Background: an optimization exercise with open tools, aiming at small area. Do not read the settings as production practice.
The RTL was checked by simulation tests, not by an equivalence proof against the original design.
The series may have gaps, and a smaller design here may also do less where the tests do not look.
The flow treats the clock pin as an ideal source, which a real chip does not have.
Power and IR drop assume default switching activity.

**flow/config.mk**
```make
export PLATFORM = sky130hd
export DESIGN_NAME = motor_ctrl
export DESIGN_NICKNAME = motor_ctrl
export VERILOG_FILES = /design/flow/design.v
export SDC_FILE = /design/flow/constraint.sdc
export NUM_CORES = 4
export LEC_CHECK = 0
export CAP_MARGIN = 20
export CORE_MARGIN = 2
export CORE_UTILIZATION = 45
export PLACE_DENSITY = 0.6
export SLEW_MARGIN = 20
```
**flow/design.v**
```verilog
module rot_encoder
  #(parameter
    BAND_WIDTH = 32)
   (input logic                   sa,
    input logic                   sb,
    output logic [BAND_WIDTH-1:0] count,
    input logic                   clk,
    input logic                   rstn);
   logic [BAND_WIDTH-1:0]         count_r;
   logic [3:0]                    patern;
   logic [1:0]                    sa_q, sb_q;
   always_comb begin
      count  = count_r;
      patern = {sa_q[1], sb_q[1], sa_q[0], sb_q[0]};
   end
   always_ff @(posedge clk) begin
      if(!rstn) begin
         count_r <= 0;
         sa_q    <= 0;
         sb_q    <= 0;
      end
      else begin
         sa_q[1] <= sa_q[0];
         sb_q[1] <= sb_q[0];
         sa_q[0] <= sa;
         sb_q[0] <= sb;
         case(patern)
           4'b0010: count_r <= count_r + 1;
           4'b1011: count_r <= count_r + 1;
           4'b1101: count_r <= count_r + 1;
           4'b0100: count_r <= count_r + 1;
           4'b0001: count_r <= count_r - 1;
           4'b0111: count_r <= count_r - 1;
           4'b1110: count_r <= count_r - 1;
           4'b1000: count_r <= count_r - 1;
           default: count_r <= count_r;
         endcase
      end
   end
endmodule
module pwm_generator
  #(parameter
    BAND_WIDTH       = 32,
    PWM_PERIOD_CYCLE = 1000)
   (input logic [BAND_WIDTH-1:0] width,
    output logic                 pwm,
    input logic                  clk,
    input logic                  rstn);
   logic [BAND_WIDTH-1:0]        count_r;
   always_comb begin
      pwm = (count_r < width) ? 1 : 0;
   end
   always_ff @(posedge clk) begin
      if(!rstn) begin
         count_r <= 0;
      end
      else if(count_r < PWM_PERIOD_CYCLE) begin
         count_r <= count_r + 1;
      end
      else begin
         count_r <= 0;
      end
   end
endmodule
module p_controller
  #(parameter
    BAND_WIDTH         = 32,
    CLK_FREQ           = 100_000_000,
    ONE_ROTATION_PULSE = 630,  
    SAMPLING_RATE      = 100,  
    localparam
    PI_FIXED           = 804,  
    RESOLUTION         = 2 * PI_FIXED * SAMPLING_RATE / ONE_ROTATION_PULSE,
    UPDATE_INTERVAL    = CLK_FREQ / SAMPLING_RATE)
   (input  logic [31:0]           target_rot_v,
    input  logic [31:0]           p_gain,
    input  logic [31:0]           rot_cnt,
    output logic [BAND_WIDTH-1:0] pulse_width,
    input  logic                  clk,
    input  logic                  rstn);
   typedef enum logic [1:0] {STT_GET_ERROR,
                             STT_CALC_TERM,
                             STT_CALC_PULSE,
                             STT_WAIT} p_statetype;
   p_statetype  p_state;
   logic [31:0] cnt_r;
   logic        update_flag;
   logic [31:0] rot_cnt_r;
   logic signed [BAND_WIDTH*2-1:0] pulse_width_r, pulse_width_w;
   logic signed [BAND_WIDTH*2-1:0] rotate_samp_cnt_r;
   logic signed [BAND_WIDTH*2-1:0] error_w;
   logic signed [BAND_WIDTH*2-1:0] error_r, p_error_r;
   logic signed [BAND_WIDTH*2-1:0] p_term_r;
   logic signed [BAND_WIDTH*2-1:0] p_term_w;
   logic [31:0] p_gain_r;
   always_comb begin
      update_flag   = (cnt_r == UPDATE_INTERVAL) ? 1 : 0;
      error_w       = $signed(target_rot_v) - (rotate_samp_cnt_r * $signed(RESOLUTION));
      p_term_w      = ($signed(p_gain_r) * error_r);
      pulse_width_w = pulse_width_r + p_term_r;
      pulse_width   = pulse_width_r;
   end
   always_ff @(posedge clk) begin
      if(!rstn) begin
         p_state           <= STT_WAIT;
         cnt_r             <= 0;
         pulse_width_r     <= 0;
         rotate_samp_cnt_r <= 0;
         rot_cnt_r         <= 0;
         error_r           <= 0;
         p_error_r         <= 0;
         p_term_r          <= 0;
      end
      else begin
         p_gain_r <= p_gain;
         if(update_flag) begin
            cnt_r <= 0;
         end
         else begin
            cnt_r <= cnt_r + 1;
         end
         case(p_state)
           STT_GET_ERROR: begin
              p_error_r <= error_r;
              error_r   <= error_w;
              p_state <= STT_CALC_TERM;
           end
           STT_CALC_TERM: begin
              p_term_r <= p_term_w >>> 16;
              p_state  <= STT_CALC_PULSE;
           end
           STT_CALC_PULSE: begin
              pulse_width_r <= (target_rot_v != 0) ? pulse_width_w : 0;
              p_state       <= STT_WAIT;
           end
           STT_WAIT: begin
              if(update_flag) begin
                 rotate_samp_cnt_r <= $signed(rot_cnt) - $signed(rot_cnt_r);
                 rot_cnt_r         <= rot_cnt;
                 p_state           <= STT_GET_ERROR;
              end
           end
         endcase
      end
   end
endmodule
module motor_ctrl
  #(parameter
    CLK_FREQ = 100_000,
    localparam
    BAND_WIDTH         = 32,
    ONE_ROTATION_PULSE = 630,  
    SAMPLING_RATE      = 100,  
    PWM_PERIOD         = 40,   
    PWM_PERIOD_CYCLE   = (CLK_FREQ / 100_000) * PWM_PERIOD)
   (output logic                  pwm,
    output logic                  dir,
    output logic [BAND_WIDTH-1:0] pulse_width,
    output logic [BAND_WIDTH-1:0] rot_cnt,
    input  logic [31:0]           target_rot_v,
    input  logic [31:0]           p_gain,
    input  logic                  sa,
    input  logic                  sb,
    input  logic                  clk,
    input  logic                  rstn);
   logic [BAND_WIDTH-1:0] pwm_pulse_width;
   pwm_generator #(.BAND_WIDTH(BAND_WIDTH),
                   .PWM_PERIOD_CYCLE(PWM_PERIOD_CYCLE))
   pwm_gen_inst(.width(pwm_pulse_width),
                .pwm(pwm),
                .clk(clk),
                .rstn(rstn));
   rot_encoder #(.BAND_WIDTH(BAND_WIDTH))
   rot_encoder_inst(.sa(sa),
                    .sb(sb),
                    .count(rot_cnt),
                    .clk(clk),
                    .rstn(rstn));
   p_controller #(.BAND_WIDTH(BAND_WIDTH),
                  .CLK_FREQ(CLK_FREQ),
                  .ONE_ROTATION_PULSE(ONE_ROTATION_PULSE),
                  .SAMPLING_RATE(SAMPLING_RATE))
   p_ctrl_inst(.target_rot_v(target_rot_v),
               .p_gain(p_gain),
               .rot_cnt(rot_cnt),
               .pulse_width(pulse_width),
               .clk(clk),
               .rstn(rstn));
   always_comb begin
      dir             = pulse_width[31:31] ? 1'b1 : 1'b0;
      pwm_pulse_width = pulse_width[31:31] ? ~pulse_width : pulse_width;
   end
endmodule
```
**flow/constraint.sdc**
```tcl
create_clock -name core_clock -period 10.0 [get_ports {clk}]
set_input_delay 2.0000 -clock core_clock [delete_from_list [all_inputs] [get_ports {clk}]]
set_output_delay 2.0000 -clock core_clock [all_outputs]
set_load 0.01 [all_outputs]
```
**flow/run.sh**
```bash
#!/bin/bash
# synth_recipe.tcl (not shown) runs the flow's synth.tcl, then flattens the netlist and writes it again
# the make line also repeats each setting of config.mk as NAME=value (left out here)
make -C /OpenROAD-flow-scripts/flow DESIGN_CONFIG=/design/flow/config.mk WORK_HOME=/design/flow/orfs CLKGATE_MAP_FILE= SYNTH_SCRIPT=/design/flow/synth_recipe.tcl finish
```
==> impl_metrics.ini, run 1 <==
[global_routing]
grt_util_all_layers = 0.2325
grt_pass1_vias = 42771
grtUsageMet3 = 0.02067
globalRouteMet2Util = 0.4318
gr-usage-met1 = 0.2725

[status]
run_status = timing/DRC/antenna clean

[cells_and_area]
antenna_cells = 0
areaGrowthSynthToFinish_pct = 7.925
n_all_buffers = 211

[setup_path]
cp_top_family = adder cells
worstSetupPathType = reg -> reg

[pwr]
seqPwrFrac = 0.213
p_leak_nw = 27.67

[route]
drt_iter0_markers = 1694
wl_met2_um = 74980

[sta]
timing.fmax_mhz = 116.6
hold_viol = 0
tns_ns = 0

[placement]
hpwl_um = 116400

[synth]
yosysTopAreaCell = fa_1
synth_area_leaders = fa_1 40%, dfxtp_1 10%, ha_1 9.4%
synth.distinct_cells = 82
netlist_area_mm2 = 0.05482

[worst_hold_path]
hold_path_end = p_ctrl_inst.rot_cnt_r[17]
min_from = p_ctrl_inst.rot_cnt_r[17]

[clock_network]
clock_latency_ns = 0.60
cts_tree = yes
-- run 1: worst max-delay path by stage --
stage | from | end | slack (ns) | cells after the start
after floorplan | p_ctrl_inst.p_gain_r[8] | p_ctrl_inst.p_term_r[27] | 2.44 | 25
after global placement | p_ctrl_inst.p_gain_r[2] | p_ctrl_inst.p_term_r[27] | 1.53 | 23
after detailed placement | p_ctrl_inst.p_gain_r[2] | p_ctrl_inst.p_term_r[27] | 1.50 | 23
after CTS | p_ctrl_inst.p_gain_r[2] | p_ctrl_inst.p_term_r[27] | 1.49 | 23
after global routing | p_ctrl_inst.p_gain_r[2] | p_ctrl_inst.p_term_r[27] | 1.06 | 23
final | p_ctrl_inst.p_gain_r[2] | p_ctrl_inst.p_term_r[27] | 1.42 | 23
-- run 1: kinds of logic after synthesis --
family / Yosys count / share of synthesized area
compound gates: 642 / 0.07452
xor+xnor: 269 / 0.04298
fa+ha+maj: 1508 / 0.4941
buf+inv: 1445 / 0.09903
flops: 311 / 0.1194
mux: 58 / 0.01061
other cells: 1 / 0.00006841
simple gates: 1818 / 0.1592
==> run_1/cell_classes.png <==
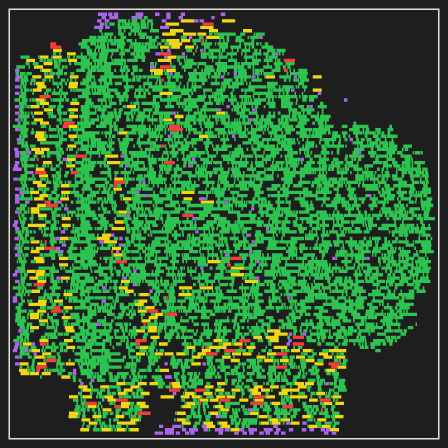
[purple] other buffers and delay cells | cells: 211
[yellow] flip-flops | cells: 311
[green] all other logic | cells: 5495
[red] clock drivers and dummy loads | cells: 70
Final Core Density: 0.4874
Finished Cell Area: 0.05916 mm^2
Seq area share: 0.1107
total core area: 0.1214 mm^2
Rows: 128

==> run_1/hierarchy.png <==
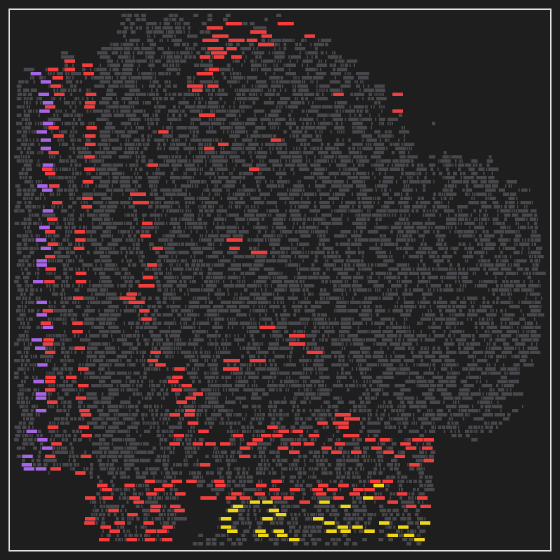
[purple] rot_encoder_inst | sequential cells: 36 | where: a vertical strip on the left
[red] p_ctrl_inst | sequential cells: 243
[yellow] pwm_gen_inst | sequential cells: 32 | where: south
fin cells: 7712
die area: 0.1246 mm^2

==> run_1/final_placement.png <==
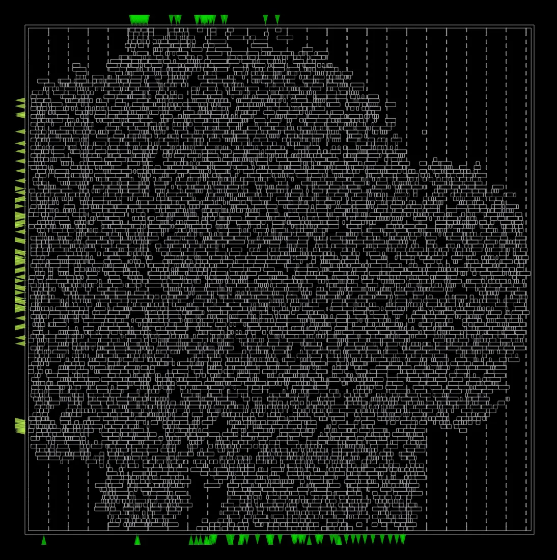
filler cell count: 11775
seq_cells: 311
Well Taps: 1625

==> run_1/clock_map.png <==
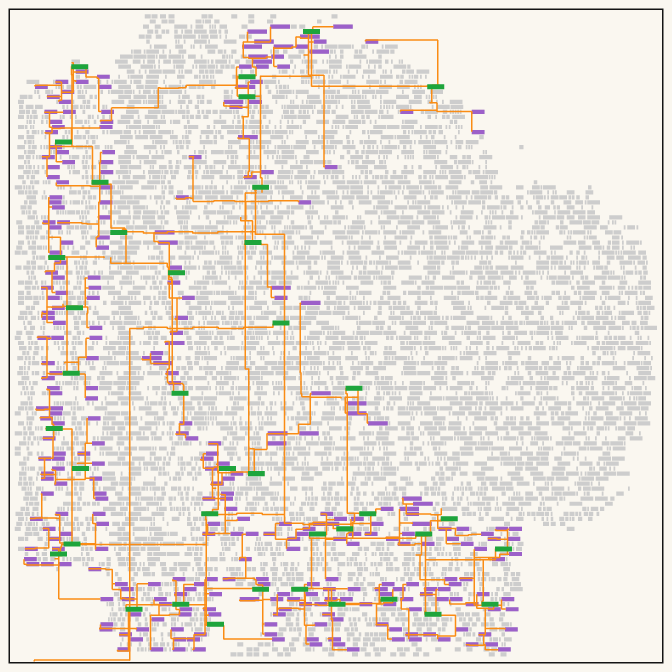

## Run 2: what changed since run 1
==> flow/design.v (replaced) <==
module motor_ctrl
  (output logic        pwm,
   output logic        dir,
   output logic [31:0] pulse_width,
   output logic [31:0] rot_cnt,
   input  logic [31:0] target_rot_v,
   input  logic [31:0] p_gain,
   input  logic        sa,
   input  logic        sb,
   input  logic        clk,
   input  logic        rstn);
   logic       sa_q0, sb_q0, sa_q1, sb_q1;
   logic       en, dn;
   logic [31:0] cnt_r;
   always_comb begin
      en = sa_q1 ^ sb_q1 ^ sa_q0 ^ sb_q0;
      dn = sa_q1 ^ sb_q0;
   end
   logic [9:0] ph;      
   logic       samp;    
   logic [5:0] pc;      
   always_comb begin
      samp = &ph[9:5] & ph[3];       
   end
   logic signed [10:0] dcnt;   
   logic signed [10:0] d_r;    
   logic       t_i, d_i, dm_i, u_i, e_i;
   logic       c1, b2, e_r, c_r, tnz, pend;
   logic [4:0] ti, pi;
   logic [3:0] di, dmi;
   logic       ewin, cwin, awin, ld;
   always_comb begin
      ewin = ~|ph[9:6] & ~(ph[5] & ph[4]);    
      cwin = ~|ph[9:6] & (ph[5] ^ ph[4]);     
      awin = ~|ph[9:5];                       
      ld   = pend & (ph == 10'd49);
      ti   = ph[4:0] | {5{ph[5]}};
      pi   = {~ph[4], ph[3:0]};
      di   = (ph[5:0] >= 6'd10) ? 4'd10 : ph[3:0];
      dmi  = (ph[5:0] >= 6'd18) ? 4'd10 : {ph[4], ph[2:0]};
      t_i  = target_rot_v[ti];
      d_i  = d_r[di];
      dm_i = (ph[5:0] >= 6'd8) ? d_r[dmi] : 1'b0;
      u_i  = t_i ^ d_i ^ c1;
      e_i  = u_i ^ dm_i ^ b2;
   end
   logic [31:0] acc, lo, pw_r;
   logic [32:0] s;
   always_comb begin
      s = {acc[31], acc} + (e_r ? {p_gain[31], p_gain} : 33'd0) + {32'd0, c_r};
   end
   always_ff @(posedge clk) begin
      lo  <= {s[0], lo[31:1]};
      acc <= {s[32] & awin, s[31:1]};
      c1  <= ~samp & ((t_i & d_i) | (t_i & c1) | (d_i & c1));
      b2  <= ~samp & ((~u_i & dm_i) | (~u_i & b2) | (dm_i & b2));
      e_r <= e_i & ewin;
      c_r <= pw_r[pi] & cwin;
      tnz <= ~samp & (tnz | t_i);
      if (samp) d_r <= dcnt;
      if (!rstn) begin
         sa_q0 <= 0; sb_q0 <= 0; sa_q1 <= 0; sb_q1 <= 0;
         cnt_r <= 0;
         ph    <= 0;
         pc    <= 0;
         dcnt  <= 0;
         pend  <= 0;
         pw_r  <= 0;
      end else begin
         sa_q0 <= sa; sb_q0 <= sb; sa_q1 <= sa_q0; sb_q1 <= sb_q0;
         cnt_r <= cnt_r + {{31{en & dn}}, en};
         dcnt  <= (samp ? 11'sd0 : dcnt) + {{10{en & dn}}, en};
         ph    <= samp ? 10'd0 : ph + 10'd1;
         pc    <= (pc[5] & pc[3]) ? 6'd0 : pc + 6'd1;
         pend  <= pend | samp;
         if (ld) pw_r <= tnz ? lo : 32'd0;
      end
   end
   always_comb begin
      rot_cnt     = cnt_r;
      pulse_width = pw_r;
      dir         = pw_r[31];
      pwm         = {26'd0, pc} < (pw_r ^ {32{pw_r[31]}});
   end
endmodule
==> run_2/clock_map.png <==
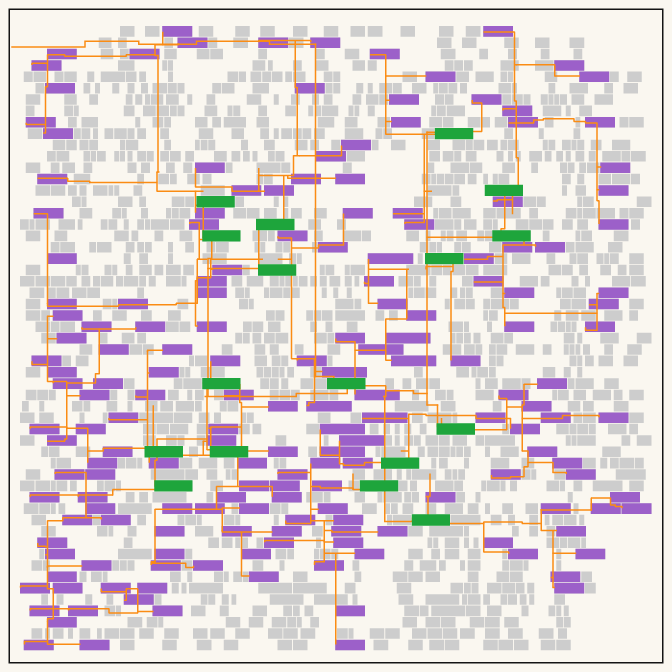
[green] cells driving clock nets | count: 17
[purple] flip-flops | count: 176
[orange] clock wires | length: 2370 um
routed clock nets: 18
Clk network pwr share: 0.230
clock skew: 0.01598 ns

==> run_2/final_placement.png <==
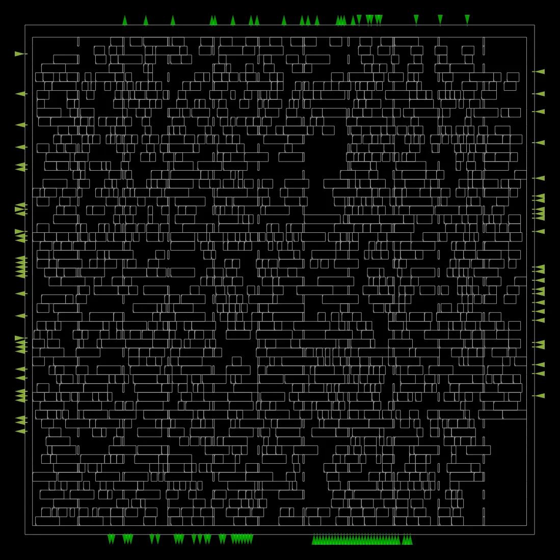
Well Taps: 285
Seq area share: 0.2898
Final Core Density: 0.5537
seq_cells: 176
fin cells: 1596

==> impl_metrics.ini, run 2 <==
[status]
run_status = timing/DRC/antenna clean

[sta]
hold_viol = 0
setup_viol_count_final = 0
tns_ns = 0

[global_routing]
grt_util_all_layers = 0.2167
grtUsageMet3 = 0.03083
grt_pass1_vias = 8739
globalRouteMet2Util = 0.3546
gr-usage-met1 = 0.2985

[die]
die_x_um = 156.1
core_mm2 = 0.02264
num_rows = 55

[pwr]
internal-power_mw = 1.871
seqPwrFrac = 0.353

[cells_and_area]
finalInstanceArea_mm2 = 0.01254
n_all_buffers = 147
final_common_cell = dfxtp_1
fillers = 2094
antenna_cells = 0

[route]
wl_met2_um = 12150
drt_iter0_markers = 508

[placement]
placed_area_mm2 = 0.01189
place_ws_ns = 4.518

[synth]
yosysTopAreaCell = dfxtp_1
netlist_area_mm2 = 0.01041
synth_area_leaders = dfxtp_1 32%, ha_1 5.8%, xnor2_1 5.3%

[worst_hold_path]
hold_path_end = lo[16]
min_from = lo[17]

[clock_network]
clock_latency_ns = 0.44
cts_tree = yes

[setup_path]
crit_path_start = pw_r[31]
crit_end = pwm
==> run_2/final_all.png <==
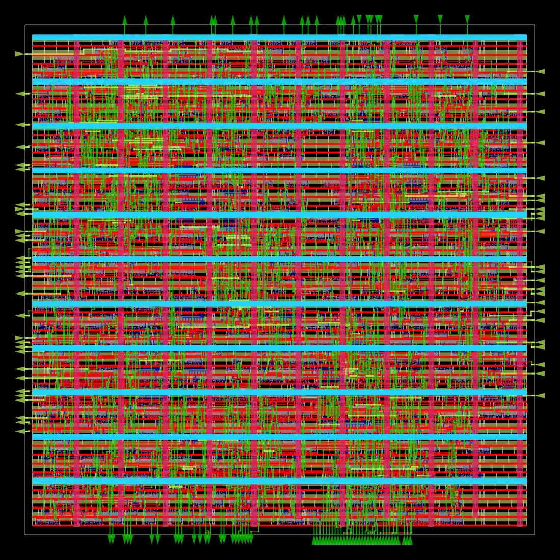
num ports: 134
die area: 0.02436 mm^2

-- run 2: cell count changes in the layout (fill, tap and decap cells not counted), sizes merged, moves of 114 or more --
| cell | change |
|---|---|
| nand2 | -702 |
| nor2 | -162 |
| inv | -1147 |
| xnor2 | -124 |
| fa | -1090 |
| ha | -365 |
| and2 | -408 |
| dfxtp | -114 |
| a21oi | -184 |
-- run 2: critical path: stages, from the launching register on --
cell and delay, ns:
dfxtp_1 0.81, xnor2_1 0.16, ha_1 0.29, o21a_1 0.11, o21a_1 0.16, o21ai_0 0.14, nand2b_1 0.07, a211oi_1 0.25
or4_1 0.16, clkdlybuf4s50_1 0.53
-- run 2: logic make-up (layout without fill, tap and decap cells) --
| logic type | after synthesis | in the layout | synth area share |
|---|---|---|---|
| AOI/OAI and AO/OA | 271 | 271 | 0.1765 |
| DFF | 176 | 176 | 0.3492 |
| adders and majority gates | 53 | 53 | 0.06733 |
| buffers and inverters | 102 | 203 | 0.03848 |
| muxes | 36 | 36 | 0.05182 |
| and+or+nand+nor | 490 | 490 | 0.2477 |
| xor gates and xnor gates | 82 | 82 | 0.06902 |
==> run_2/drive_strength.png <==
Scale bar: 50 um.
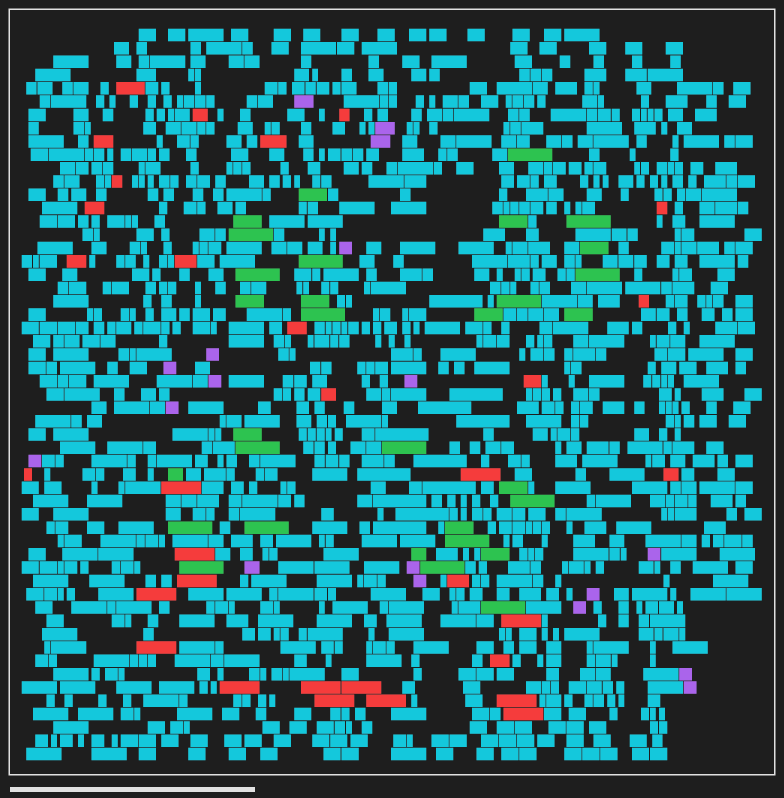

## Run 3: what changed since run 2
--- a/flow/design.v
+++ b/flow/design.v
@@ -16,6 +16,13 @@
       en = sa_q1 ^ sb_q1 ^ sa_q0 ^ sb_q0;
       dn = sa_q1 ^ sb_q0;
    end
+   logic [31:0] cnt_sum, cnt_c;
+   always_comb begin
+      cnt_c[0] = en & ~dn;
+      for (int i = 0; i < 31; i++)
+        cnt_c[i+1] = (cnt_r[i] & (en & dn)) | (cnt_r[i] & cnt_c[i]) | ((en & dn) & cnt_c[i]);
+      cnt_sum = cnt_r ^ {32{en & dn}} ^ cnt_c;
+   end
    logic [9:0] ph;      
    logic       samp;    
    logic [5:0] pc;      
@@ -24,6 +31,14 @@
    end
    logic signed [10:0] dcnt;   
    logic signed [10:0] d_r;    
+   logic [10:0] dc_a, dc_sum, dc_c;
+   always_comb begin
+      dc_a    = samp ? 11'd0 : dcnt;
+      dc_c[0] = en & ~dn;
+      for (int i = 0; i < 10; i++)
+        dc_c[i+1] = (dc_a[i] & (en & dn)) | (dc_a[i] & dc_c[i]) | ((en & dn) & dc_c[i]);
+      dc_sum = dc_a ^ {11{en & dn}} ^ dc_c;
+   end
    logic       t_i, d_i, dm_i, u_i, e_i;
    logic       c1, b2, e_r, c_r, tnz, pend;
    logic [4:0] ti, pi;
@@ -45,9 +60,13 @@
       e_i  = u_i ^ dm_i ^ b2;
    end
    logic [31:0] acc, lo, pw_r;
-   logic [32:0] s;
+   logic [32:0] s, ma, mb, mc;
    always_comb begin
-      s = {acc[31], acc} + (e_r ? {p_gain[31], p_gain} : 33'd0) + {32'd0, c_r};
+      ma = {acc[31], acc};
+      mb = {33{e_r}} & {p_gain[31], p_gain};
+      mc[0] = c_r;
+      for (int i = 0; i < 32; i++) mc[i+1] = (ma[i] & mb[i]) | (ma[i] & mc[i]) | (mb[i] & mc[i]);
+      s = ma ^ mb ^ mc;
    end
    always_ff @(posedge clk) begin
       lo  <= {s[0], lo[31:1]};
@@ -68,8 +87,8 @@
          pw_r  <= 0;
       end else begin
          sa_q0 <= sa; sb_q0 <= sb; sa_q1 <= sa_q0; sb_q1 <= sb_q0;
-         cnt_r <= cnt_r + {{31{en & dn}}, en};
-         dcnt  <= (samp ? 11'sd0 : dcnt) + {{10{en & dn}}, en};
+         cnt_r <= cnt_sum;
+         dcnt  <= dc_sum;
          ph    <= samp ? 10'd0 : ph + 10'd1;
          pc    <= (pc[5] & pc[3]) ? 6'd0 : pc + 6'd1;
          pend  <= pend | samp;
==> run_3/drive_strength.png <==
Scale bar: 50 um.
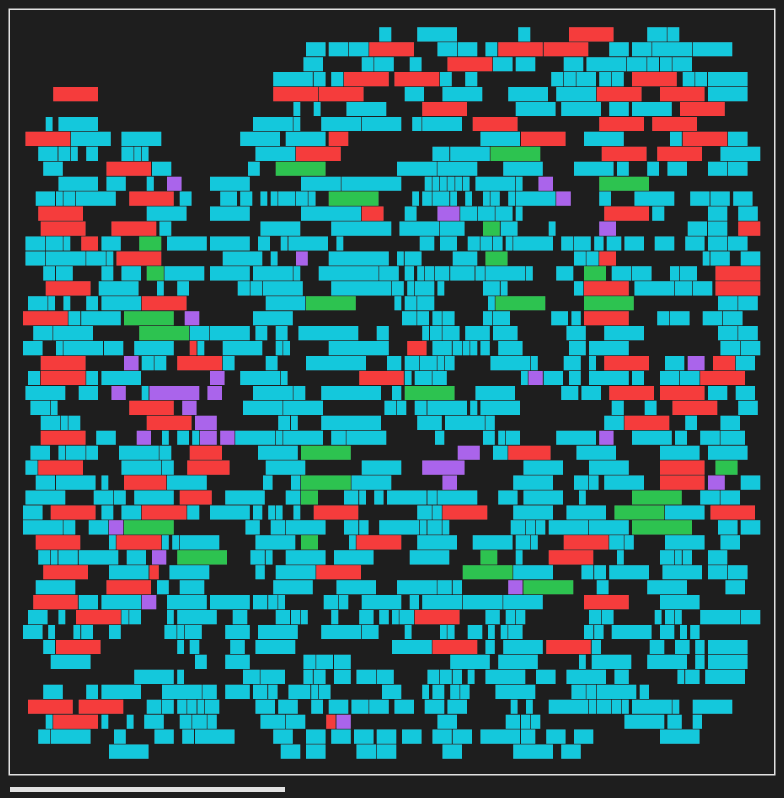
[green] drive 6 and up | cells: 28 | share: 3.2% | most used: clkbuf_16
[red] drive 2 | cells: 92 | share: 11% | most used: fa_2
[purple] drive 3 to 4 | cells: 29 | share: 3.4% | most used: buf_4
[cyan] drive 1 or less | cells: 714 | share: 83% | most used: dfxtp_1
Syn-to-layout area delta: 28.50%
Plain + repair buffers: 150
Finished Cell Area: 0.01055 mm^2

==> run_3/gate_families.png <==
Scale bar: 50 um.
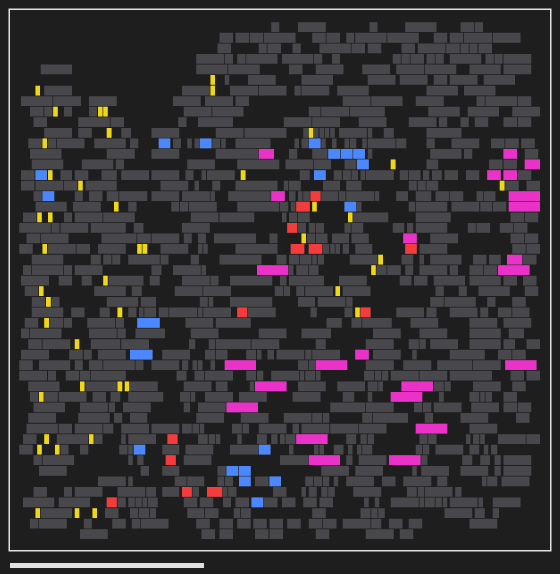
[red] AND-OR and OR-AND gates | cells: 13
[yellow] inverters | cells: 44
[blue] XOR/XNOR gates | cells: 20
[magenta] multiplexers | cells: 24
fraction of area in multi-input gates: 0.4180
most common cell after layout, fill and taps aside: dfxtp_1

==> impl_metrics.ini, run 3 <==
[synth]
yosys.area_share.simple = 0.1605
yosysTopAreaCell = dfxtp_1
netlist_area_mm2 = 0.008209
synth_fa_ha_area_frac = 0.2042
synth.distinct_cells = 60
synth-xor-area-share = 0.02134
synth_mux_area_frac = 0.05258
synth_top_family_by_area = adder cells
synth_commonest_cells = 165 x dfxtp_1, 75 x fa_1, 56 x nand2_1
synth_compound_area_frac = 0.07346

[clock_network]
cts_tree = yes
clock_latency_ns = 0.43

[status]
run_status = failed layout checks
so_faults = setup timing

[cells_and_area]
layout.cells.non_filler = 1092
fillers = 1496
antenna_cells = 0

[die]
die_y_um = 139.1
core_mm2 = 0.01790
die_x_um = 139.1
pin_count = 134
die-area_mm2 = 0.01934

[pwr]
cellPowerDensity_mw_per_mm2 = 214.6
p_leak_nw = 3.741
internal-power_mw = 1.583
combinationalPowerShare = 0.253
p_clk_frac = 0.294

[sta]
tns_ns = -26.34
fin_ws_ns = -3.214
timing.fmax_mhz = 75.68
hold_viol = 0
setup_viol_count_final = 17
fin_skew_ns = 0.009997

[setup_path]
worstSetupPathType = in -> reg
critPathMaxStageDelay_ns = 0.37
path_common_cell = fa_2
cp_slowest_cell = fa_2

[route]
drt_iter0_markers = 260
wl_met2_um = 8141

[placement]
hpwl_um = 12080

[global_routing]
grt_pass1_vias = 5927
grt_util_all_layers = 0.1926
==> run_3/cell_classes.png <==
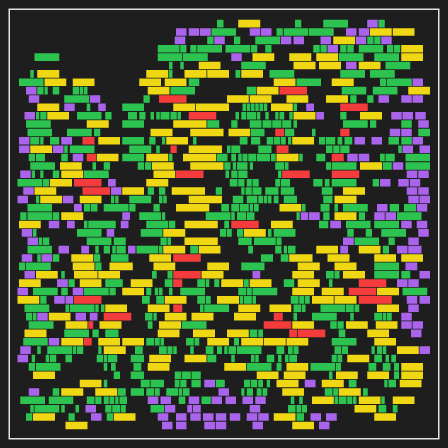
[purple] other buffers and delay cells | cells: 150
[green] all other logic | cells: 505
[red] clock drivers and dummy loads | cells: 32
[yellow] flip-flops | cells: 176
Final Core Density: 0.5893
Seq area share: 0.3448
Rows: 49

## run 3: stage by stage
step	hold WS (ns)	area (um^2)	setup slack, ns
after floorplan	0.3315	8408	-3.245
after global placement	0.3357	9913	-3.801
after detailed placement	0.3391	9913	-4.050
after CTS	0.3472	10520	-3.239
after global routing	0.3585	10550	-3.424
final	0.3477	10550	-3.214
## run 3: final timing paths
kind	start	endpoint
max	p_gain[0]	acc[31]
min	lo[15]	lo[14]
max reg2reg	sb_q1	cnt_r[31]
min reg2reg	lo[15]	lo[14]
## run 3: layer usage
layer / up-vias / track usage
met2: 156 / 0.3015
met5: - / 0
met4: 0 / 0.05423
li1: 2667 / -
met1: 2736 / 0.2585
met3: 14 / 0.06319
## run 3: worst max-delay path: cells and delay by family
| kind | cells | cell delay [ns] |
|---|---|---|
| buf+inv | 1 | 0.09 |
| simple gates | 2 | 0.31 |
| fa+ha+maj | 32 | 11.17 |
## run 3: cell type report
type | count | share of cell area
multi-input cells | 461 | 0.4180
flip-flops and latches | 176 | 0.3448
repair buffers | 150 | 0.1382
clock buffers | 18 | 0.04270
well taps | 229 | 0.02716
inverters | 44 | 0.01566
clock inverters | 14 | 0.01352
==> run_3/final_all.png <==
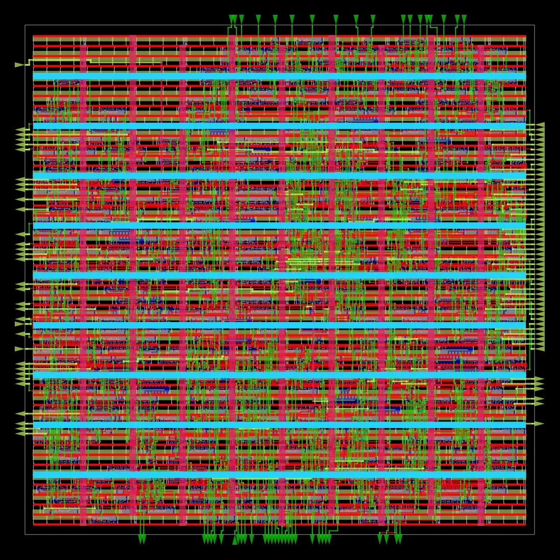

--- run 4 (changed files replaced; the others as in run 3) ---
==> flow/design.v <==
module motor_ctrl
  (output logic        pwm,
   output logic        dir,
   output logic [31:0] pulse_width,
   output logic [31:0] rot_cnt,
   input  logic [31:0] target_rot_v,
   input  logic [31:0] p_gain,
   input  logic        sa,
   input  logic        sb,
   input  logic        clk,
   input  logic        rstn);
   logic        sa_q0, sb_q0, sa_q1, sb_q1;
   logic        en, dn, up;
   logic [31:0] cnt_r, cnt_sum;
   logic [16:0] cnt_c;
   logic [15:0] hi_c, hi_pm;
   always_comb begin
      en = sa_q1 ^ sb_q1 ^ sa_q0 ^ sb_q0;
      dn = en & (sa_q1 ^ sb_q0);
      up = en & ~(sa_q1 ^ sb_q0);
      cnt_c[0] = up;
      for (int i = 0; i < 16; i++)
        cnt_c[i+1] = (cnt_r[i] & dn) | (cnt_r[i] & cnt_c[i]) | (dn & cnt_c[i]);
      cnt_sum[15:0] = cnt_r[15:0] ^ {16{dn}} ^ cnt_c[15:0];
      hi_c[0] = ~dn;
      for (int i = 0; i < 15; i++)
        hi_c[i+1] = (cnt_r[16+i] & dn) | (cnt_r[16+i] & hi_c[i]) | (dn & hi_c[i]);
      hi_pm = cnt_r[31:16] ^ {16{dn}} ^ hi_c;
      cnt_sum[31:16] = (cnt_c[16] ^ dn) ? hi_pm : cnt_r[31:16];
   end
   logic [9:0] ph;      
   logic       samp;    
   logic [5:0] pc;      
   always_comb samp = &ph[9:5] & ph[3];       
   logic [10:0] dcnt, dc_a, dc_sum, dc_c;     
   always_comb begin
      dc_a    = samp ? 11'd0 : dcnt;
      dc_c[0] = up;
      for (int i = 0; i < 10; i++)
        dc_c[i+1] = (dc_a[i] & dn) | (dc_a[i] & dc_c[i]) | (dn & dc_c[i]);
      dc_sum = dc_a ^ {11{dn}} ^ dc_c;
   end
   logic [10:0] d_r;
   logic        d_sg, d_hi, p_sg;
   logic        kneg, kpos;
   always_comb begin
      kneg = ~p_sg & cnt_r[31] & ~cnt_r[30];    
      kpos = p_sg & ~cnt_r[31] & cnt_r[30];     
   end
   logic       t_i, d_i, dm_i, u_i, e_i;
   logic       c1, b2, tnz, pend;
   logic [4:0] ti, pi;
   logic       ewin, cwin, awin, ld;
   always_comb begin
      ewin = ~|ph[9:6] & ~(ph[5] & ph[4]);    
      cwin = ~|ph[9:6] & (ph[5] ^ ph[4]);     
      awin = ~|ph[9:5];                       
      ld   = pend & (ph == 10'd49);
      ti   = ph[4:0] | {5{ph[5]}};
      pi   = {~ph[4], ph[3:0]};
      t_i  = target_rot_v[ti];
      d_i  = (ph[5:0] <= 6'd10) ? d_r[0] : (ph[5] ? d_hi : d_sg);
      dm_i = (ph[5:0] <  6'd8)  ? 1'b0 :
             (ph[5:0] <= 6'd18) ? d_r[3] :
             (ph[5:0] <= 6'd39) ? d_sg : d_hi;
      u_i  = t_i ^ d_i ^ c1;
      e_i  = u_i ^ dm_i ^ b2;
   end
   logic [31:0] lo, pw_r;
   logic [14:0] a_lo;
   logic [15:0] a_hi;
   logic        e_r, e_d, c_r, k_r;
   logic [15:0] la, lb, ls;
   logic [16:0] lc;
   logic [16:0] ha, hb, hs, hc;
   always_comb begin
      ha = {a_hi[15], a_hi};
      hb = {17{e_d}} & {p_gain[31], p_gain[31:16]};
      hc[0] = k_r;
      for (int i = 0; i < 16; i++) hc[i+1] = (ha[i] & hb[i]) | (ha[i] & hc[i]) | (hb[i] & hc[i]);
      hs = ha ^ hb ^ hc;
      la = {hs[0], a_lo};
      lb = {16{e_r}} & p_gain[15:0];
      lc[0] = c_r;
      for (int i = 0; i < 16; i++) lc[i+1] = (la[i] & lb[i]) | (la[i] & lc[i]) | (lb[i] & lc[i]);
      ls = la ^ lb ^ lc[15:0];
   end
   always_ff @(posedge clk) begin
      lo   <= {ls[0], lo[31:1]};
      a_lo <= ls[15:1];
      k_r  <= lc[16];
      a_hi <= {hs[16] & awin, hs[15:1]};
      e_r  <= e_i & ewin;
      e_d  <= e_r;
      c_r  <= pw_r[pi] & cwin;
      c1  <= ~samp & ((t_i & d_i) | (t_i & c1) | (d_i & c1));
      b2  <= ~samp & ((~u_i & dm_i) | (~u_i & b2) | (dm_i & b2));
      tnz <= ~samp & (tnz | t_i);
      d_r <= samp ? dcnt : {d_r[0], d_r[10:1]};
      if (samp) begin
         d_sg <= dcnt[10];
         d_hi <= kneg | (~kpos & dcnt[10]);
      end
      if (!rstn) begin
         sa_q0 <= 0; sb_q0 <= 0; sa_q1 <= 0; sb_q1 <= 0;
         cnt_r <= 0;
         ph    <= 0;
         pc    <= 0;
         dcnt  <= 0;
         p_sg  <= 0;
         pend  <= 0;
         pw_r  <= 0;
      end else begin
         sa_q0 <= sa; sb_q0 <= sb; sa_q1 <= sa_q0; sb_q1 <= sb_q0;
         cnt_r <= cnt_sum;
         dcnt  <= dc_sum;
         ph    <= samp ? 10'd0 : ph + 10'd1;
         pc    <= (pc[5] & pc[3]) ? 6'd0 : pc + 6'd1;
         pend  <= pend | samp;
         if (samp) p_sg <= cnt_r[31];
         if (ld) pw_r <= tnz ? lo : 32'd0;
      end
   end
   always_comb begin
      rot_cnt     = cnt_r;
      pulse_width = pw_r;
      dir         = pw_r[31];
      pwm         = {26'd0, pc} < (pw_r ^ {32{pw_r[31]}});
   end
endmodule
==> flow/config.mk <==
export PLATFORM = sky130hd
export DESIGN_NAME = motor_ctrl
export DESIGN_NICKNAME = motor_ctrl
export VERILOG_FILES = /design/flow/design.v
export SDC_FILE = /design/flow/constraint.sdc
export NUM_CORES = 4
export LEC_CHECK = 0
export CAP_MARGIN = 20
export CORE_MARGIN = 2
export CORE_UTILIZATION = 45
export CTS_BUF_LIST = sky130_fd_sc_hd__clkbuf_4 sky130_fd_sc_hd__clkbuf_8
export PLACE_DENSITY = 0.6
export SLEW_MARGIN = 20
==> run_4/final_all.png <==
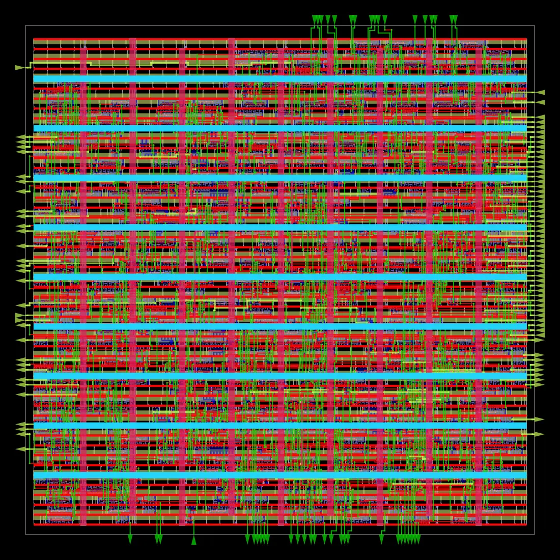
fin cells: 1130
Finished Cell Area: 0.01020 mm^2
final wirelength: 17630 um
die area: 0.01953 mm^2
Final Core Density: 0.5657

==> run_4/gate_families.png <==
Scale bar: 50 um.
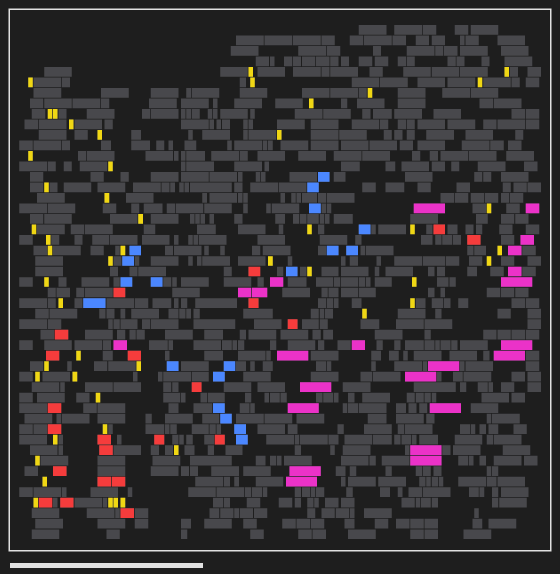
[red] AND-OR and OR-AND gates | cells: 22
[blue] XOR/XNOR gates | cells: 19
[magenta] multiplexers | cells: 23
[yellow] inverters | cells: 49 | where: widely spread
fraction of area in multi-input gates: 0.4215

==> impl_metrics.ini, run 4 <==
[global_routing]
globalRouteMet2Util = 0.2945

[sta]
fin_skew_ns = 0.01185
fin_ws_ns = 1.477
setup_viol_count_final = 0

[pwr]
combinationalPowerShare = 0.220
p_clk_frac = 0.264
cellPowerDensity_mw_per_mm2 = 194.5

[synth]
yosysTopAreaCell = dfxtp_1
synth_area_leaders = dfxtp_1 43%, fa_1 18%, nand2_1 4.9%
synth.distinct_cells = 52

[status]
run_status = timing/DRC/antenna clean

[cells_and_area]
layout.comb_gates.multi_input = 501
clk_share = 0.04172
seq_share = 0.3555
areaGrowthSynthToFinish_pct = 22.94
fillers = 1576
n_all_inverters = 49

[setup_path]
cp_cell_sequence = clkdlybuf4s50_1 -> and2_1 -> fa_1 -> fa_1 -> fa_1 -> fa_1 -> fa_1 -> fa_1 -> fa_1 -> fa_1 -> fa_1 -> fa_1 -> fa_1 -> fa_1 -> fa_1 -> fa_1 -> fa_1 -> fa_1
r2r-start = sa_q0
critPathMaxStageDelay_ns = 0.43
crit_end = a_lo[14]
cp_slowest_cell = fa_1
path_depth = 18

[worst_hold_path]
hold_path_end = lo[29]

[placement]
hpwl_um = 12430

[route]
drt_iter0_markers = 214
==> run_4/clock_map.png <==
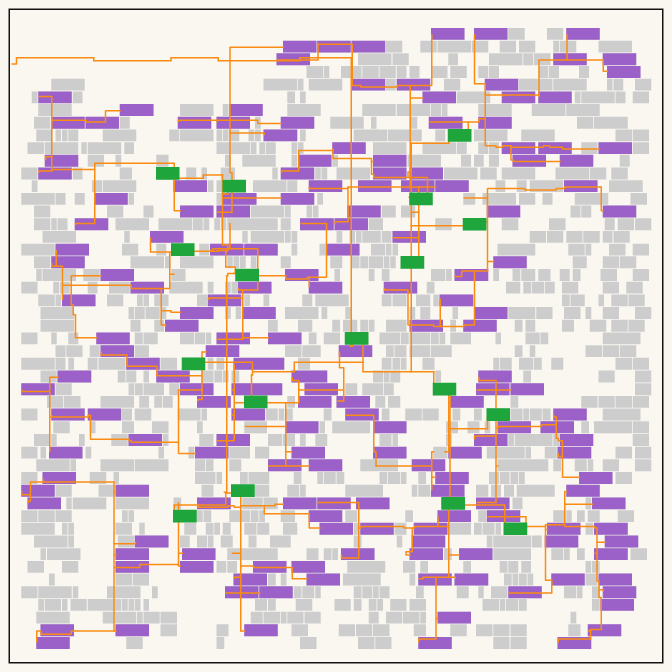
[orange] clock wires | length: 2060 um
[purple] flip-flops | count: 180
[green] cells driving clock nets | count: 17
routed clock nets: 18
flops lie: widely spread
Skew-Pair Late Insertion Delay: 0.45 ns
Clock group: 524 uW

[run 4: cell count changes in the layout (fill, tap and decap cells not counted), moves of 14 or more]
cell	change
a21boi_0	+15
clkbuf_16	-18
nand2_1	+52
nor2b_1	-15
dfxtp_1	+15
clkbuf_8	+20
a21boi_1	-14
fa_1	+61
fa_2	-62
[run 4: power groups by stage]
stage | clock, mW | sequential [mW] | combinational, mW
after CTS | 0.540 | 1.03 | 0.455
after global placement | 0 | 1.03 | 0.411
final | 0.524 | 1.02 | 0.437
after detailed placement | 0 | 1.04 | 0.451
after floorplan | 0 | 1.02 | 0.268
after global routing | 0.566 | 1.05 | 0.519
[run 4: cells by family after synthesis]
| kind of cell | count (synthesis) | synth area share |
|---|---|---|
| xor gates and xnor gates | 19 | 0.02097 |
| adders and majority gates | 89 | 0.2012 |
| muxes | 23 | 0.04903 |
| buffers and inverters | 87 | 0.04525 |
| AOI/OAI and AO/OA | 90 | 0.08071 |
| and+or+nand+nor | 280 | 0.1659 |
| DFF | 180 | 0.4369 |
[run 4: per-layer routing]
metal	part of all wire	up-vias	routed length (um)
li1	-	2760	-
met1	0.47	2796	8246
met2	0.46	147	8160
met5	0	-	0
met3	0.056	22	980
met4	0.014	0	243
==> run_4/final_placement.png <==
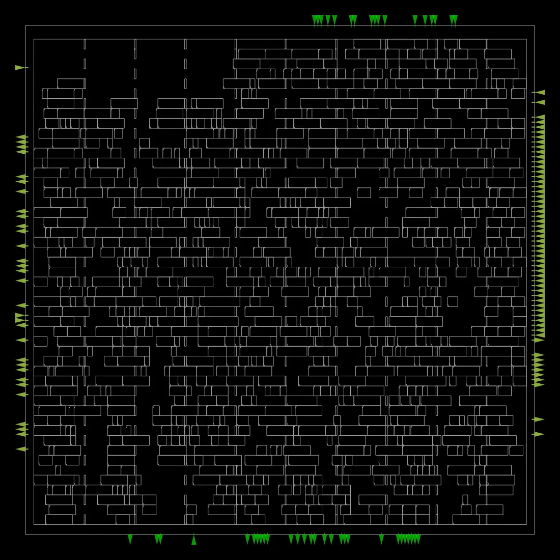

## Run 5: what changed since run 4
==> flow/flow/run.sh (new file) <==
#!/bin/bash
set -euo pipefail
export BUFFER_PORTS_ARGS="-buffer_cell sky130_fd_sc_hd__buf_1"
export CTS_ARGS="-sink_clustering_enable -repair_clock_nets -dont_use_dummy_load -buf_list {sky130_fd_sc_hd__clkbuf_4 sky130_fd_sc_hd__clkbuf_8}"
bash standard.sh > standard.log 2>&1
==> flow/standard.sh (new file) <==
#!/bin/bash
# synth_recipe.tcl (not shown) runs the flow's synth.tcl, then flattens the netlist and writes it again
# the make line also repeats each setting of config.mk as NAME=value (left out here)
make -C /OpenROAD-flow-scripts/flow DESIGN_CONFIG=/design/flow/config.mk WORK_HOME=/design/flow/orfs CLKGATE_MAP_FILE= SYNTH_SCRIPT=/design/flow/synth_recipe.tcl "${@:-finish}"
--- a/flow/config.mk
+++ b/flow/config.mk
@@ -8,6 +8,5 @@
 export CAP_MARGIN = 20
 export CORE_MARGIN = 2
 export CORE_UTILIZATION = 45
-export CTS_BUF_LIST = sky130_fd_sc_hd__clkbuf_4 sky130_fd_sc_hd__clkbuf_8
 export PLACE_DENSITY = 0.6
 export SLEW_MARGIN = 20
removed: flow/run.sh
==> run_5/final_placement.png <==
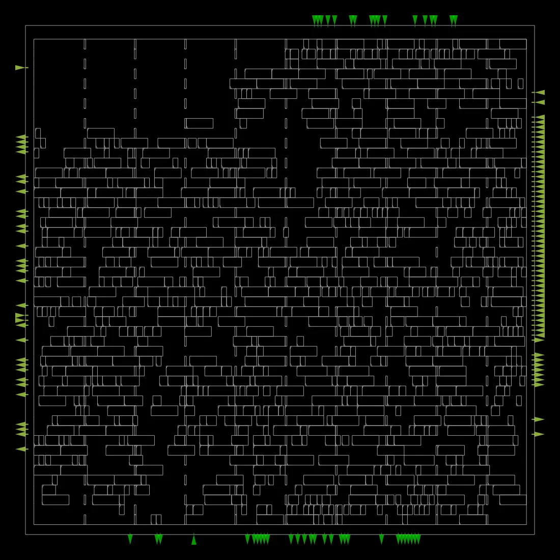
total core area: 0.01802 mm^2
Final Core Density: 0.5093
seq_cells: 180
Seq area share: 0.3948

==> run_5/final_all.png <==
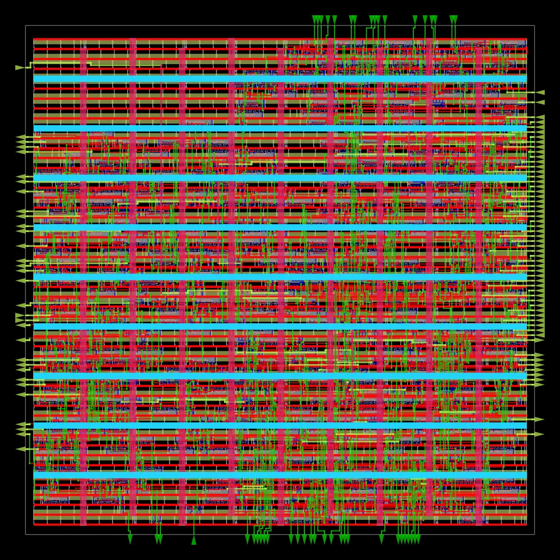
fin cells: 1116
Die Y: 139.8 um
Die Width: 139.8 um

==> impl_metrics.ini, run 5 <==
[cells_and_area]
finalInstanceArea_mm2 = 0.009180
layout.comb_gates.multi_input = 501
fillers = 1671
clockBufferCount = 17
n_all_inverters = 49

[worst_hold_path]
min_from = lo[6]
hold_path_end = lo[5]

[setup_path]
path_common_cell = fa_1
r2r-start = sa_q0
crit_path_start = sa_q0
crit_end = cnt_r[17]
cp_top_family = adder cells
path_buf_inv = 3

[sta]
fin_skew_ns = 0.02562
whs_ns = 0.3358
hold_viol = 0
timing.fmax_mhz = 118.6
tns_ns = 0

[pwr]
combinationalPowerShare = 0.213
p_leak_nw = 3.470
sequentialPower_mw = 1.02
cellPowerDensity_mw_per_mm2 = 192.1

[synth]
synth_area_leaders = dfxtp_1 43%, fa_1 18%, nand2_1 4.9%
netlist_area_mm2 = 0.008294

[die]
pin_count = 134
num_tap_cells = 229

[placement]
placed_area_mm2 = 0.008944

[clock_network]
clock_latency_ns = 0.46

[route]
totalWireLength_um = 16160

[status]
run_status = timing/DRC/antenna clean
==> run_5/drive_strength.png <==
Scale bar: 50 um.
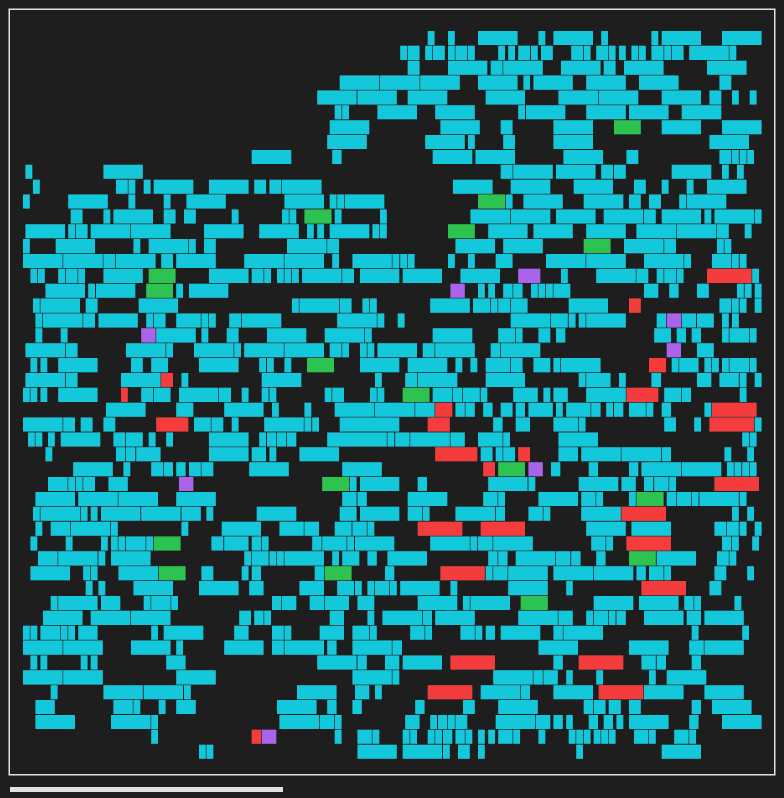
[cyan] drive 1 or less | cells: 836 | share: 94% | most used: dfxtp_1
[purple] drive 3 to 4 | cells: 8 | share: 0.90% | most used: buf_4
[red] drive 2 | cells: 26 | share: 2.9% | most used: mux4_2
[green] drive 6 and up | cells: 17 | share: 1.9% | most used: clkbuf_8
Syn-to-layout area delta: 10.68%
Plain + repair buffers: 140
setup ws final: 1.568 ns

==> run 5: cell counts after synthesis <==
No cell type changed its count.
==> run 5: worst register-to-register path: stages, from the launching register on <==
cell and delay [ns]:
dfxtp_1 0.31, xor2_1 0.17, nor2_2 0.40, inv_2 0.39
nand2_1 0.15, ha_1 0.15, inv_1 0.05, fa_1 0.38
fa_1 0.39, fa_1 0.38, fa_1 0.38, fa_1 0.38
fa_1 0.38, fa_1 0.38, fa_1 0.39, fa_1 0.39
fa_1 0.39, fa_1 0.39, fa_1 0.39, fa_1 0.39
fa_1 0.40, fa_1 0.51, xnor2_2 0.19, buf_4 0.29
mux2i_1 0.23, nor2b_1 0.06
==> run 5: routing by layer <==
metal	GRT usage	share of wire	vias to the layer above
met5	0	0	-
met4	0.05368	0.014	0
met3	0.05471	0.065	22
met2	0.2426	0.43	136
met1	0.2563	0.49	2591
li1	-	-	2757
==> run 5: cells by family (layout without fill, tap and decap cells) <==
logic type,Yosys count,in the layout,share of synthesized area
mux,23,23,0.04903
xor+xnor,19,19,0.02097
compound gates,90,90,0.08071
simple gates,280,280,0.1659
buf+inv,87,206,0.04525
flops,180,180,0.4369
fa+ha+maj,89,89,0.2012
==> run_5/clock_map.png <==
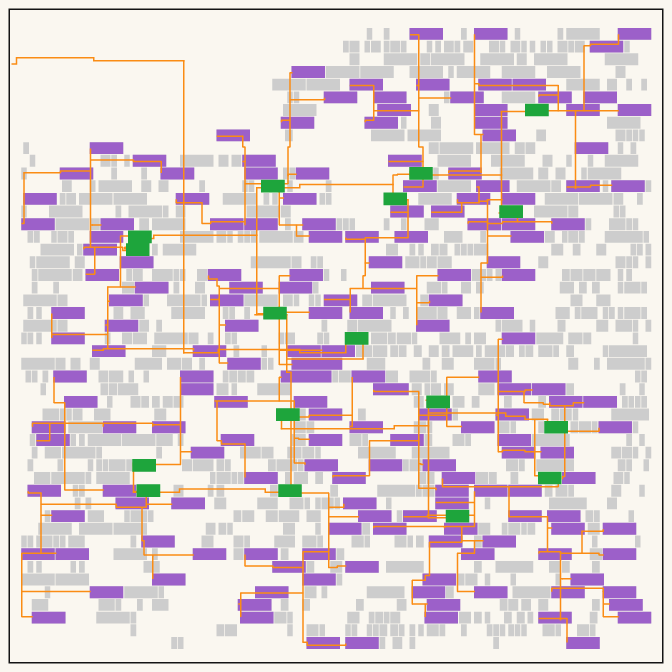

## Run 6: what changed since run 5
--- a/flow/design.v
+++ b/flow/design.v
@@ -50,11 +50,10 @@
    logic       t_i, d_i, dm_i, u_i, e_i;
    logic       c1, b2, tnz, pend;
    logic [4:0] ti, pi;
-   logic       ewin, cwin, awin, ld;
+   logic       ewin, cwin, ld;
    always_comb begin
       ewin = ~|ph[9:6] & ~(ph[5] & ph[4]);    
       cwin = ~|ph[9:6] & (ph[5] ^ ph[4]);     
-      awin = ~|ph[9:5];                       
       ld   = pend & (ph == 10'd49);
       ti   = ph[4:0] | {5{ph[5]}};
       pi   = {~ph[4], ph[3:0]};
@@ -66,7 +65,9 @@
       u_i  = t_i ^ d_i ^ c1;
       e_i  = u_i ^ dm_i ^ b2;
    end
-   logic [31:0] lo, pw_r;
+   logic [31:0] pw_r;
+   logic [15:0] lo;
+   logic        sh_top, sh_off;
    logic [14:0] a_lo;
    logic [15:0] a_hi;
    logic        e_r, e_d, c_r, k_r;
@@ -84,14 +85,16 @@
       lc[0] = c_r;
       for (int i = 0; i < 16; i++) lc[i+1] = (la[i] & lb[i]) | (la[i] & lc[i]) | (lb[i] & lc[i]);
       ls = la ^ lb ^ lc[15:0];
+      sh_top = ~|ph[9:6] & (ph[5] ? lo[0] : hs[16]);
+      sh_off = ~|ph[9:6] & ph[5] & (|ph[4:0]);   
    end
    always_ff @(posedge clk) begin
-      lo   <= {ls[0], lo[31:1]};
+      lo   <= {ls[0], lo[15:1]};
       a_lo <= ls[15:1];
-      k_r  <= lc[16];
-      a_hi <= {hs[16] & awin, hs[15:1]};
+      k_r  <= lc[16] & ~sh_off;
+      a_hi <= {sh_top, hs[15:1]};
       e_r  <= e_i & ewin;
-      e_d  <= e_r;
+      e_d  <= e_r & ~sh_off;
       c_r  <= pw_r[pi] & cwin;
       c1  <= ~samp & ((t_i & d_i) | (t_i & c1) | (d_i & c1));
       b2  <= ~samp & ((~u_i & dm_i) | (~u_i & b2) | (dm_i & b2));
@@ -118,7 +121,7 @@
          pc    <= (pc[5] & pc[3]) ? 6'd0 : pc + 6'd1;
          pend  <= pend | samp;
          if (samp) p_sg <= cnt_r[31];
-         if (ld) pw_r <= tnz ? lo : 32'd0;
+         if (ld) pw_r <= tnz ? {lo, a_hi} : 32'd0;
       end
    end
    always_comb begin
--- a/flow/config.mk
+++ b/flow/config.mk
@@ -7,6 +7,6 @@
 export LEC_CHECK = 0
 export CAP_MARGIN = 20
 export CORE_MARGIN = 2
-export CORE_UTILIZATION = 45
-export PLACE_DENSITY = 0.6
+export CORE_UTILIZATION = 70
+export PLACE_DENSITY = 0.8
 export SLEW_MARGIN = 20
==> run_6/clock_map.png <==
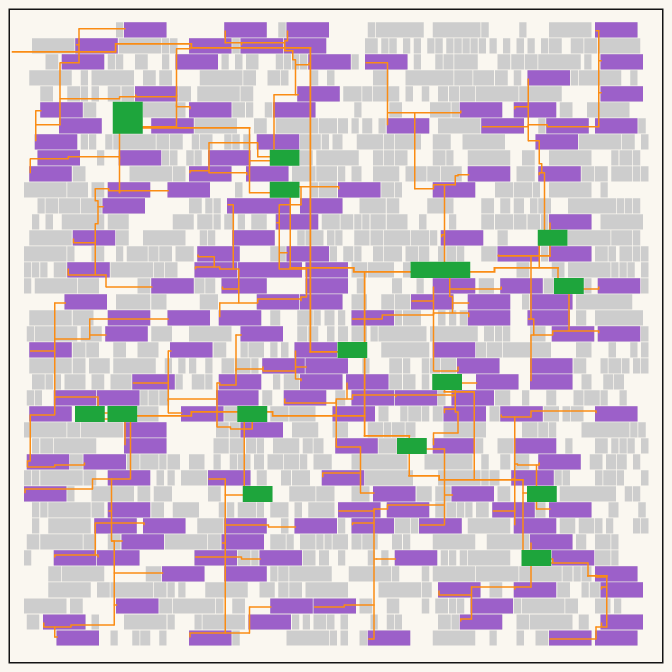
[orange] clock wires | length: 1660 um
[green] cells driving clock nets | count: 17
[purple] flip-flops | count: 164
routed clock nets: 18
Skew-Pair Late Insertion Delay: 0.43 ns
Clk network pwr share: 0.212
Clock group: 346 uW
clock skew: 0.02404 ns

==> run_6/gate_families.png <==
Scale bar: 20 um.
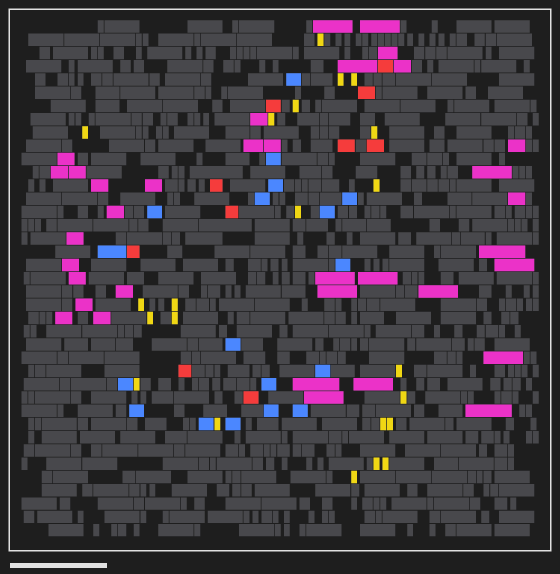
[yellow] inverters | cells: 22
[blue] XOR/XNOR gates | cells: 18
[magenta] multiplexers | cells: 35
[red] AND-OR and OR-AND gates | cells: 10
fin cells: 998
fraction of area in multi-input gates: 0.5049

==> run_6/final_placement.png <==
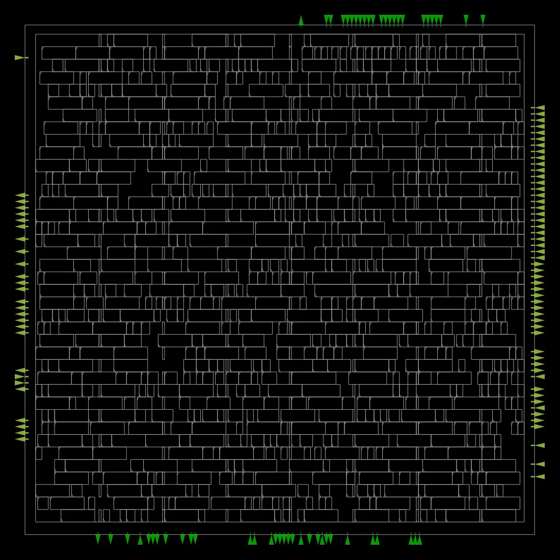
total core area: 0.01127 mm^2
seq_cells: 164
Rows: 39
filler cell count: 783

==> impl_metrics.ini, run 6 <==
[synth]
yosysTopAreaCell = dfxtp_1
netlist_area_mm2 = 0.007985
syn_inst = 736
synth.distinct_cells = 53
synth_commonest_cells = 162 x dfxtp_1, 87 x nand2_1, 77 x and2_1
synth_area_leaders = dfxtp_1 41%, fa_1 19%, and2_1 6.0%
ys_warn_count = 1

[cells_and_area]
regArea_mm2 = 0.003304
final_common_cell = dfxtp_1
antenna_cells = 0
areaGrowthSynthToFinish_pct = 9.919
finalInstanceArea_mm2 = 0.008777
final_core_util = 0.7787

[clock_network]
cts_tree = yes

[setup_path]
cp_cell_sequence = xor2_1 -> nand2_1 -> inv_2 -> buf_4 -> fa_1 -> fa_1 -> fa_1 -> fa_1 -> fa_1 -> fa_1 -> fa_1 -> fa_1 -> fa_1 -> fa_1 -> fa_1 -> fa_1 -> fa_1 -> fa_1 -> fa_1 -> xnor2_2 -> mux2i_1 -> nor2b_1
cp_top_family = adder cells
path_buf_inv = 2
critPathMaxStageDelay_ns = 0.87
cp_slowest_cell = xnor2_2
worstSetupPathType = reg -> reg
path_common_cell = fa_1

[route]
drt_iter0_markers = 432
firstDrtPassIters = 5
totalWireLength_um = 16000

[die]
die-area_mm2 = 0.01228
die_x_um = 110.8
pin_count = 134

[pwr]
combinationalPowerShare = 0.231
seqPwrFrac = 0.558
cellPowerDensity_mw_per_mm2 = 186.4
p_comb_uw = 378
power-top-group = sequential cells
p_leak_nw = 3.557
internal-power_mw = 1.138
sequentialPower_uw = 912

[placement]
place_ws_ns = 1.267
placed_area_mm2 = 0.008542
hpwl_um = 11570

[sta]
setup_viol_count_final = 0
timing.fmax_mhz = 115.7
tns_ns = 0
fin_ws_ns = 1.354
whs_ns = 0.3475

[global_routing]
grt_pass1_vias = 5899
grt_util_all_layers = 0.2840

[status]
run_status = timing/DRC/antenna clean
==> run 6: layer usage <==
layer	track usage	wire length (um)
met5	0	0
met2	0.4564	7740
met3	0.07326	1017
met4	0.09833	291
met1	0.3793	6950
==> run 6: kinds of logic (layout without fill, tap and decap cells) <==
group                    count (synthesis)  count (layout)  share of synthesized area
buffers and inverters                   59             178                    0.03228
flip-flops                             164             164                     0.4137
AO/OA/AOI/OAI                           78              78                    0.06722
AND/OR/NAND/NOR                        290             290                     0.1840
adder cells (fa/ha/maj)                 92              92                     0.2131
XOR/XNOR                                18              18                    0.02068
multiplexers                            35              35                    0.06910
==> run 6: final cells by class <==
cell class / count / share of cell area
sequential: 164 / 0.3765
clock buffer: 17 / 0.02666
multi-input combinational: 513 / 0.5049
inverter: 22 / 0.009408
tap: 143 / 0.02038
timing repair buffer: 139 / 0.06215
==> run 6: worst paths after layout <==
path,from,endpoint,slack (ns),depth (start not counted)
worst max register to register,sa_q1,cnt_r[25],1.35,22
worst max-delay path,sa_q1,cnt_r[25],1.35,22
worst min-delay path,lo[13],lo[12],0.35,0
worst min register to register,lo[13],lo[12],0.35,0
==> run_6/final_all.png <==
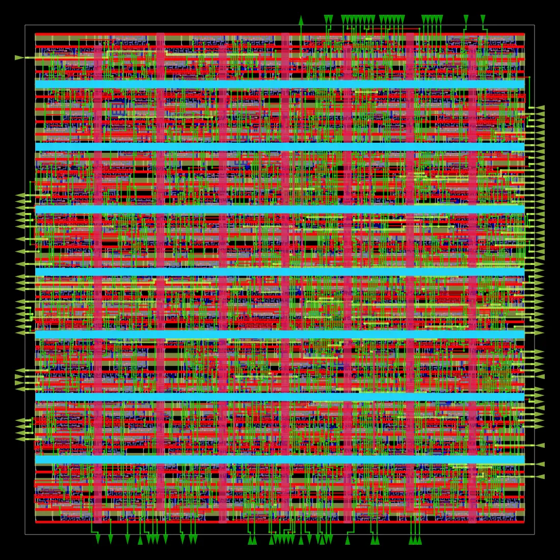

## Run 7: what changed since run 6
--- a/flow/config.mk
+++ b/flow/config.mk
@@ -7,6 +7,6 @@
 export LEC_CHECK = 0
 export CAP_MARGIN = 20
 export CORE_MARGIN = 2
-export CORE_UTILIZATION = 70
-export PLACE_DENSITY = 0.8
+export CORE_UTILIZATION = 45
+export PLACE_DENSITY = 0.6
 export SLEW_MARGIN = 20
==> run_7/final_all.png <==
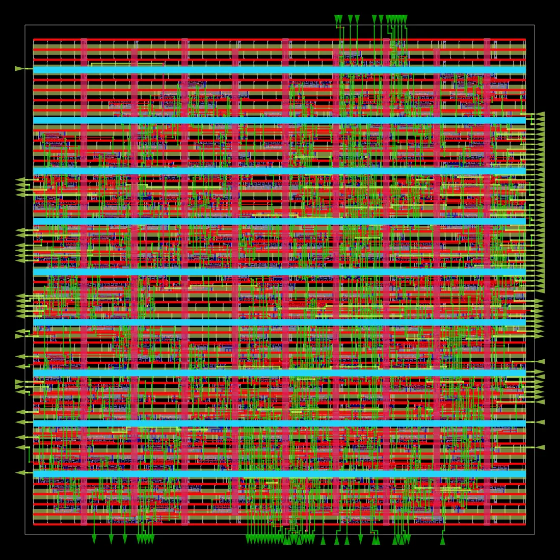
Die Width: 137.2 um
Rows: 48

==> run_7/drive_strength.png <==
Scale bar: 50 um.
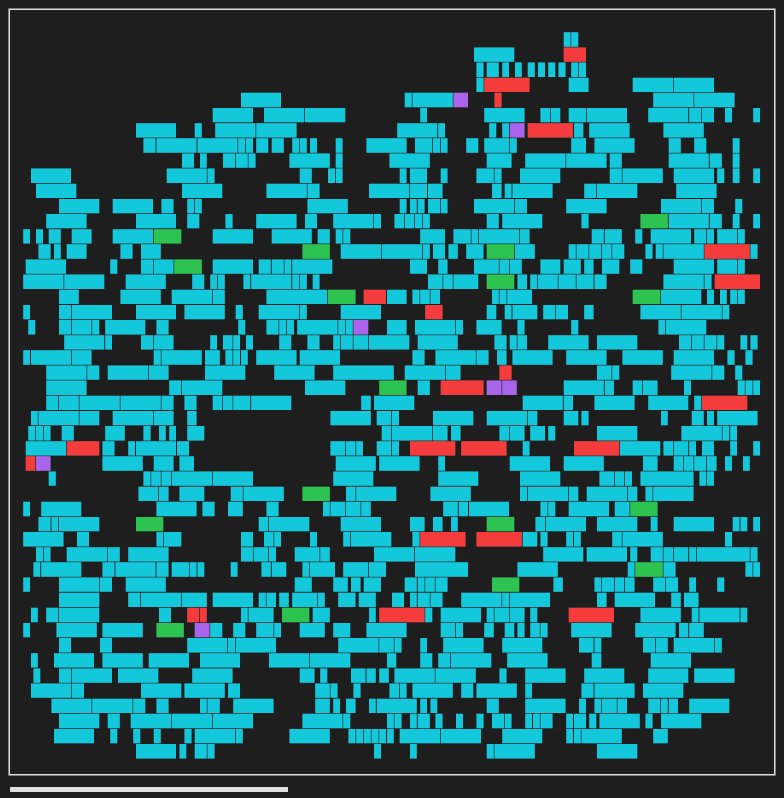
[green] drive 6 and up | cells: 17 | share: 2.0% | most used: clkbuf_8
[cyan] drive 1 or less | cells: 810 | share: 95% | most used: dfxtp_1
[red] drive 2 | cells: 22 | share: 2.6% | most used: mux4_2
[purple] drive 3 to 4 | cells: 7 | share: 0.82% | most used: buf_4
Finished Cell Area: 0.008882 mm^2
setup ws final: 1.433 ns
Syn-to-layout area delta: 11.23%

==> impl_metrics.ini, run 7 <==
[worst_hold_path]
min_from = lo[5]
min_path_cells = 0

[setup_path]
path_buf_inv = 1
crit_path_start = sa_q1
rr_worst_depth = 23
crit_end = cnt_r[30]
critPathMaxStageDelay_ns = 0.84
r2r_end = cnt_r[30]
worstSetupPathType = reg -> reg
cp_slowest_cell = xnor2_2
reg2reg_slack_ns = 1.43

[sta]
timing.fmax_mhz = 116.7
whs_ns = 0.3468
hold_viol = 0
setup_viol_count_final = 0
tns_ns = 0

[route]
wl_met2_um = 8327
firstDrtPassIters = 4
maxUsedRoutingLayer = met4
dr_wl_met3_um = 1058

[cells_and_area]
layout.cells.non_filler = 1081
final_core_util = 0.5135
final_common_cell = dfxtp_1
antenna_cells = 0

[synth]
synth_area_leaders = dfxtp_1 41%, fa_1 19%, and2_1 6.0%
synth_commonest_cells = 162 x dfxtp_1, 87 x nand2_1, 77 x and2_1
synth.distinct_cells = 53
syn_inst = 736
yosysTopAreaCell = dfxtp_1
netlist_area_mm2 = 0.007985

[pwr]
internal-power_mw = 1.136
cellPowerDensity_mw_per_mm2 = 184.5

[clock_network]
cts_tree = yes
clock_latency_ns = 0.44

[global_routing]
grt_pass1_vias = 5699

[die]
die-area_mm2 = 0.01883
core_mm2 = 0.01730

[placement]
place_ws_ns = 1.250
hpwl_um = 12140

[status]
run_status = timing/DRC/antenna clean
==> run_7/clock_map.png <==
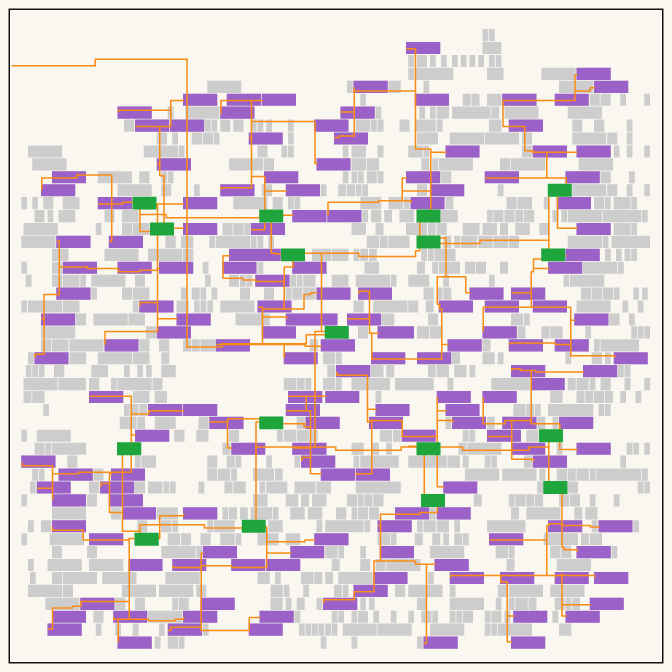
[purple] flip-flops | count: 164
[orange] clock wires | length: 1900 um
[green] cells driving clock nets | count: 17
flops lie: widely spread
Clock group: 353 uW
clock skew: 0.01700 ns

[run 7: cell counts after synthesis]
Identical to the previous run, type by type.
[run 7: layout make-up]
cell class,count,area (um^2)
Clock buffer,17,234.0
Fill cell,1612,8414
Inverter,22,82.58
Multi-Input combinational cell,513,4427
Sequential cell,164,3304
Tap cell,225,281.5
Timing Repair Buffer,140,553.0
[run 7: metal layers]
layer | global-route usage | vias up
met2 | 0.3270 | 153
met5 | 0 | -
li1 | - | 2669
met3 | 0.04893 | 11
met1 | 0.2545 | 2727
met4 | 0.05498 | 0
[run 7: kinds of logic after synthesis]
group	Yosys count	synth area share
simple gates	290	0.1840
buf+inv	59	0.03228
mux	35	0.06910
flops	164	0.4137
compound gates	78	0.06722
xor+xnor	18	0.02068
fa+ha+maj	92	0.2131
[run 7: power groups by stage]
stage                     registers [mW]  clock network, mW  logic (mW)
after CTS                          0.917              0.369       0.382
final                              0.914              0.353       0.371
after global placement             0.924                  0       0.353
after global routing               0.937              0.395       0.445
after floorplan                    0.910                  0       0.256
after detailed placement           0.929                  0       0.371
==> run_7/gate_families.png <==
Scale bar: 50 um.
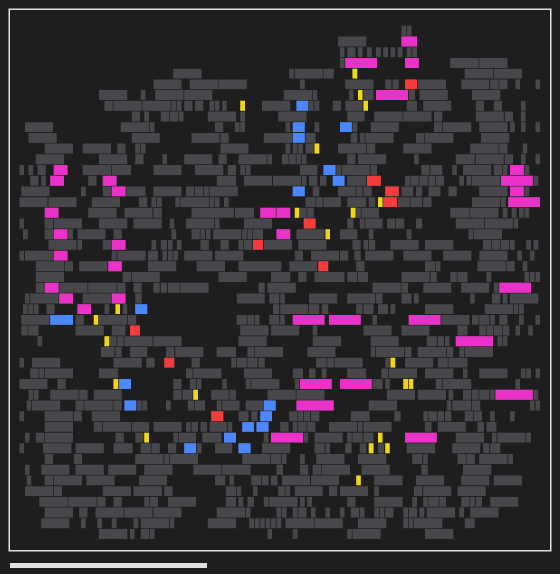

## Run 8: what changed since run 7
==> flow/flow/run.sh (replaced) <==
#!/bin/bash
# The standard layout, with: the standard synthesis's combinational logic
# re-mapped for area (registers and adders untouched), single-strength port
# buffers, and a clock tree of clkbuf_4 without dummy loads (a buffer close to
# the slew limit is upsized after CTS). Each tool's output goes to its own log
# here and under orfs/logs.
set -euo pipefail
W=$PWD
RES=$W/orfs/results/$FLOW_PLATFORM/motor_ctrl/base
LIB=$FLOW_HOME/platforms/sky130hd/lib/sky130_fd_sc_hd__tt_025C_1v80.lib
export BUFFER_PORTS_ARGS="-buffer_cell sky130_fd_sc_hd__buf_1"
export CTS_ARGS="-sink_clustering_enable -repair_clock_nets -dont_use_dummy_load -buf_list {sky130_fd_sc_hd__clkbuf_4}"
export POST_CTS_TCL=$W/flow/post_cts.tcl

bash standard.sh synth > standard_synth.log 2>&1
cp $RES/1_2_yosys.v $W/standard_synth_netlist.v
REMAP_LIB=$LIB REMAP_IN=$W/standard_synth_netlist.v REMAP_OUT=$W/remapped.v REMAP_TOP=$FLOW_TOP \
  REMAP_SCRIPT=$W/flow/abc_area.script \
  DONT_USE_CELLS="sky130_fd_sc_hd__probe_p_8 sky130_fd_sc_hd__probec_p_8 sky130_fd_sc_hd__lpflow_bleeder_1 sky130_fd_sc_hd__lpflow_clkbufkapwr_1 sky130_fd_sc_hd__lpflow_clkbufkapwr_16 sky130_fd_sc_hd__lpflow_clkbufkapwr_2 sky130_fd_sc_hd__lpflow_clkbufkapwr_4 sky130_fd_sc_hd__lpflow_clkbufkapwr_8 sky130_fd_sc_hd__lpflow_clkinvkapwr_1 sky130_fd_sc_hd__lpflow_clkinvkapwr_16 sky130_fd_sc_hd__lpflow_clkinvkapwr_2 sky130_fd_sc_hd__lpflow_clkinvkapwr_4 sky130_fd_sc_hd__lpflow_clkinvkapwr_8 sky130_fd_sc_hd__lpflow_decapkapwr_12 sky130_fd_sc_hd__lpflow_decapkapwr_3 sky130_fd_sc_hd__lpflow_decapkapwr_4 sky130_fd_sc_hd__lpflow_decapkapwr_6 sky130_fd_sc_hd__lpflow_decapkapwr_8 sky130_fd_sc_hd__lpflow_inputiso0n_1 sky130_fd_sc_hd__lpflow_inputiso0p_1 sky130_fd_sc_hd__lpflow_inputiso1n_1 sky130_fd_sc_hd__lpflow_inputiso1p_1 sky130_fd_sc_hd__lpflow_inputisolatch_1 sky130_fd_sc_hd__lpflow_isobufsrc_1 sky130_fd_sc_hd__lpflow_isobufsrc_16 sky130_fd_sc_hd__lpflow_isobufsrc_2 sky130_fd_sc_hd__lpflow_isobufsrc_4 sky130_fd_sc_hd__lpflow_isobufsrc_8 sky130_fd_sc_hd__lpflow_isobufsrckapwr_16 sky130_fd_sc_hd__lpflow_lsbuf_lh_hl_isowell_tap_1 sky130_fd_sc_hd__lpflow_lsbuf_lh_hl_isowell_tap_2 sky130_fd_sc_hd__lpflow_lsbuf_lh_hl_isowell_tap_4 sky130_fd_sc_hd__lpflow_lsbuf_lh_isowell_4 sky130_fd_sc_hd__lpflow_lsbuf_lh_isowell_tap_1 sky130_fd_sc_hd__lpflow_lsbuf_lh_isowell_tap_2 sky130_fd_sc_hd__lpflow_lsbuf_lh_isowell_tap_4 " \
  $FLOW_HOME/../tools/install/yosys/bin/yosys -c $W/flow/remap.tcl > remap.log 2>&1
cp $W/remapped.v $RES/1_2_yosys.v
rm -f $RES/1_synth.odb $RES/1_synth.sdc
bash standard.sh > standard.log 2>&1
==> flow/flow/abc_area.script (new file) <==
strash
dch -f
amap
topo
==> flow/flow/post_cts.tcl (new file) <==
estimate_parasitics -placement
set n 0
foreach inst [get_cells -quiet clkbuf_*] {
  set m [get_property $inst ref_name]
  if {$m ne "sky130_fd_sc_hd__clkbuf_4"} continue
  set x [get_pins [get_name $inst]/X]
  set s [expr {max([get_property $x slew_max_rise], [get_property $x slew_max_fall])}]
  if {$s > 0.100} {
    replace_cell $inst sky130_fd_sc_hd__clkbuf_8
    incr n
  }
}
puts "POST_CTS: upsized $n clock buffers"
if {$n > 0} { detailed_placement }
==> flow/flow/remap.tcl (new file) <==
# yosys -c remap.tcl: re-map the combinational logic of the standard
# synthesis netlist with an area-oriented ABC script. Flip-flops, full and
# half adders keep their cells and instance names; the other cells are
# rebuilt from their liberty functions and mapped again.
yosys -import
set lib $::env(REMAP_LIB)
set net $::env(REMAP_IN)
read_liberty -ignore_miss_func $lib
read_verilog $net
hierarchy -top $::env(REMAP_TOP)
set keep {}
foreach m [split [exec grep -o {^ *sky130_fd_sc_hd__[a-z0-9_]*} $net] "\n"] {
  set m [string trim $m]
  if {[regexp {__(dfxtp|edfxtp|dfrtp|dfstp|dfbbp|dfxbp|sdff|fa_|ha_)} $m]} { lappend keep $m }
}
set keep [lsort -unique $keep]
puts "REMAP keep: $keep"
foreach m $keep { setattr -mod -set keep_hierarchy 1 $m }
flatten
yosys rename -hide w:*.*
opt_clean
set dont_use {}
foreach c $::env(DONT_USE_CELLS) { lappend dont_use -dont_use $c }
abc -liberty $lib -script $::env(REMAP_SCRIPT) {*}$dont_use
splitnets
opt_clean -purge
hilomap -singleton -hicell sky130_fd_sc_hd__conb_1 HI -locell sky130_fd_sc_hd__conb_1 LO
insbuf -buf sky130_fd_sc_hd__buf_4 A X
select $::env(REMAP_TOP)
write_verilog -noattr -nohex -nodec -selected $::env(REMAP_OUT)
==> run_8/gate_families.png <==
Scale bar: 50 um.
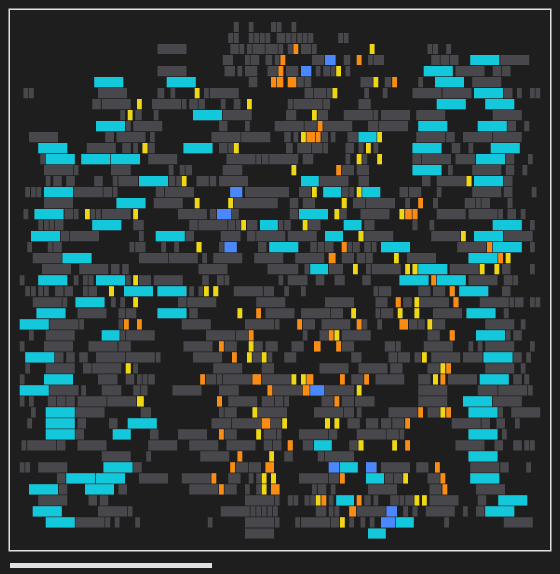
[orange] NAND gates | cells: 67
[blue] AND-OR and OR-AND gates | cells: 10
[cyan] adder and majority cells | cells: 90 | where: widely spread
[yellow] inverters | cells: 80
fin cells: 1105
fraction of area in multi-input gates: 0.4590

==> run_8/clock_map.png <==
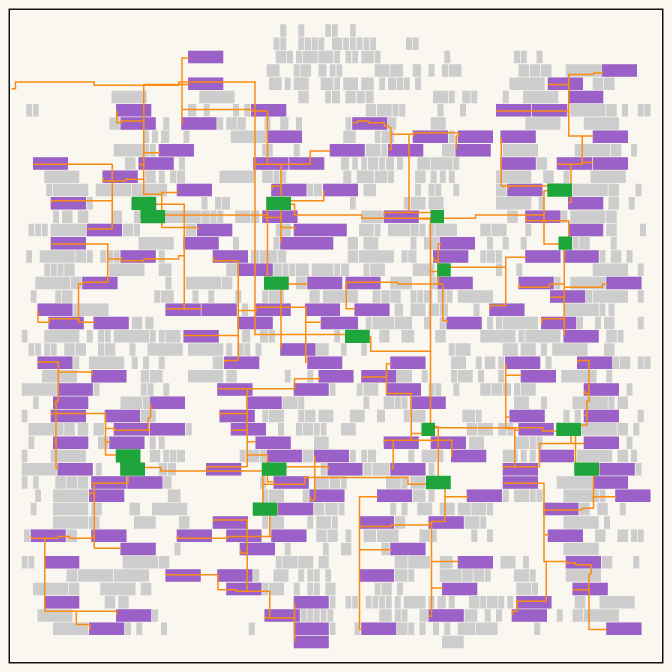
[orange] clock wires | length: 1820 um
[purple] flip-flops | count: 164
[green] cells driving clock nets | count: 17
routed clock nets: 18
flops lie: widely spread
Clock group: 333 uW
Clk network pwr share: 0.198
clock skew: 0.02513 ns
Skew-Pair Late Insertion Delay: 0.44 ns

==> impl_metrics.ini, run 8 <==
[status]
run_status = timing/DRC/antenna clean

[cells_and_area]
areaGrowthSynthToFinish_pct = 13.75
regArea_mm2 = 0.003304
multi_input_area_mm2 = 0.003934
finalInstanceArea_mm2 = 0.008571
final_cell_mix = 161 x dfxtp_1, 133 x buf_1, 89 x nor2_1
final_common_cell = dfxtp_1

[route]
viasPerCell = 5.301
m1WireLength_um = 7761
firstDrtPassIters = 4
wl_met2_um = 8401
drt_iter0_markers = 297
dr_wl_met3_um = 1288
totalWireLength_um = 17720
maxUsedRoutingLayer = met4

[pwr]
cellPowerDensity_mw_per_mm2 = 196.1
p_leak_nw = 3.270
internal-power_mw = 1.136
combinationalPowerShare = 0.254
seqPwrFrac = 0.548

[placement]
placedCellCount = 1087
hpwl_um = 12770
placed_area_mm2 = 0.008358
place_ws_ns = 1.266

[sta]
setup_viol_count_final = 0
timing.fmax_mhz = 119.0
whs_ns = 0.3419
tns_ns = 0
fin_ws_ns = 1.599
hold_viol = 0

[worst_hold_path]
hold_path_end = lo[1]
min_from = lo[2]
min_path_cells = 0

[global_routing]
grt_pass1_vias = 5866
gr-usage-met1 = 0.2817
grt_busiest_layer = met2
grt_util_all_layers = 0.2103
globalRouteMet2Util = 0.3362

[synth]
ys_warn_count = 1
netlist_area_mm2 = 0.007535
avgSynthCellArea_um2 = 10.34
syn_inst = 729

[setup_path]
r2r-start = sa_q0
crit_end = cnt_r[29]
rr_worst_depth = 26
crit_path_end_kind = flop
r2r_end = cnt_r[29]
worstSetupPathType = reg -> reg
crit_path_start = sa_q0
reg2reg_slack_ns = 1.60

[die]
core_mm2 = 0.01647
die_x_um = 133.4
pin_count = 134
die_y_um = 133.4
die-area_mm2 = 0.01779
num_rows = 47

[clock_network]
cts_tree = yes
==> run_8/final_placement.png <==
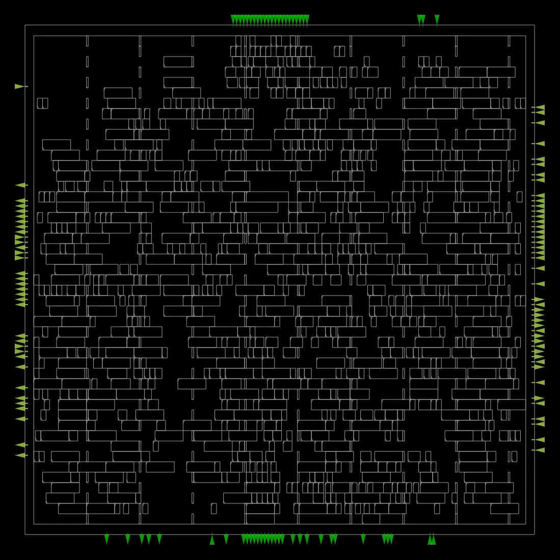
Seq area share: 0.3855
Final Core Density: 0.5205
filler cell count: 1544

run 8: worst max-delay path, cell delays in order, from the launching register on:
cell and delay, ns:
dfxtp_1 0.31, clkinv_1 0.08, nor2_1 0.11, a21oi_1 0.08, nand2_1 0.24, o21ai_0 0.16
ha_1 0.22, fa_1 0.38, fa_1 0.39, fa_1 0.39, fa_1 0.38, fa_1 0.39
fa_1 0.39, fa_1 0.39, fa_1 0.41, fa_1 0.39, fa_1 0.39, fa_1 0.39
fa_1 0.39, fa_1 0.39, fa_1 0.39, fa_1 0.44, o21ai_0 0.18, buf_4 0.23
clkinv_1 0.36, o22ai_1 0.30, nor2_1 0.06
run 8: layout make-up:
cell class              instances  area share
multi-input cells             484      0.4590
flip-flops and latches        164      0.3855
repair buffers                139     0.06350
inverters                      80     0.03518
well taps                     220     0.03212
clock buffers                  17     0.02438
diodes                          1   0.0002920
run 8: power by group through the flow:
stage / Clock, mW / Sequential, mW / Combinational (mW)
detailed placement: 0 / 0.936 / 0.430
floorplan: 0 / 0.921 / 0.295
global placement: 0 / 0.934 / 0.418
global route: 0.373 / 0.944 / 0.515
finish: 0.333 / 0.921 / 0.427
==> run_8/final_all.png <==
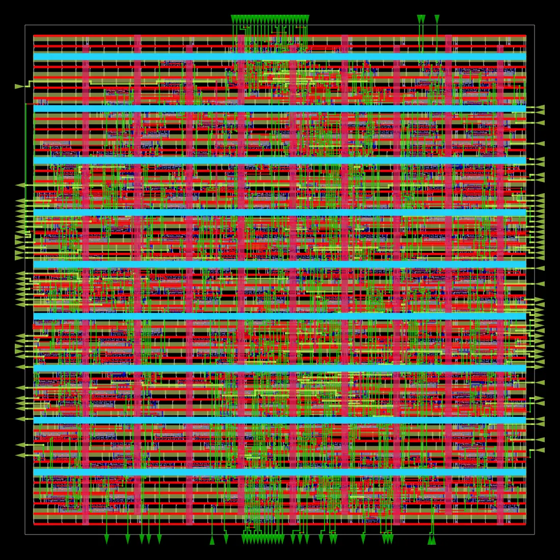

## Run 9: what changed since run 8
--- a/flow/flow/run.sh
+++ b/flow/flow/run.sh
@@ -11,6 +11,7 @@
 export BUFFER_PORTS_ARGS="-buffer_cell sky130_fd_sc_hd__buf_1"
 export CTS_ARGS="-sink_clustering_enable -repair_clock_nets -dont_use_dummy_load -buf_list {sky130_fd_sc_hd__clkbuf_4}"
 export POST_CTS_TCL=$W/flow/post_cts.tcl
+export CLK_UPSIZE_SLEW=0.120
 
 bash standard.sh synth > standard_synth.log 2>&1
 cp $RES/1_2_yosys.v $W/standard_synth_netlist.v
==> flow/flow/abc_area.script (replaced) <==
strash
&get -n
&st
&syn2
&dch -f
&nf -R 1000
&put
topo
--- a/flow/flow/post_cts.tcl
+++ b/flow/flow/post_cts.tcl
@@ -5,7 +5,8 @@
   if {$m ne "sky130_fd_sc_hd__clkbuf_4"} continue
   set x [get_pins [get_name $inst]/X]
   set s [expr {max([get_property $x slew_max_rise], [get_property $x slew_max_fall])}]
-  if {$s > 0.100} {
+  puts "POST_CTS: [get_name $inst] slew $s"
+  if {$s > $::env(CLK_UPSIZE_SLEW)} {
     replace_cell $inst sky130_fd_sc_hd__clkbuf_8
     incr n
   }
==> run_9/final_all.png <==
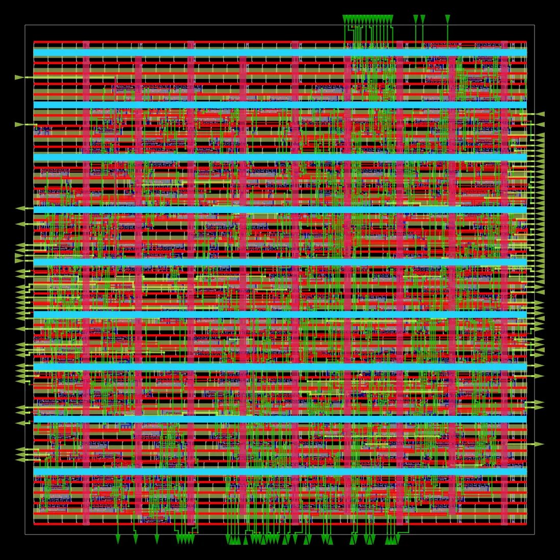
Die Y: 132.3 um
final wirelength: 16350 um
die area: 0.01749 mm^2

==> run_9/cell_classes.png <==
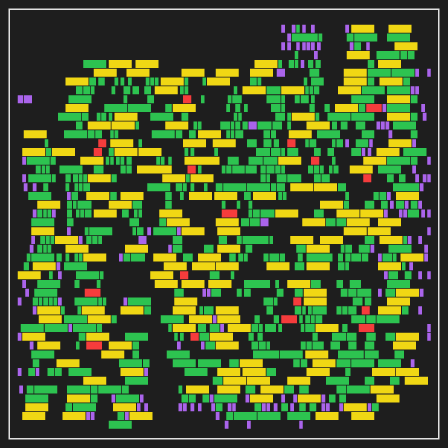
Final Core Density: 0.5233
Finished Cell Area: 0.008373 mm^2
Rows: 46

==> run_9/gate_families.png <==
Scale bar: 50 um.
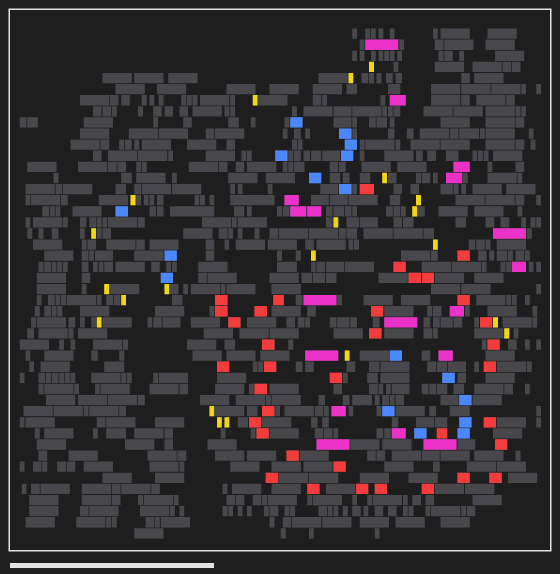
fin cells: 1028
fraction of area in multi-input gates: 0.4798

==> impl_metrics.ini, run 9 <==
[status]
run_status = timing/DRC/antenna clean

[cells_and_area]
multi_input_area_mm2 = 0.004018
n_all_inverters = 21
seq_share = 0.3945
final_cell_mix = 162 x dfxtp_1, 132 x buf_1, 94 x nor2_1
n_all_buffers = 138
regArea_mm2 = 0.003303
dominant_cells = multi-input combinational cells
fillers = 1476
antenna_cells = 0
layout.nonclk_buf_frac = 0.06426

[pwr]
p_leak_nw = 3.289
p_clk_frac = 0.188
cellPowerDensity_mw_per_mm2 = 191.0
seqPwrFrac = 0.575

[sta]
setup_viol_count_final = 0
timing.fmax_mhz = 118.6
hold_viol = 0

[setup_path]
worstSetupPathType = reg -> reg
path_common_cell = fa_1
cp_slowest_cell = fa_1
crit_path_end_kind = flop
cp_top_family = adder cells

[placement]
placed_area_mm2 = 0.008207
place_ws_ns = 1.201

[global_routing]
grt_pass1_vias = 5614

[route]
viasPerCell = 5.078
run 9: changes by cell type in the layout (fill, tap and decap cells not counted), sizes merged, moves of 7 or more:
cell,change
and2,+77
clkinv,-59
nor2b,-58
a221oi,-41
a22o,+31
nand2,-29
o22ai,-25
o21ai,+18
xnor2,+12
a211oi,-7
mux2i,+7
mux4,+7
run 9: power by group through the flow:
stage | Sequential (mW) | Combinational, mW | Clock (mW)
5_1_grt | 0.943 | 0.458 | 0.341
3_5_place_dp | 0.936 | 0.383 | 0
3_3_place_gp | 0.931 | 0.351 | 0
6_report | 0.919 | 0.380 | 0.300
2_1_floorplan | 0.924 | 0.242 | 0
run 9: path summary, 6_finish.rpt:
path                            start   endpoint  slack, ns  depth (start not counted)
worst max-delay path            sb_q0  cnt_r[16]       1.57                         24
worst min-delay path            lo[5]      lo[4]       0.35                          0
worst min register to register  lo[5]      lo[4]       0.35                          0
worst max register to register  sb_q0  cnt_r[16]       1.57                         24
run 9: metal layers:
layer	routed length, um	vias to the layer above	part of all wire	track usage
met5	0	-	0	0
met4	110	0	0.0067	0.05436
met3	1005	11	0.061	0.05805
met2	7971	117	0.49	0.3264
met1	7261	2543	0.44	0.2556
li1	-	2549	-	-
==> run_9/drive_strength.png <==
Scale bar: 50 um.
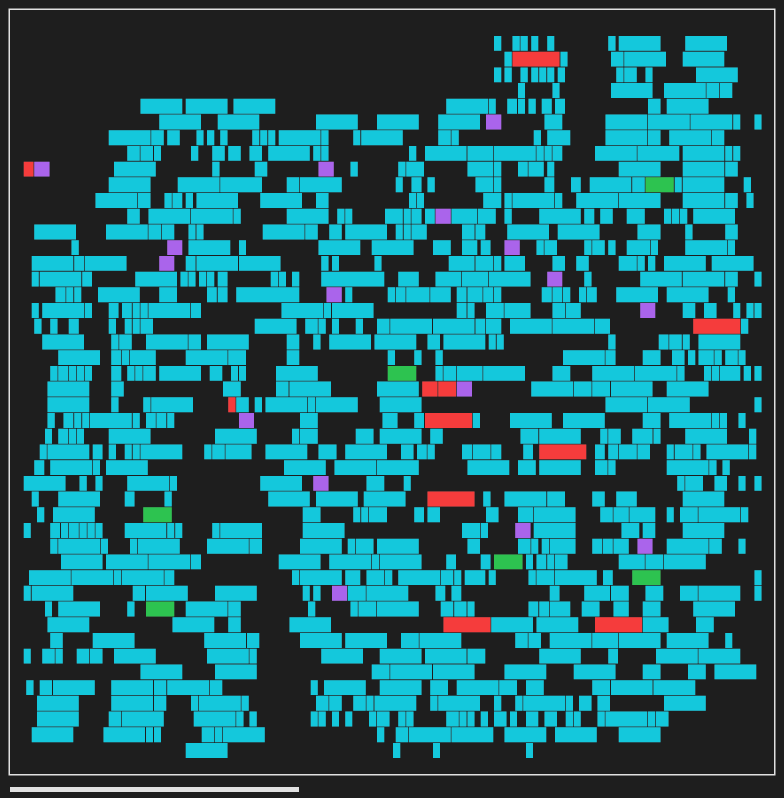

## Run 10: what changed since run 9
--- a/flow/flow/run.sh
+++ b/flow/flow/run.sh
@@ -11,7 +11,7 @@
 export BUFFER_PORTS_ARGS="-buffer_cell sky130_fd_sc_hd__buf_1"
 export CTS_ARGS="-sink_clustering_enable -repair_clock_nets -dont_use_dummy_load -buf_list {sky130_fd_sc_hd__clkbuf_4}"
 export POST_CTS_TCL=$W/flow/post_cts.tcl
-export CLK_UPSIZE_SLEW=0.120
+export CLK_UPSIZE_SLEW=0.100
 
 bash standard.sh synth > standard_synth.log 2>&1
 cp $RES/1_2_yosys.v $W/standard_synth_netlist.v
==> run_10/drive_strength.png <==
Scale bar: 50 um.
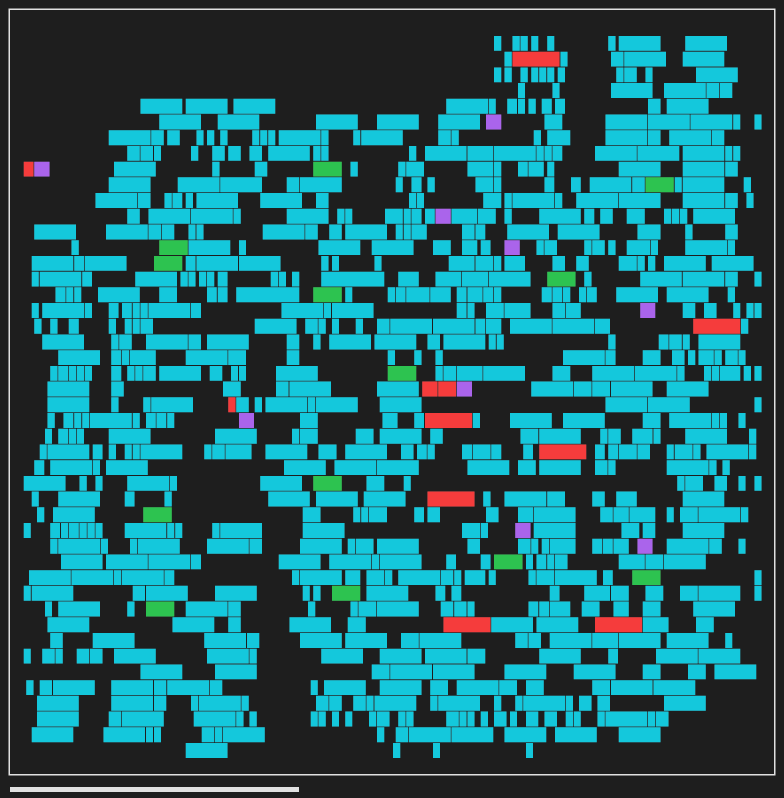
Plain + repair buffers: 138
Syn-to-layout area delta: 13.69%
setup ws final: 1.618 ns
Finished Cell Area: 0.008417 mm^2

==> run_10/cell_classes.png <==
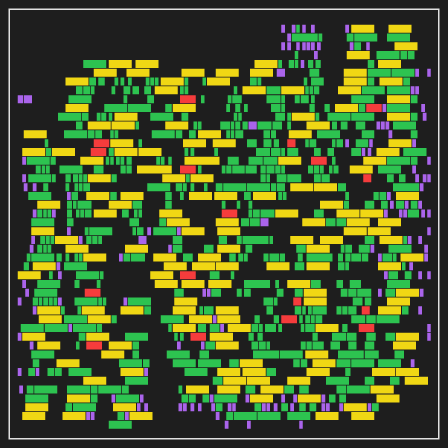
[purple] other buffers and delay cells | cells: 138
[red] cells driving clock nets | cells: 17
[green] all other logic | cells: 493
[yellow] flip-flops | cells: 164
Seq area share: 0.3924
Final Core Density: 0.5260

==> impl_metrics.ini, run 10 <==
[cells_and_area]
antenna_cells = 0
final_cell_mix = 162 x dfxtp_1, 132 x buf_1, 94 x nor2_1
regArea_mm2 = 0.003303
fillers = 1466
multi_input_area_mm2 = 0.004018

[pwr]
internal-power_mw = 1.117
p_clk_frac = 0.204
combinationalPowerShare = 0.233
seqPwrFrac = 0.563

[die]
core_mm2 = 0.01600

[route]
drt_iter0_markers = 231
firstDrtPassIters = 4

[setup_path]
worstSetupPathType = reg -> reg
path_buf_inv = 3
cp_slowest_cell = fa_1
critPathMaxStageDelay_ns = 0.51

[sta]
whs_ns = 0.3229
fin_skew_ns = 0.03477
setup_viol_count_final = 0
tns_ns = 0
hold_viol = 0

[synth]
ys_warn_count = 1
syn_inst = 658

[status]
run_status = timing/DRC/antenna clean

[placement]
place_ws_ns = 1.201
hpwl_um = 11850
placedCellCount = 1011
placed_area_mm2 = 0.008207

[clock_network]
cts_tree = yes

[global_routing]
grt_util_all_layers = 0.1983
==> run_10/final_all.png <==
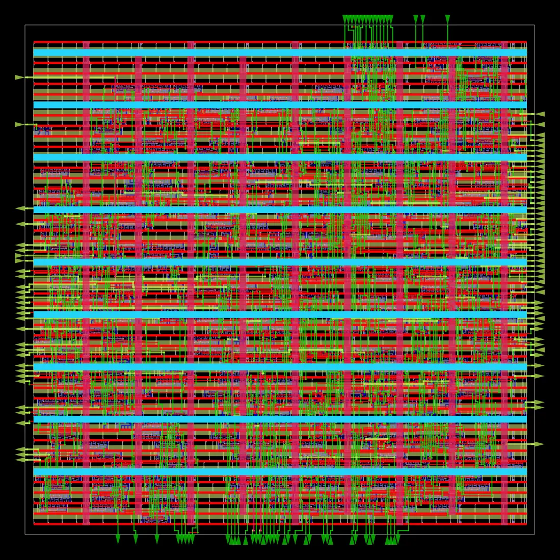
final wirelength: 16430 um
Die Width: 132.3 um

[run 10: worst paths after layout]
check,from,end,slack [ns],depth (start not counted)
min,lo[11],lo[10],0.32,0
max reg2reg,sb_q0,cnt_r[16],1.62,24
min reg2reg,lo[11],lo[10],0.32,0
max,sb_q0,cnt_r[16],1.62,24
[run 10: cell type report]
type / instances / share of cell area
multi-input combinational: 472 / 0.4773
timing repair buffer: 138 / 0.06392
inverter: 21 / 0.009365
sequential: 164 / 0.3924
tap: 216 / 0.03211
clock buffer: 17 / 0.02483
[run 10: per-layer routing]
layer	wire length (um)	vias to the layer above	share of wire	track usage
met5	0	-	0	0
met2	7882	134	0.48	0.3241
met4	180	0	0.011	0.06033
met3	1049	16	0.064	0.05805
met1	7316	2536	0.45	0.2561
li1	-	2546	-	-
[run 10: power groups by stage]
stage / Sequential (mW) / Clock (mW) / Combinational (mW)
floorplan: 0.924 / 0 / 0.242
global placement: 0.931 / 0 / 0.351
detailed placement: 0.936 / 0 / 0.383
global route: 0.943 / 0.375 / 0.458
finish: 0.920 / 0.334 / 0.380
==> run_10/gate_families.png <==
Scale bar: 50 um.
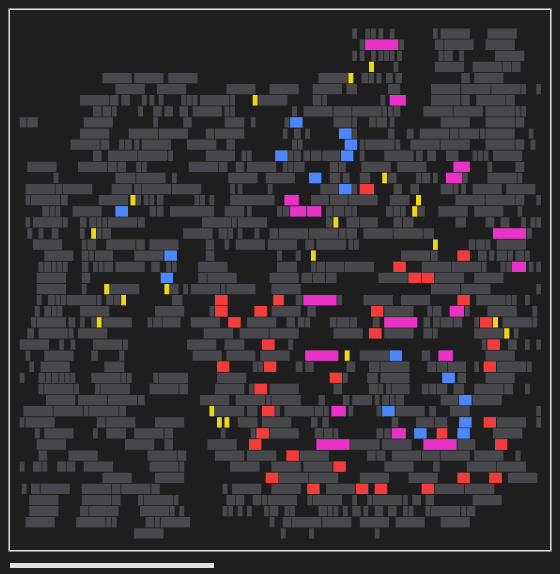

## Run 11: what changed since run 10
==> flow/flow/abc_area.script (replaced) <==
strash
&get -n
&st
&deepsyn -T 30
&dch -f
&nf -R 1000
&put
topo
==> run_11/gate_families.png <==
Scale bar: 50 um.
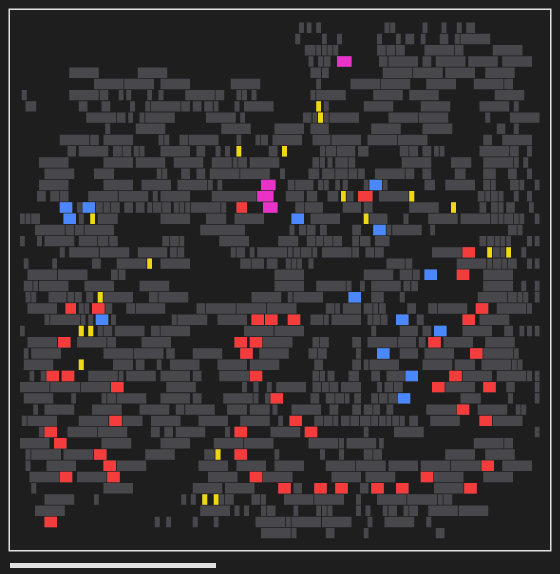
fin cells: 1008
fraction of area in multi-input gates: 0.4674

==> run_11/final_placement.png <==
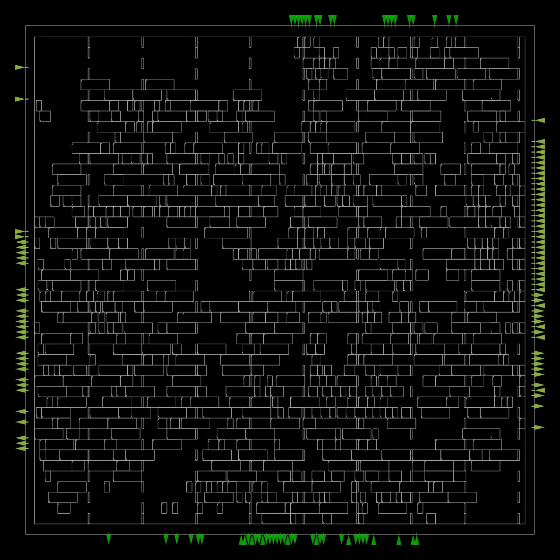
Seq area share: 0.4007
Final Core Density: 0.5228
Well Taps: 216
total core area: 0.01577 mm^2

==> run_11/cell_classes.png <==
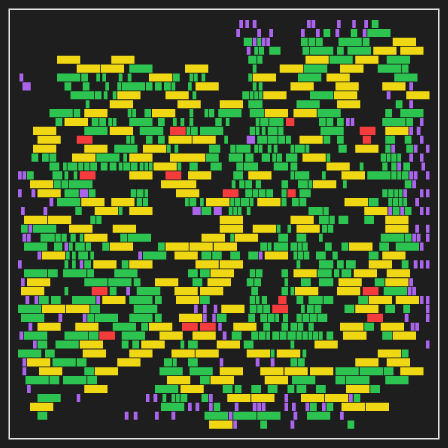
Finished Cell Area: 0.008244 mm^2

==> impl_metrics.ini, run 11 <==
[synth]
avgSynthCellArea_um2 = 11.34
ys_warn_count = 1
syn_inst = 638
netlist_area_mm2 = 0.007233

[global_routing]
grt_util_all_layers = 0.2023
grt_pass1_vias = 5332

[cells_and_area]
antenna_cells = 0
final_cell_mix = 162 x dfxtp_1, 133 x buf_1, 79 x nor2_1
drive_gt1_frac = 0.03030
areaGrowthSynthToFinish_pct = 13.98
reg_top3 = cnt_r x32, pw_r x32
final_common_cell = dfxtp_1

[setup_path]
path_buf_inv = 2
cp_cell_sequence = xor2_1 -> nand2_1 -> inv_2 -> or2_0 -> ha_1 -> fa_1 -> fa_1 -> fa_1 -> fa_1 -> fa_1 -> fa_1 -> fa_1 -> fa_1 -> fa_1 -> fa_1 -> fa_1 -> fa_1 -> fa_1 -> fa_1 -> fa_1 -> xor2_1 -> nor2b_1 -> clkinv_1 -> o21ai_0
path_common_cell = fa_1
worstSetupPathType = reg -> reg
crit_path_end_kind = flop
arrival_ns = 8.94
cp_top_family = adder cells
cp_slowest_cell = nor2b_1

[sta]
timing.fmax_mhz = 116.5
tns_ns = 0
fin_skew_ns = 0.03329
fin_ws_ns = 1.418
hold_viol = 0
setup_viol_count_final = 0

[placement]
placedCellCount = 991
place_ws_ns = 1.256
hpwl_um = 11730
placed_area_mm2 = 0.008035

[route]
routedWlPerCell_um = 15.97
drt_iter0_markers = 277
viasPerCell = 5.224
firstDrtPassIters = 4
totalWireLength_um = 16100

[worst_hold_path]
hp-class = reg -> reg

[status]
run_status = timing/DRC/antenna clean

[clock_network]
clock_latency_ns = 0.46
clk_pin_slew_worst_paths_ns = 0.10

[die]
num_rows = 46
die-area_mm2 = 0.01710
die_y_um = 130.8
pin_count = 134

[pwr]
p_leak_nw = 3.249
[run 11: area by class of cell]
class,count,area [um^2]
well taps,216,270.3
fillers,1468,7526
clock buffers,17,209.0
multi-input cells,454,3854
inverters,19,71.32
repair buffers,138,536.8
flip-flops and latches,164,3303
[run 11: where the power goes]
group / switching (mW) / leakage (nW) / internal (mW)
combinational: 0.198 / 1.79 / 0.166
clock: 0.200 / 0.112 / 0.134
sequential: 0.107 / 1.35 / 0.808
[run 11: through the flow]
step	util	total power, mW	hold slack [ns]
after global routing	0.5228	1.747	0.3425
after global placement	0.5095	1.268	0.3352
after floorplan	-	1.152	0.3316
final	0.5228	1.613	0.3244
after detailed placement	0.5095	1.298	0.3372
[run 11: worst paths after layout]
| path | from | end | slack [ns] | cells after the start |
|---|---|---|---|---|
| setup reg to reg | sa_q1 | cnt_r[17] | 1.42 | 24 |
| setup / recovery | sa_q1 | cnt_r[17] | 1.42 | 24 |
| hold / removal | lo[12] | lo[11] | 0.32 | 0 |
| hold reg to reg | lo[12] | lo[11] | 0.32 | 0 |
[run 11: layer usage]
layer  GRT usage  wire, um
met5           0         0
met4     0.07447       278
met3     0.05049       926
met2      0.3251      7680
met1      0.2672      7217
==> run_11/drive_strength.png <==
Scale bar: 50 um.
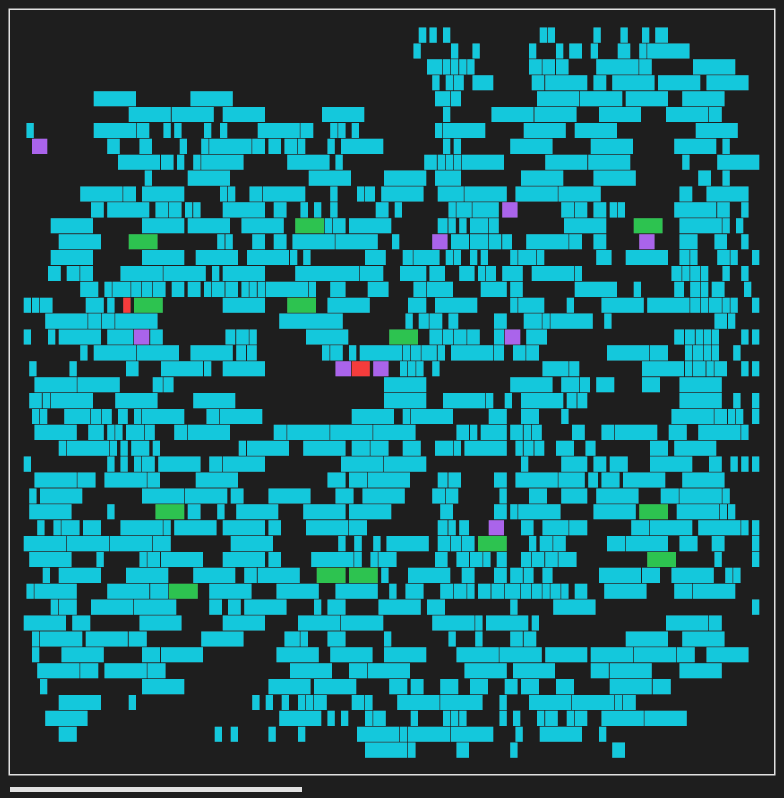

## Run 12: what changed since run 11
--- a/flow/design.v
+++ b/flow/design.v
@@ -32,13 +32,15 @@
    logic       samp;    
    logic [5:0] pc;      
    always_comb samp = &ph[9:5] & ph[3];       
-   logic [10:0] dcnt, dc_a, dc_sum, dc_c;     
+   logic [10:0] dcnt, dc_a, dc_sum, dc_c;
+   logic        dc_dn;     
    always_comb begin
-      dc_a    = samp ? 11'd0 : dcnt;
-      dc_c[0] = up;
+      dc_a    = (samp | ~rstn) ? 11'd0 : dcnt;
+      dc_dn   = dn & rstn;
+      dc_c[0] = up & rstn;
       for (int i = 0; i < 10; i++)
-        dc_c[i+1] = (dc_a[i] & dn) | (dc_a[i] & dc_c[i]) | (dn & dc_c[i]);
-      dc_sum = dc_a ^ {11{dn}} ^ dc_c;
+        dc_c[i+1] = (dc_a[i] & dc_dn) | (dc_a[i] & dc_c[i]) | (dc_dn & dc_c[i]);
+      dc_sum = dc_a ^ {11{dc_dn}} ^ dc_c;
    end
    logic [10:0] d_r;
    logic        d_sg, d_hi, p_sg;
@@ -100,6 +102,7 @@
       b2  <= ~samp & ((~u_i & dm_i) | (~u_i & b2) | (dm_i & b2));
       tnz <= ~samp & (tnz | t_i);
       d_r <= samp ? dcnt : {d_r[0], d_r[10:1]};
+      dcnt <= dc_sum;
       if (samp) begin
          d_sg <= dcnt[10];
          d_hi <= kneg | (~kpos & dcnt[10]);
@@ -109,14 +112,12 @@
          cnt_r <= 0;
          ph    <= 0;
          pc    <= 0;
-         dcnt  <= 0;
          p_sg  <= 0;
          pend  <= 0;
          pw_r  <= 0;
       end else begin
          sa_q0 <= sa; sb_q0 <= sb; sa_q1 <= sa_q0; sb_q1 <= sb_q0;
          cnt_r <= cnt_sum;
-         dcnt  <= dc_sum;
          ph    <= samp ? 10'd0 : ph + 10'd1;
          pc    <= (pc[5] & pc[3]) ? 6'd0 : pc + 6'd1;
          pend  <= pend | samp;
--- a/flow/flow/run.sh
+++ b/flow/flow/run.sh
@@ -11,7 +11,7 @@
 export BUFFER_PORTS_ARGS="-buffer_cell sky130_fd_sc_hd__buf_1"
 export CTS_ARGS="-sink_clustering_enable -repair_clock_nets -dont_use_dummy_load -buf_list {sky130_fd_sc_hd__clkbuf_4}"
 export POST_CTS_TCL=$W/flow/post_cts.tcl
-export CLK_UPSIZE_SLEW=0.100
+export CLK_UPSIZE_SLEW=0.110
 
 bash standard.sh synth > standard_synth.log 2>&1
 cp $RES/1_2_yosys.v $W/standard_synth_netlist.v
==> run_12/drive_strength.png <==
Scale bar: 50 um.
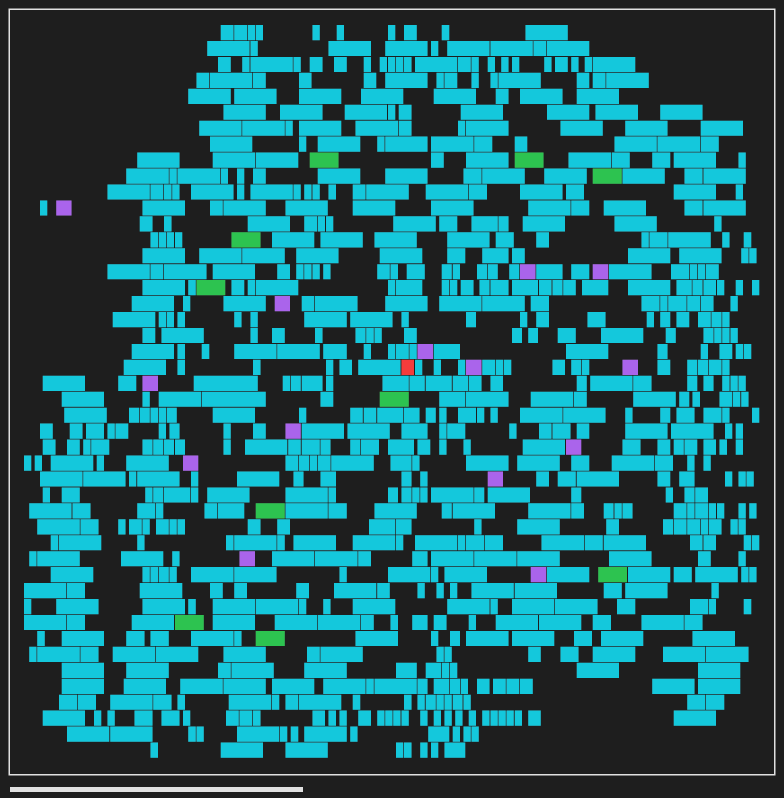
[green] drive 6 and up | cells: 10 | share: 1.3% | most used: clkbuf_8
[red] drive 2 | cells: 1 | share: 0.13% | most used: nor2_2
[cyan] drive 1 or less | cells: 765 | share: 97% | most used: dfxtp_1
[purple] drive 3 to 4 | cells: 14 | share: 1.8%
Syn-to-layout area delta: 14.02%
Finished Cell Area: 0.008189 mm^2
setup ws final: 1.483 ns
Plain + repair buffers: 140

==> run_12/cell_classes.png <==
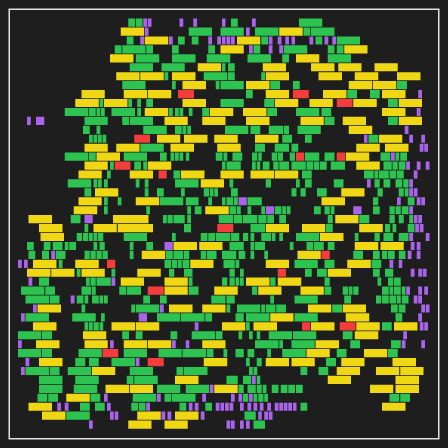
Final Core Density: 0.5212
Seq area share: 0.4034

==> run_12/gate_families.png <==
Scale bar: 50 um.
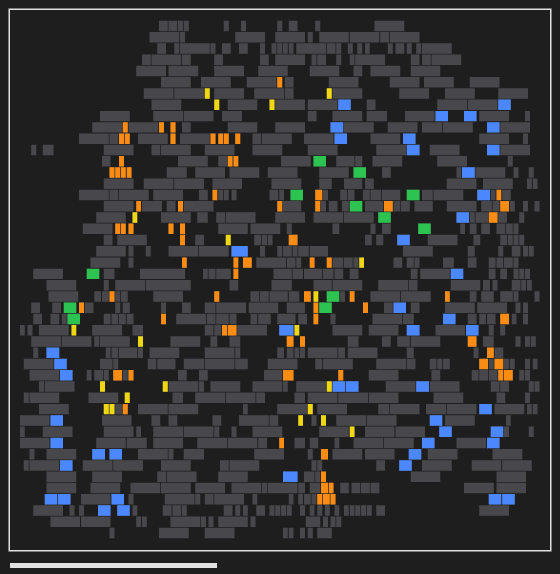
fraction of area in multi-input gates: 0.4634
fin cells: 1006

==> impl_metrics.ini, run 12 <==
[die]
die_x_um = 130.3
die_y_um = 130.3
num_rows = 46
core_mm2 = 0.01571
pin_count = 134

[setup_path]
r2r-start = sa_q0
r2r_end = cnt_r[17]
critPathMaxStageDelay_ns = 0.58
crit_path_end_kind = flop
crit_path_start = sa_q0
rr_worst_depth = 24
cp_cell_sequence = xor2_1 -> or2_0 -> nand2_1 -> ha_1 -> fa_1 -> fa_1 -> fa_1 -> fa_1 -> fa_1 -> fa_1 -> fa_1 -> fa_1 -> fa_1 -> fa_1 -> fa_1 -> fa_1 -> fa_1 -> fa_1 -> fa_1 -> nor2_1 -> nand2b_1 -> and2_0 -> clkinv_1 -> o21ai_0

[global_routing]
grt_util_all_layers = 0.2015
grt_pass1_vias = 5253

[sta]
tns_ns = 0
fin_skew_ns = 0.03451
hold_viol = 0
timing.fmax_mhz = 117.4

[placement]
hpwl_um = 11840

[cells_and_area]
drive_gt1_frac = 0.03165
regArea_mm2 = 0.003303
antenna_cells = 0
final_common_cell = dfxtp_1
final_cell_mix = 162 x dfxtp_1, 133 x buf_1, 74 x fa_1

[status]
run_status = timing/DRC/antenna clean

[route]
routedWlPerCell_um = 15.93
firstDrtPassIters = 5
drt_iter0_markers = 328
viasPerCell = 5.267

[synth]
avgSynthCellArea_um2 = 11.33
syn_inst = 634
ys_warn_count = 1
netlist_area_mm2 = 0.007182

[pwr]
combinationalPowerShare = 0.203
p_leak_nw = 3.301
p_switching_uw = 469.0

[worst_hold_path]
min_from = lo[11]

[clock_network]
clk_pin_slew_worst_paths_ns = 0.09
[run 12: through the flow]
stage               cells  setup slack [ns]    util  power [mW]
finish               1006             1.483  0.5212       1.532
global route         1006            0.9114  0.5212       1.655
detailed placement    989             1.260  0.5091       1.240
global placement      989             1.386  0.5091       1.211
floorplan             634            0.7579       -       1.109
[run 12: area by class of cell]
cell class	instances	share of cell area
clock buffers	17	0.02322
multi-input cells	448	0.4634
repair buffers	140	0.06738
flip-flops and latches	164	0.4034
well taps	216	0.03300
inverters	21	0.009626
[run 12: power by group through the flow]
stage / combinational [mW] / sequential, mW / clock, mW
after global routing: 0.368 / 0.930 / 0.358
final: 0.311 / 0.904 / 0.317
after detailed placement: 0.317 / 0.923 / 0
after global placement: 0.293 / 0.918 / 0
after floorplan: 0.203 / 0.906 / 0
[run 12: critical path, delay by kind of cell (launching register included)]
family,cells,cell delay (ns)
AOI/OAI and AO/OA,1,0.16
xor gates and xnor gates,1,0.17
adders and majority gates,16,6.14
buffers and inverters,1,0.13
DFF,1,0.34
and+or+nand+nor,5,1.49
[run 12: per-layer routing]
metal  vias up  global-route usage
li1       2511                   -
met1      2612              0.2552
met2       149              0.3419
met3        27             0.04387
met4         0             0.07322
met5         -                   0
==> run_12/clock_map.png <==
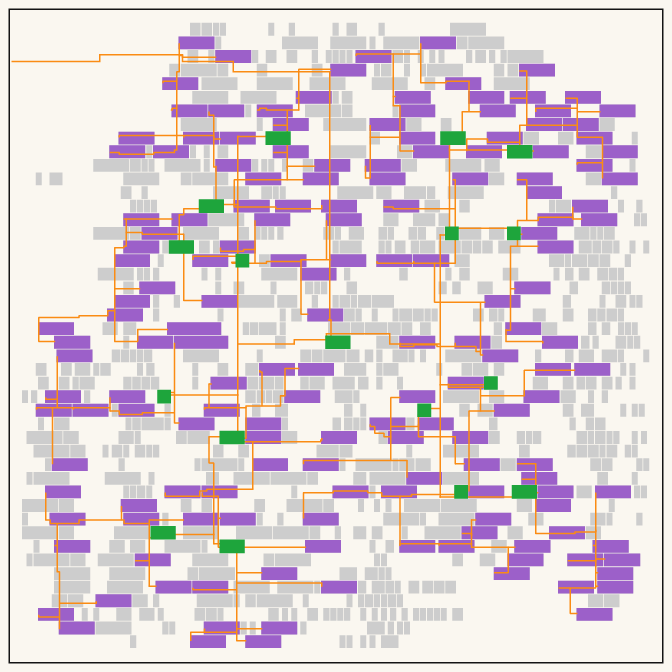

## Run 13: what changed since run 12
--- a/flow/config.mk
+++ b/flow/config.mk
@@ -7,6 +7,6 @@
 export LEC_CHECK = 0
 export CAP_MARGIN = 20
 export CORE_MARGIN = 2
-export CORE_UTILIZATION = 45
-export PLACE_DENSITY = 0.6
+export CORE_UTILIZATION = 70
+export PLACE_DENSITY = 0.8
 export SLEW_MARGIN = 20
==> run_13/clock_map.png <==
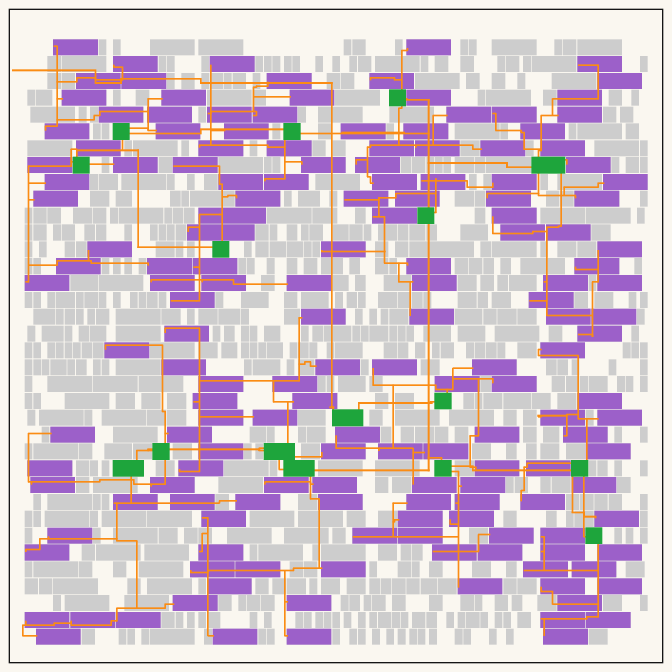
clock skew: 0.03478 ns
Clock group: 284 uW
Skew-Pair Late Insertion Delay: 0.43 ns

==> run_13/cell_classes.png <==
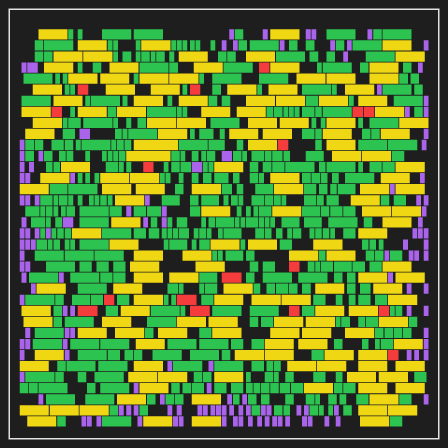
[green] all other logic | cells: 469
[purple] other buffers and delay cells | cells: 138
[yellow] flip-flops | cells: 164
[red] cells driving clock nets | cells: 17
total core area: 0.009864 mm^2
Rows: 36
Finished Cell Area: 0.008034 mm^2
Final Core Density: 0.8144
Seq area share: 0.4112

==> run_13/final_placement.png <==
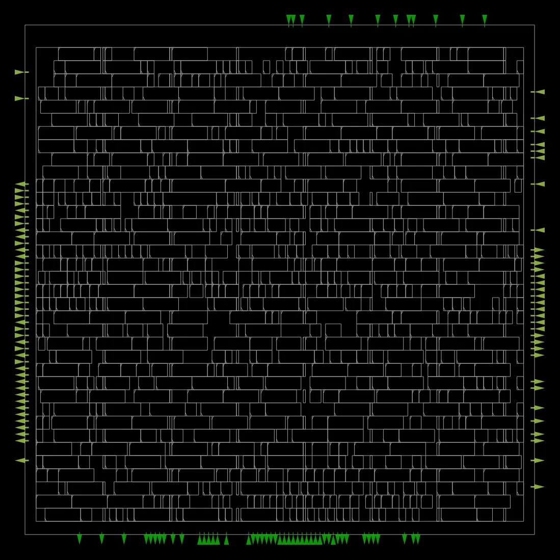
filler cell count: 626
fin cells: 921

==> impl_metrics.ini, run 13 <==
[setup_path]
path_common_cell = fa_1
crit_end = cnt_r[17]
rr_worst_depth = 24
cp_cell_sequence = xor2_1 -> or2_0 -> clkinv_1 -> buf_4 -> fa_1 -> fa_1 -> fa_1 -> fa_1 -> fa_1 -> fa_1 -> fa_1 -> fa_1 -> fa_1 -> fa_1 -> fa_1 -> fa_1 -> fa_1 -> fa_1 -> fa_1 -> nor2_1 -> nand2b_1 -> and2_0 -> clkinv_1 -> o21ai_0
cp_slowest_cell = and2_0

[die]
pin_count = 134

[route]
maxUsedRoutingLayer = met4
drt_iter0_markers = 347
firstDrtPassIters = 6
dr_wl_met3_um = 1413
totalWireLength_um = 16130
viasPerCell = 5.835
m1WireLength_um = 6429

[cells_and_area]
final_cell_mix = 162 x dfxtp_1, 133 x buf_1, 74 x fa_1
final_common_cell = dfxtp_1

[placement]
hpwl_um = 11930

[pwr]
p_leak_nw = 3.275

[sta]
tns_ns = 0
timing.fmax_mhz = 113.7
fin_ws_ns = 1.204
setup_viol_count_final = 0

[synth]
netlist_area_mm2 = 0.007182

[worst_hold_path]
min_path_cells = 0
hp-class = reg -> reg

[clock_network]
cts_tree = yes

[status]
run_status = timing/DRC/antenna clean
[run 13: cell types whose count changed in the layout (fill, tap and decap cells not counted)]
cell and delta:
buf_4 -2, clkbuf_4 +6, clkbuf_8 -6, and3_2 +1, and3_1 -1
[run 13: layout make-up]
cell class	instances	share of cell area
Inverter	21	0.009812
Sequential cell	164	0.4112
Multi-Input combinational cell	448	0.4725
Clock buffer	17	0.01900
Timing Repair Buffer	138	0.06681
Tap cell	133	0.02071
[run 13: where the power goes]
part | internal [mW] | switching, mW
sequential | 0.802 | 0.108
combinational | 0.148 | 0.181
clock | 0.0962 | 0.187
[run 13: critical path: cells and delay by family (launching register included)]
family	cells	cell delay [ns]
buffers and inverters	3	0.58
AOI/OAI and AO/OA	1	0.15
DFF	1	0.35
and+or+nand+nor	4	1.39
adders and majority gates	15	6.09
xor gates and xnor gates	1	0.18
[run 13: through the flow]
step / power, mW / hold WS, ns
after detailed placement: 1.251 / 0.3402
final: 1.522 / 0.3600
after floorplan: 1.109 / 0.3316
after global placement: 1.206 / 0.3382
after global routing: 1.621 / 0.3677

==> what the ideal ports hide <==
No port has a modelled driver above. Below, the same layouts with a new extraction and two added sets of constraints. Step 1 assumes that a clkbuf_16 drives the clock port and a buf_2 every other input. Step 2, shift: input delay + t, output delay - t, t = (earliest + latest rising clock arrival at the registers) / 2. This alone moves slack from input paths to output paths. Three values: no drivers, after step 1, after step 2; two values: the first two.
run	shift t [ns]	slack for setup (ns)	hold WS [ns]	cell pins on the clock port's net
run 1	0.663	1.422 / 1.422 / 1.422	0.448 / 0.448 / 0.448	1
run 2	0.484	4.882 / 4.832 / 4.564	0.345 / 0.345 / 0.345	1
run 3	0.471	-3.214 / -3.206 / -3.677	0.348 / 0.348 / 0.348	1
run 4	0.485	1.477 / 1.494 / 1.009	0.348 / 0.348 / 0.348	1
run 5	0.485	1.568 / 1.568 / 1.372	0.336 / 0.336 / 0.336	1
run 6	0.458	1.354 / 1.354 / 1.233	0.347 / 0.347 / 0.347	1
run 7	0.470	1.433 / 1.433 / 1.266	0.347 / 0.347 / 0.347	1
run 8	0.465	1.599 / 1.599 / 1.270	0.342 / 0.342 / 0.342	1
run 9	0.459	1.566 / 1.566 / 1.190	0.353 / 0.353 / 0.353	1
run 10	0.473	1.618 / 1.618 / 1.203	0.323 / 0.323 / 0.323	1
run 11	0.472	1.418 / 1.418 / 1.248	0.324 / 0.324 / 0.324	1
run 12	0.468	1.483 / 1.483 / 1.247	0.344 / 0.344 / 0.344	1
run 13	0.448	1.204 / 1.204 / 1.204	0.360 / 0.360 / 0.360	1
For run 4, which loses most, drivers alone change the setup slack by +0.017 ns; drivers and shift together by -0.468 ns.
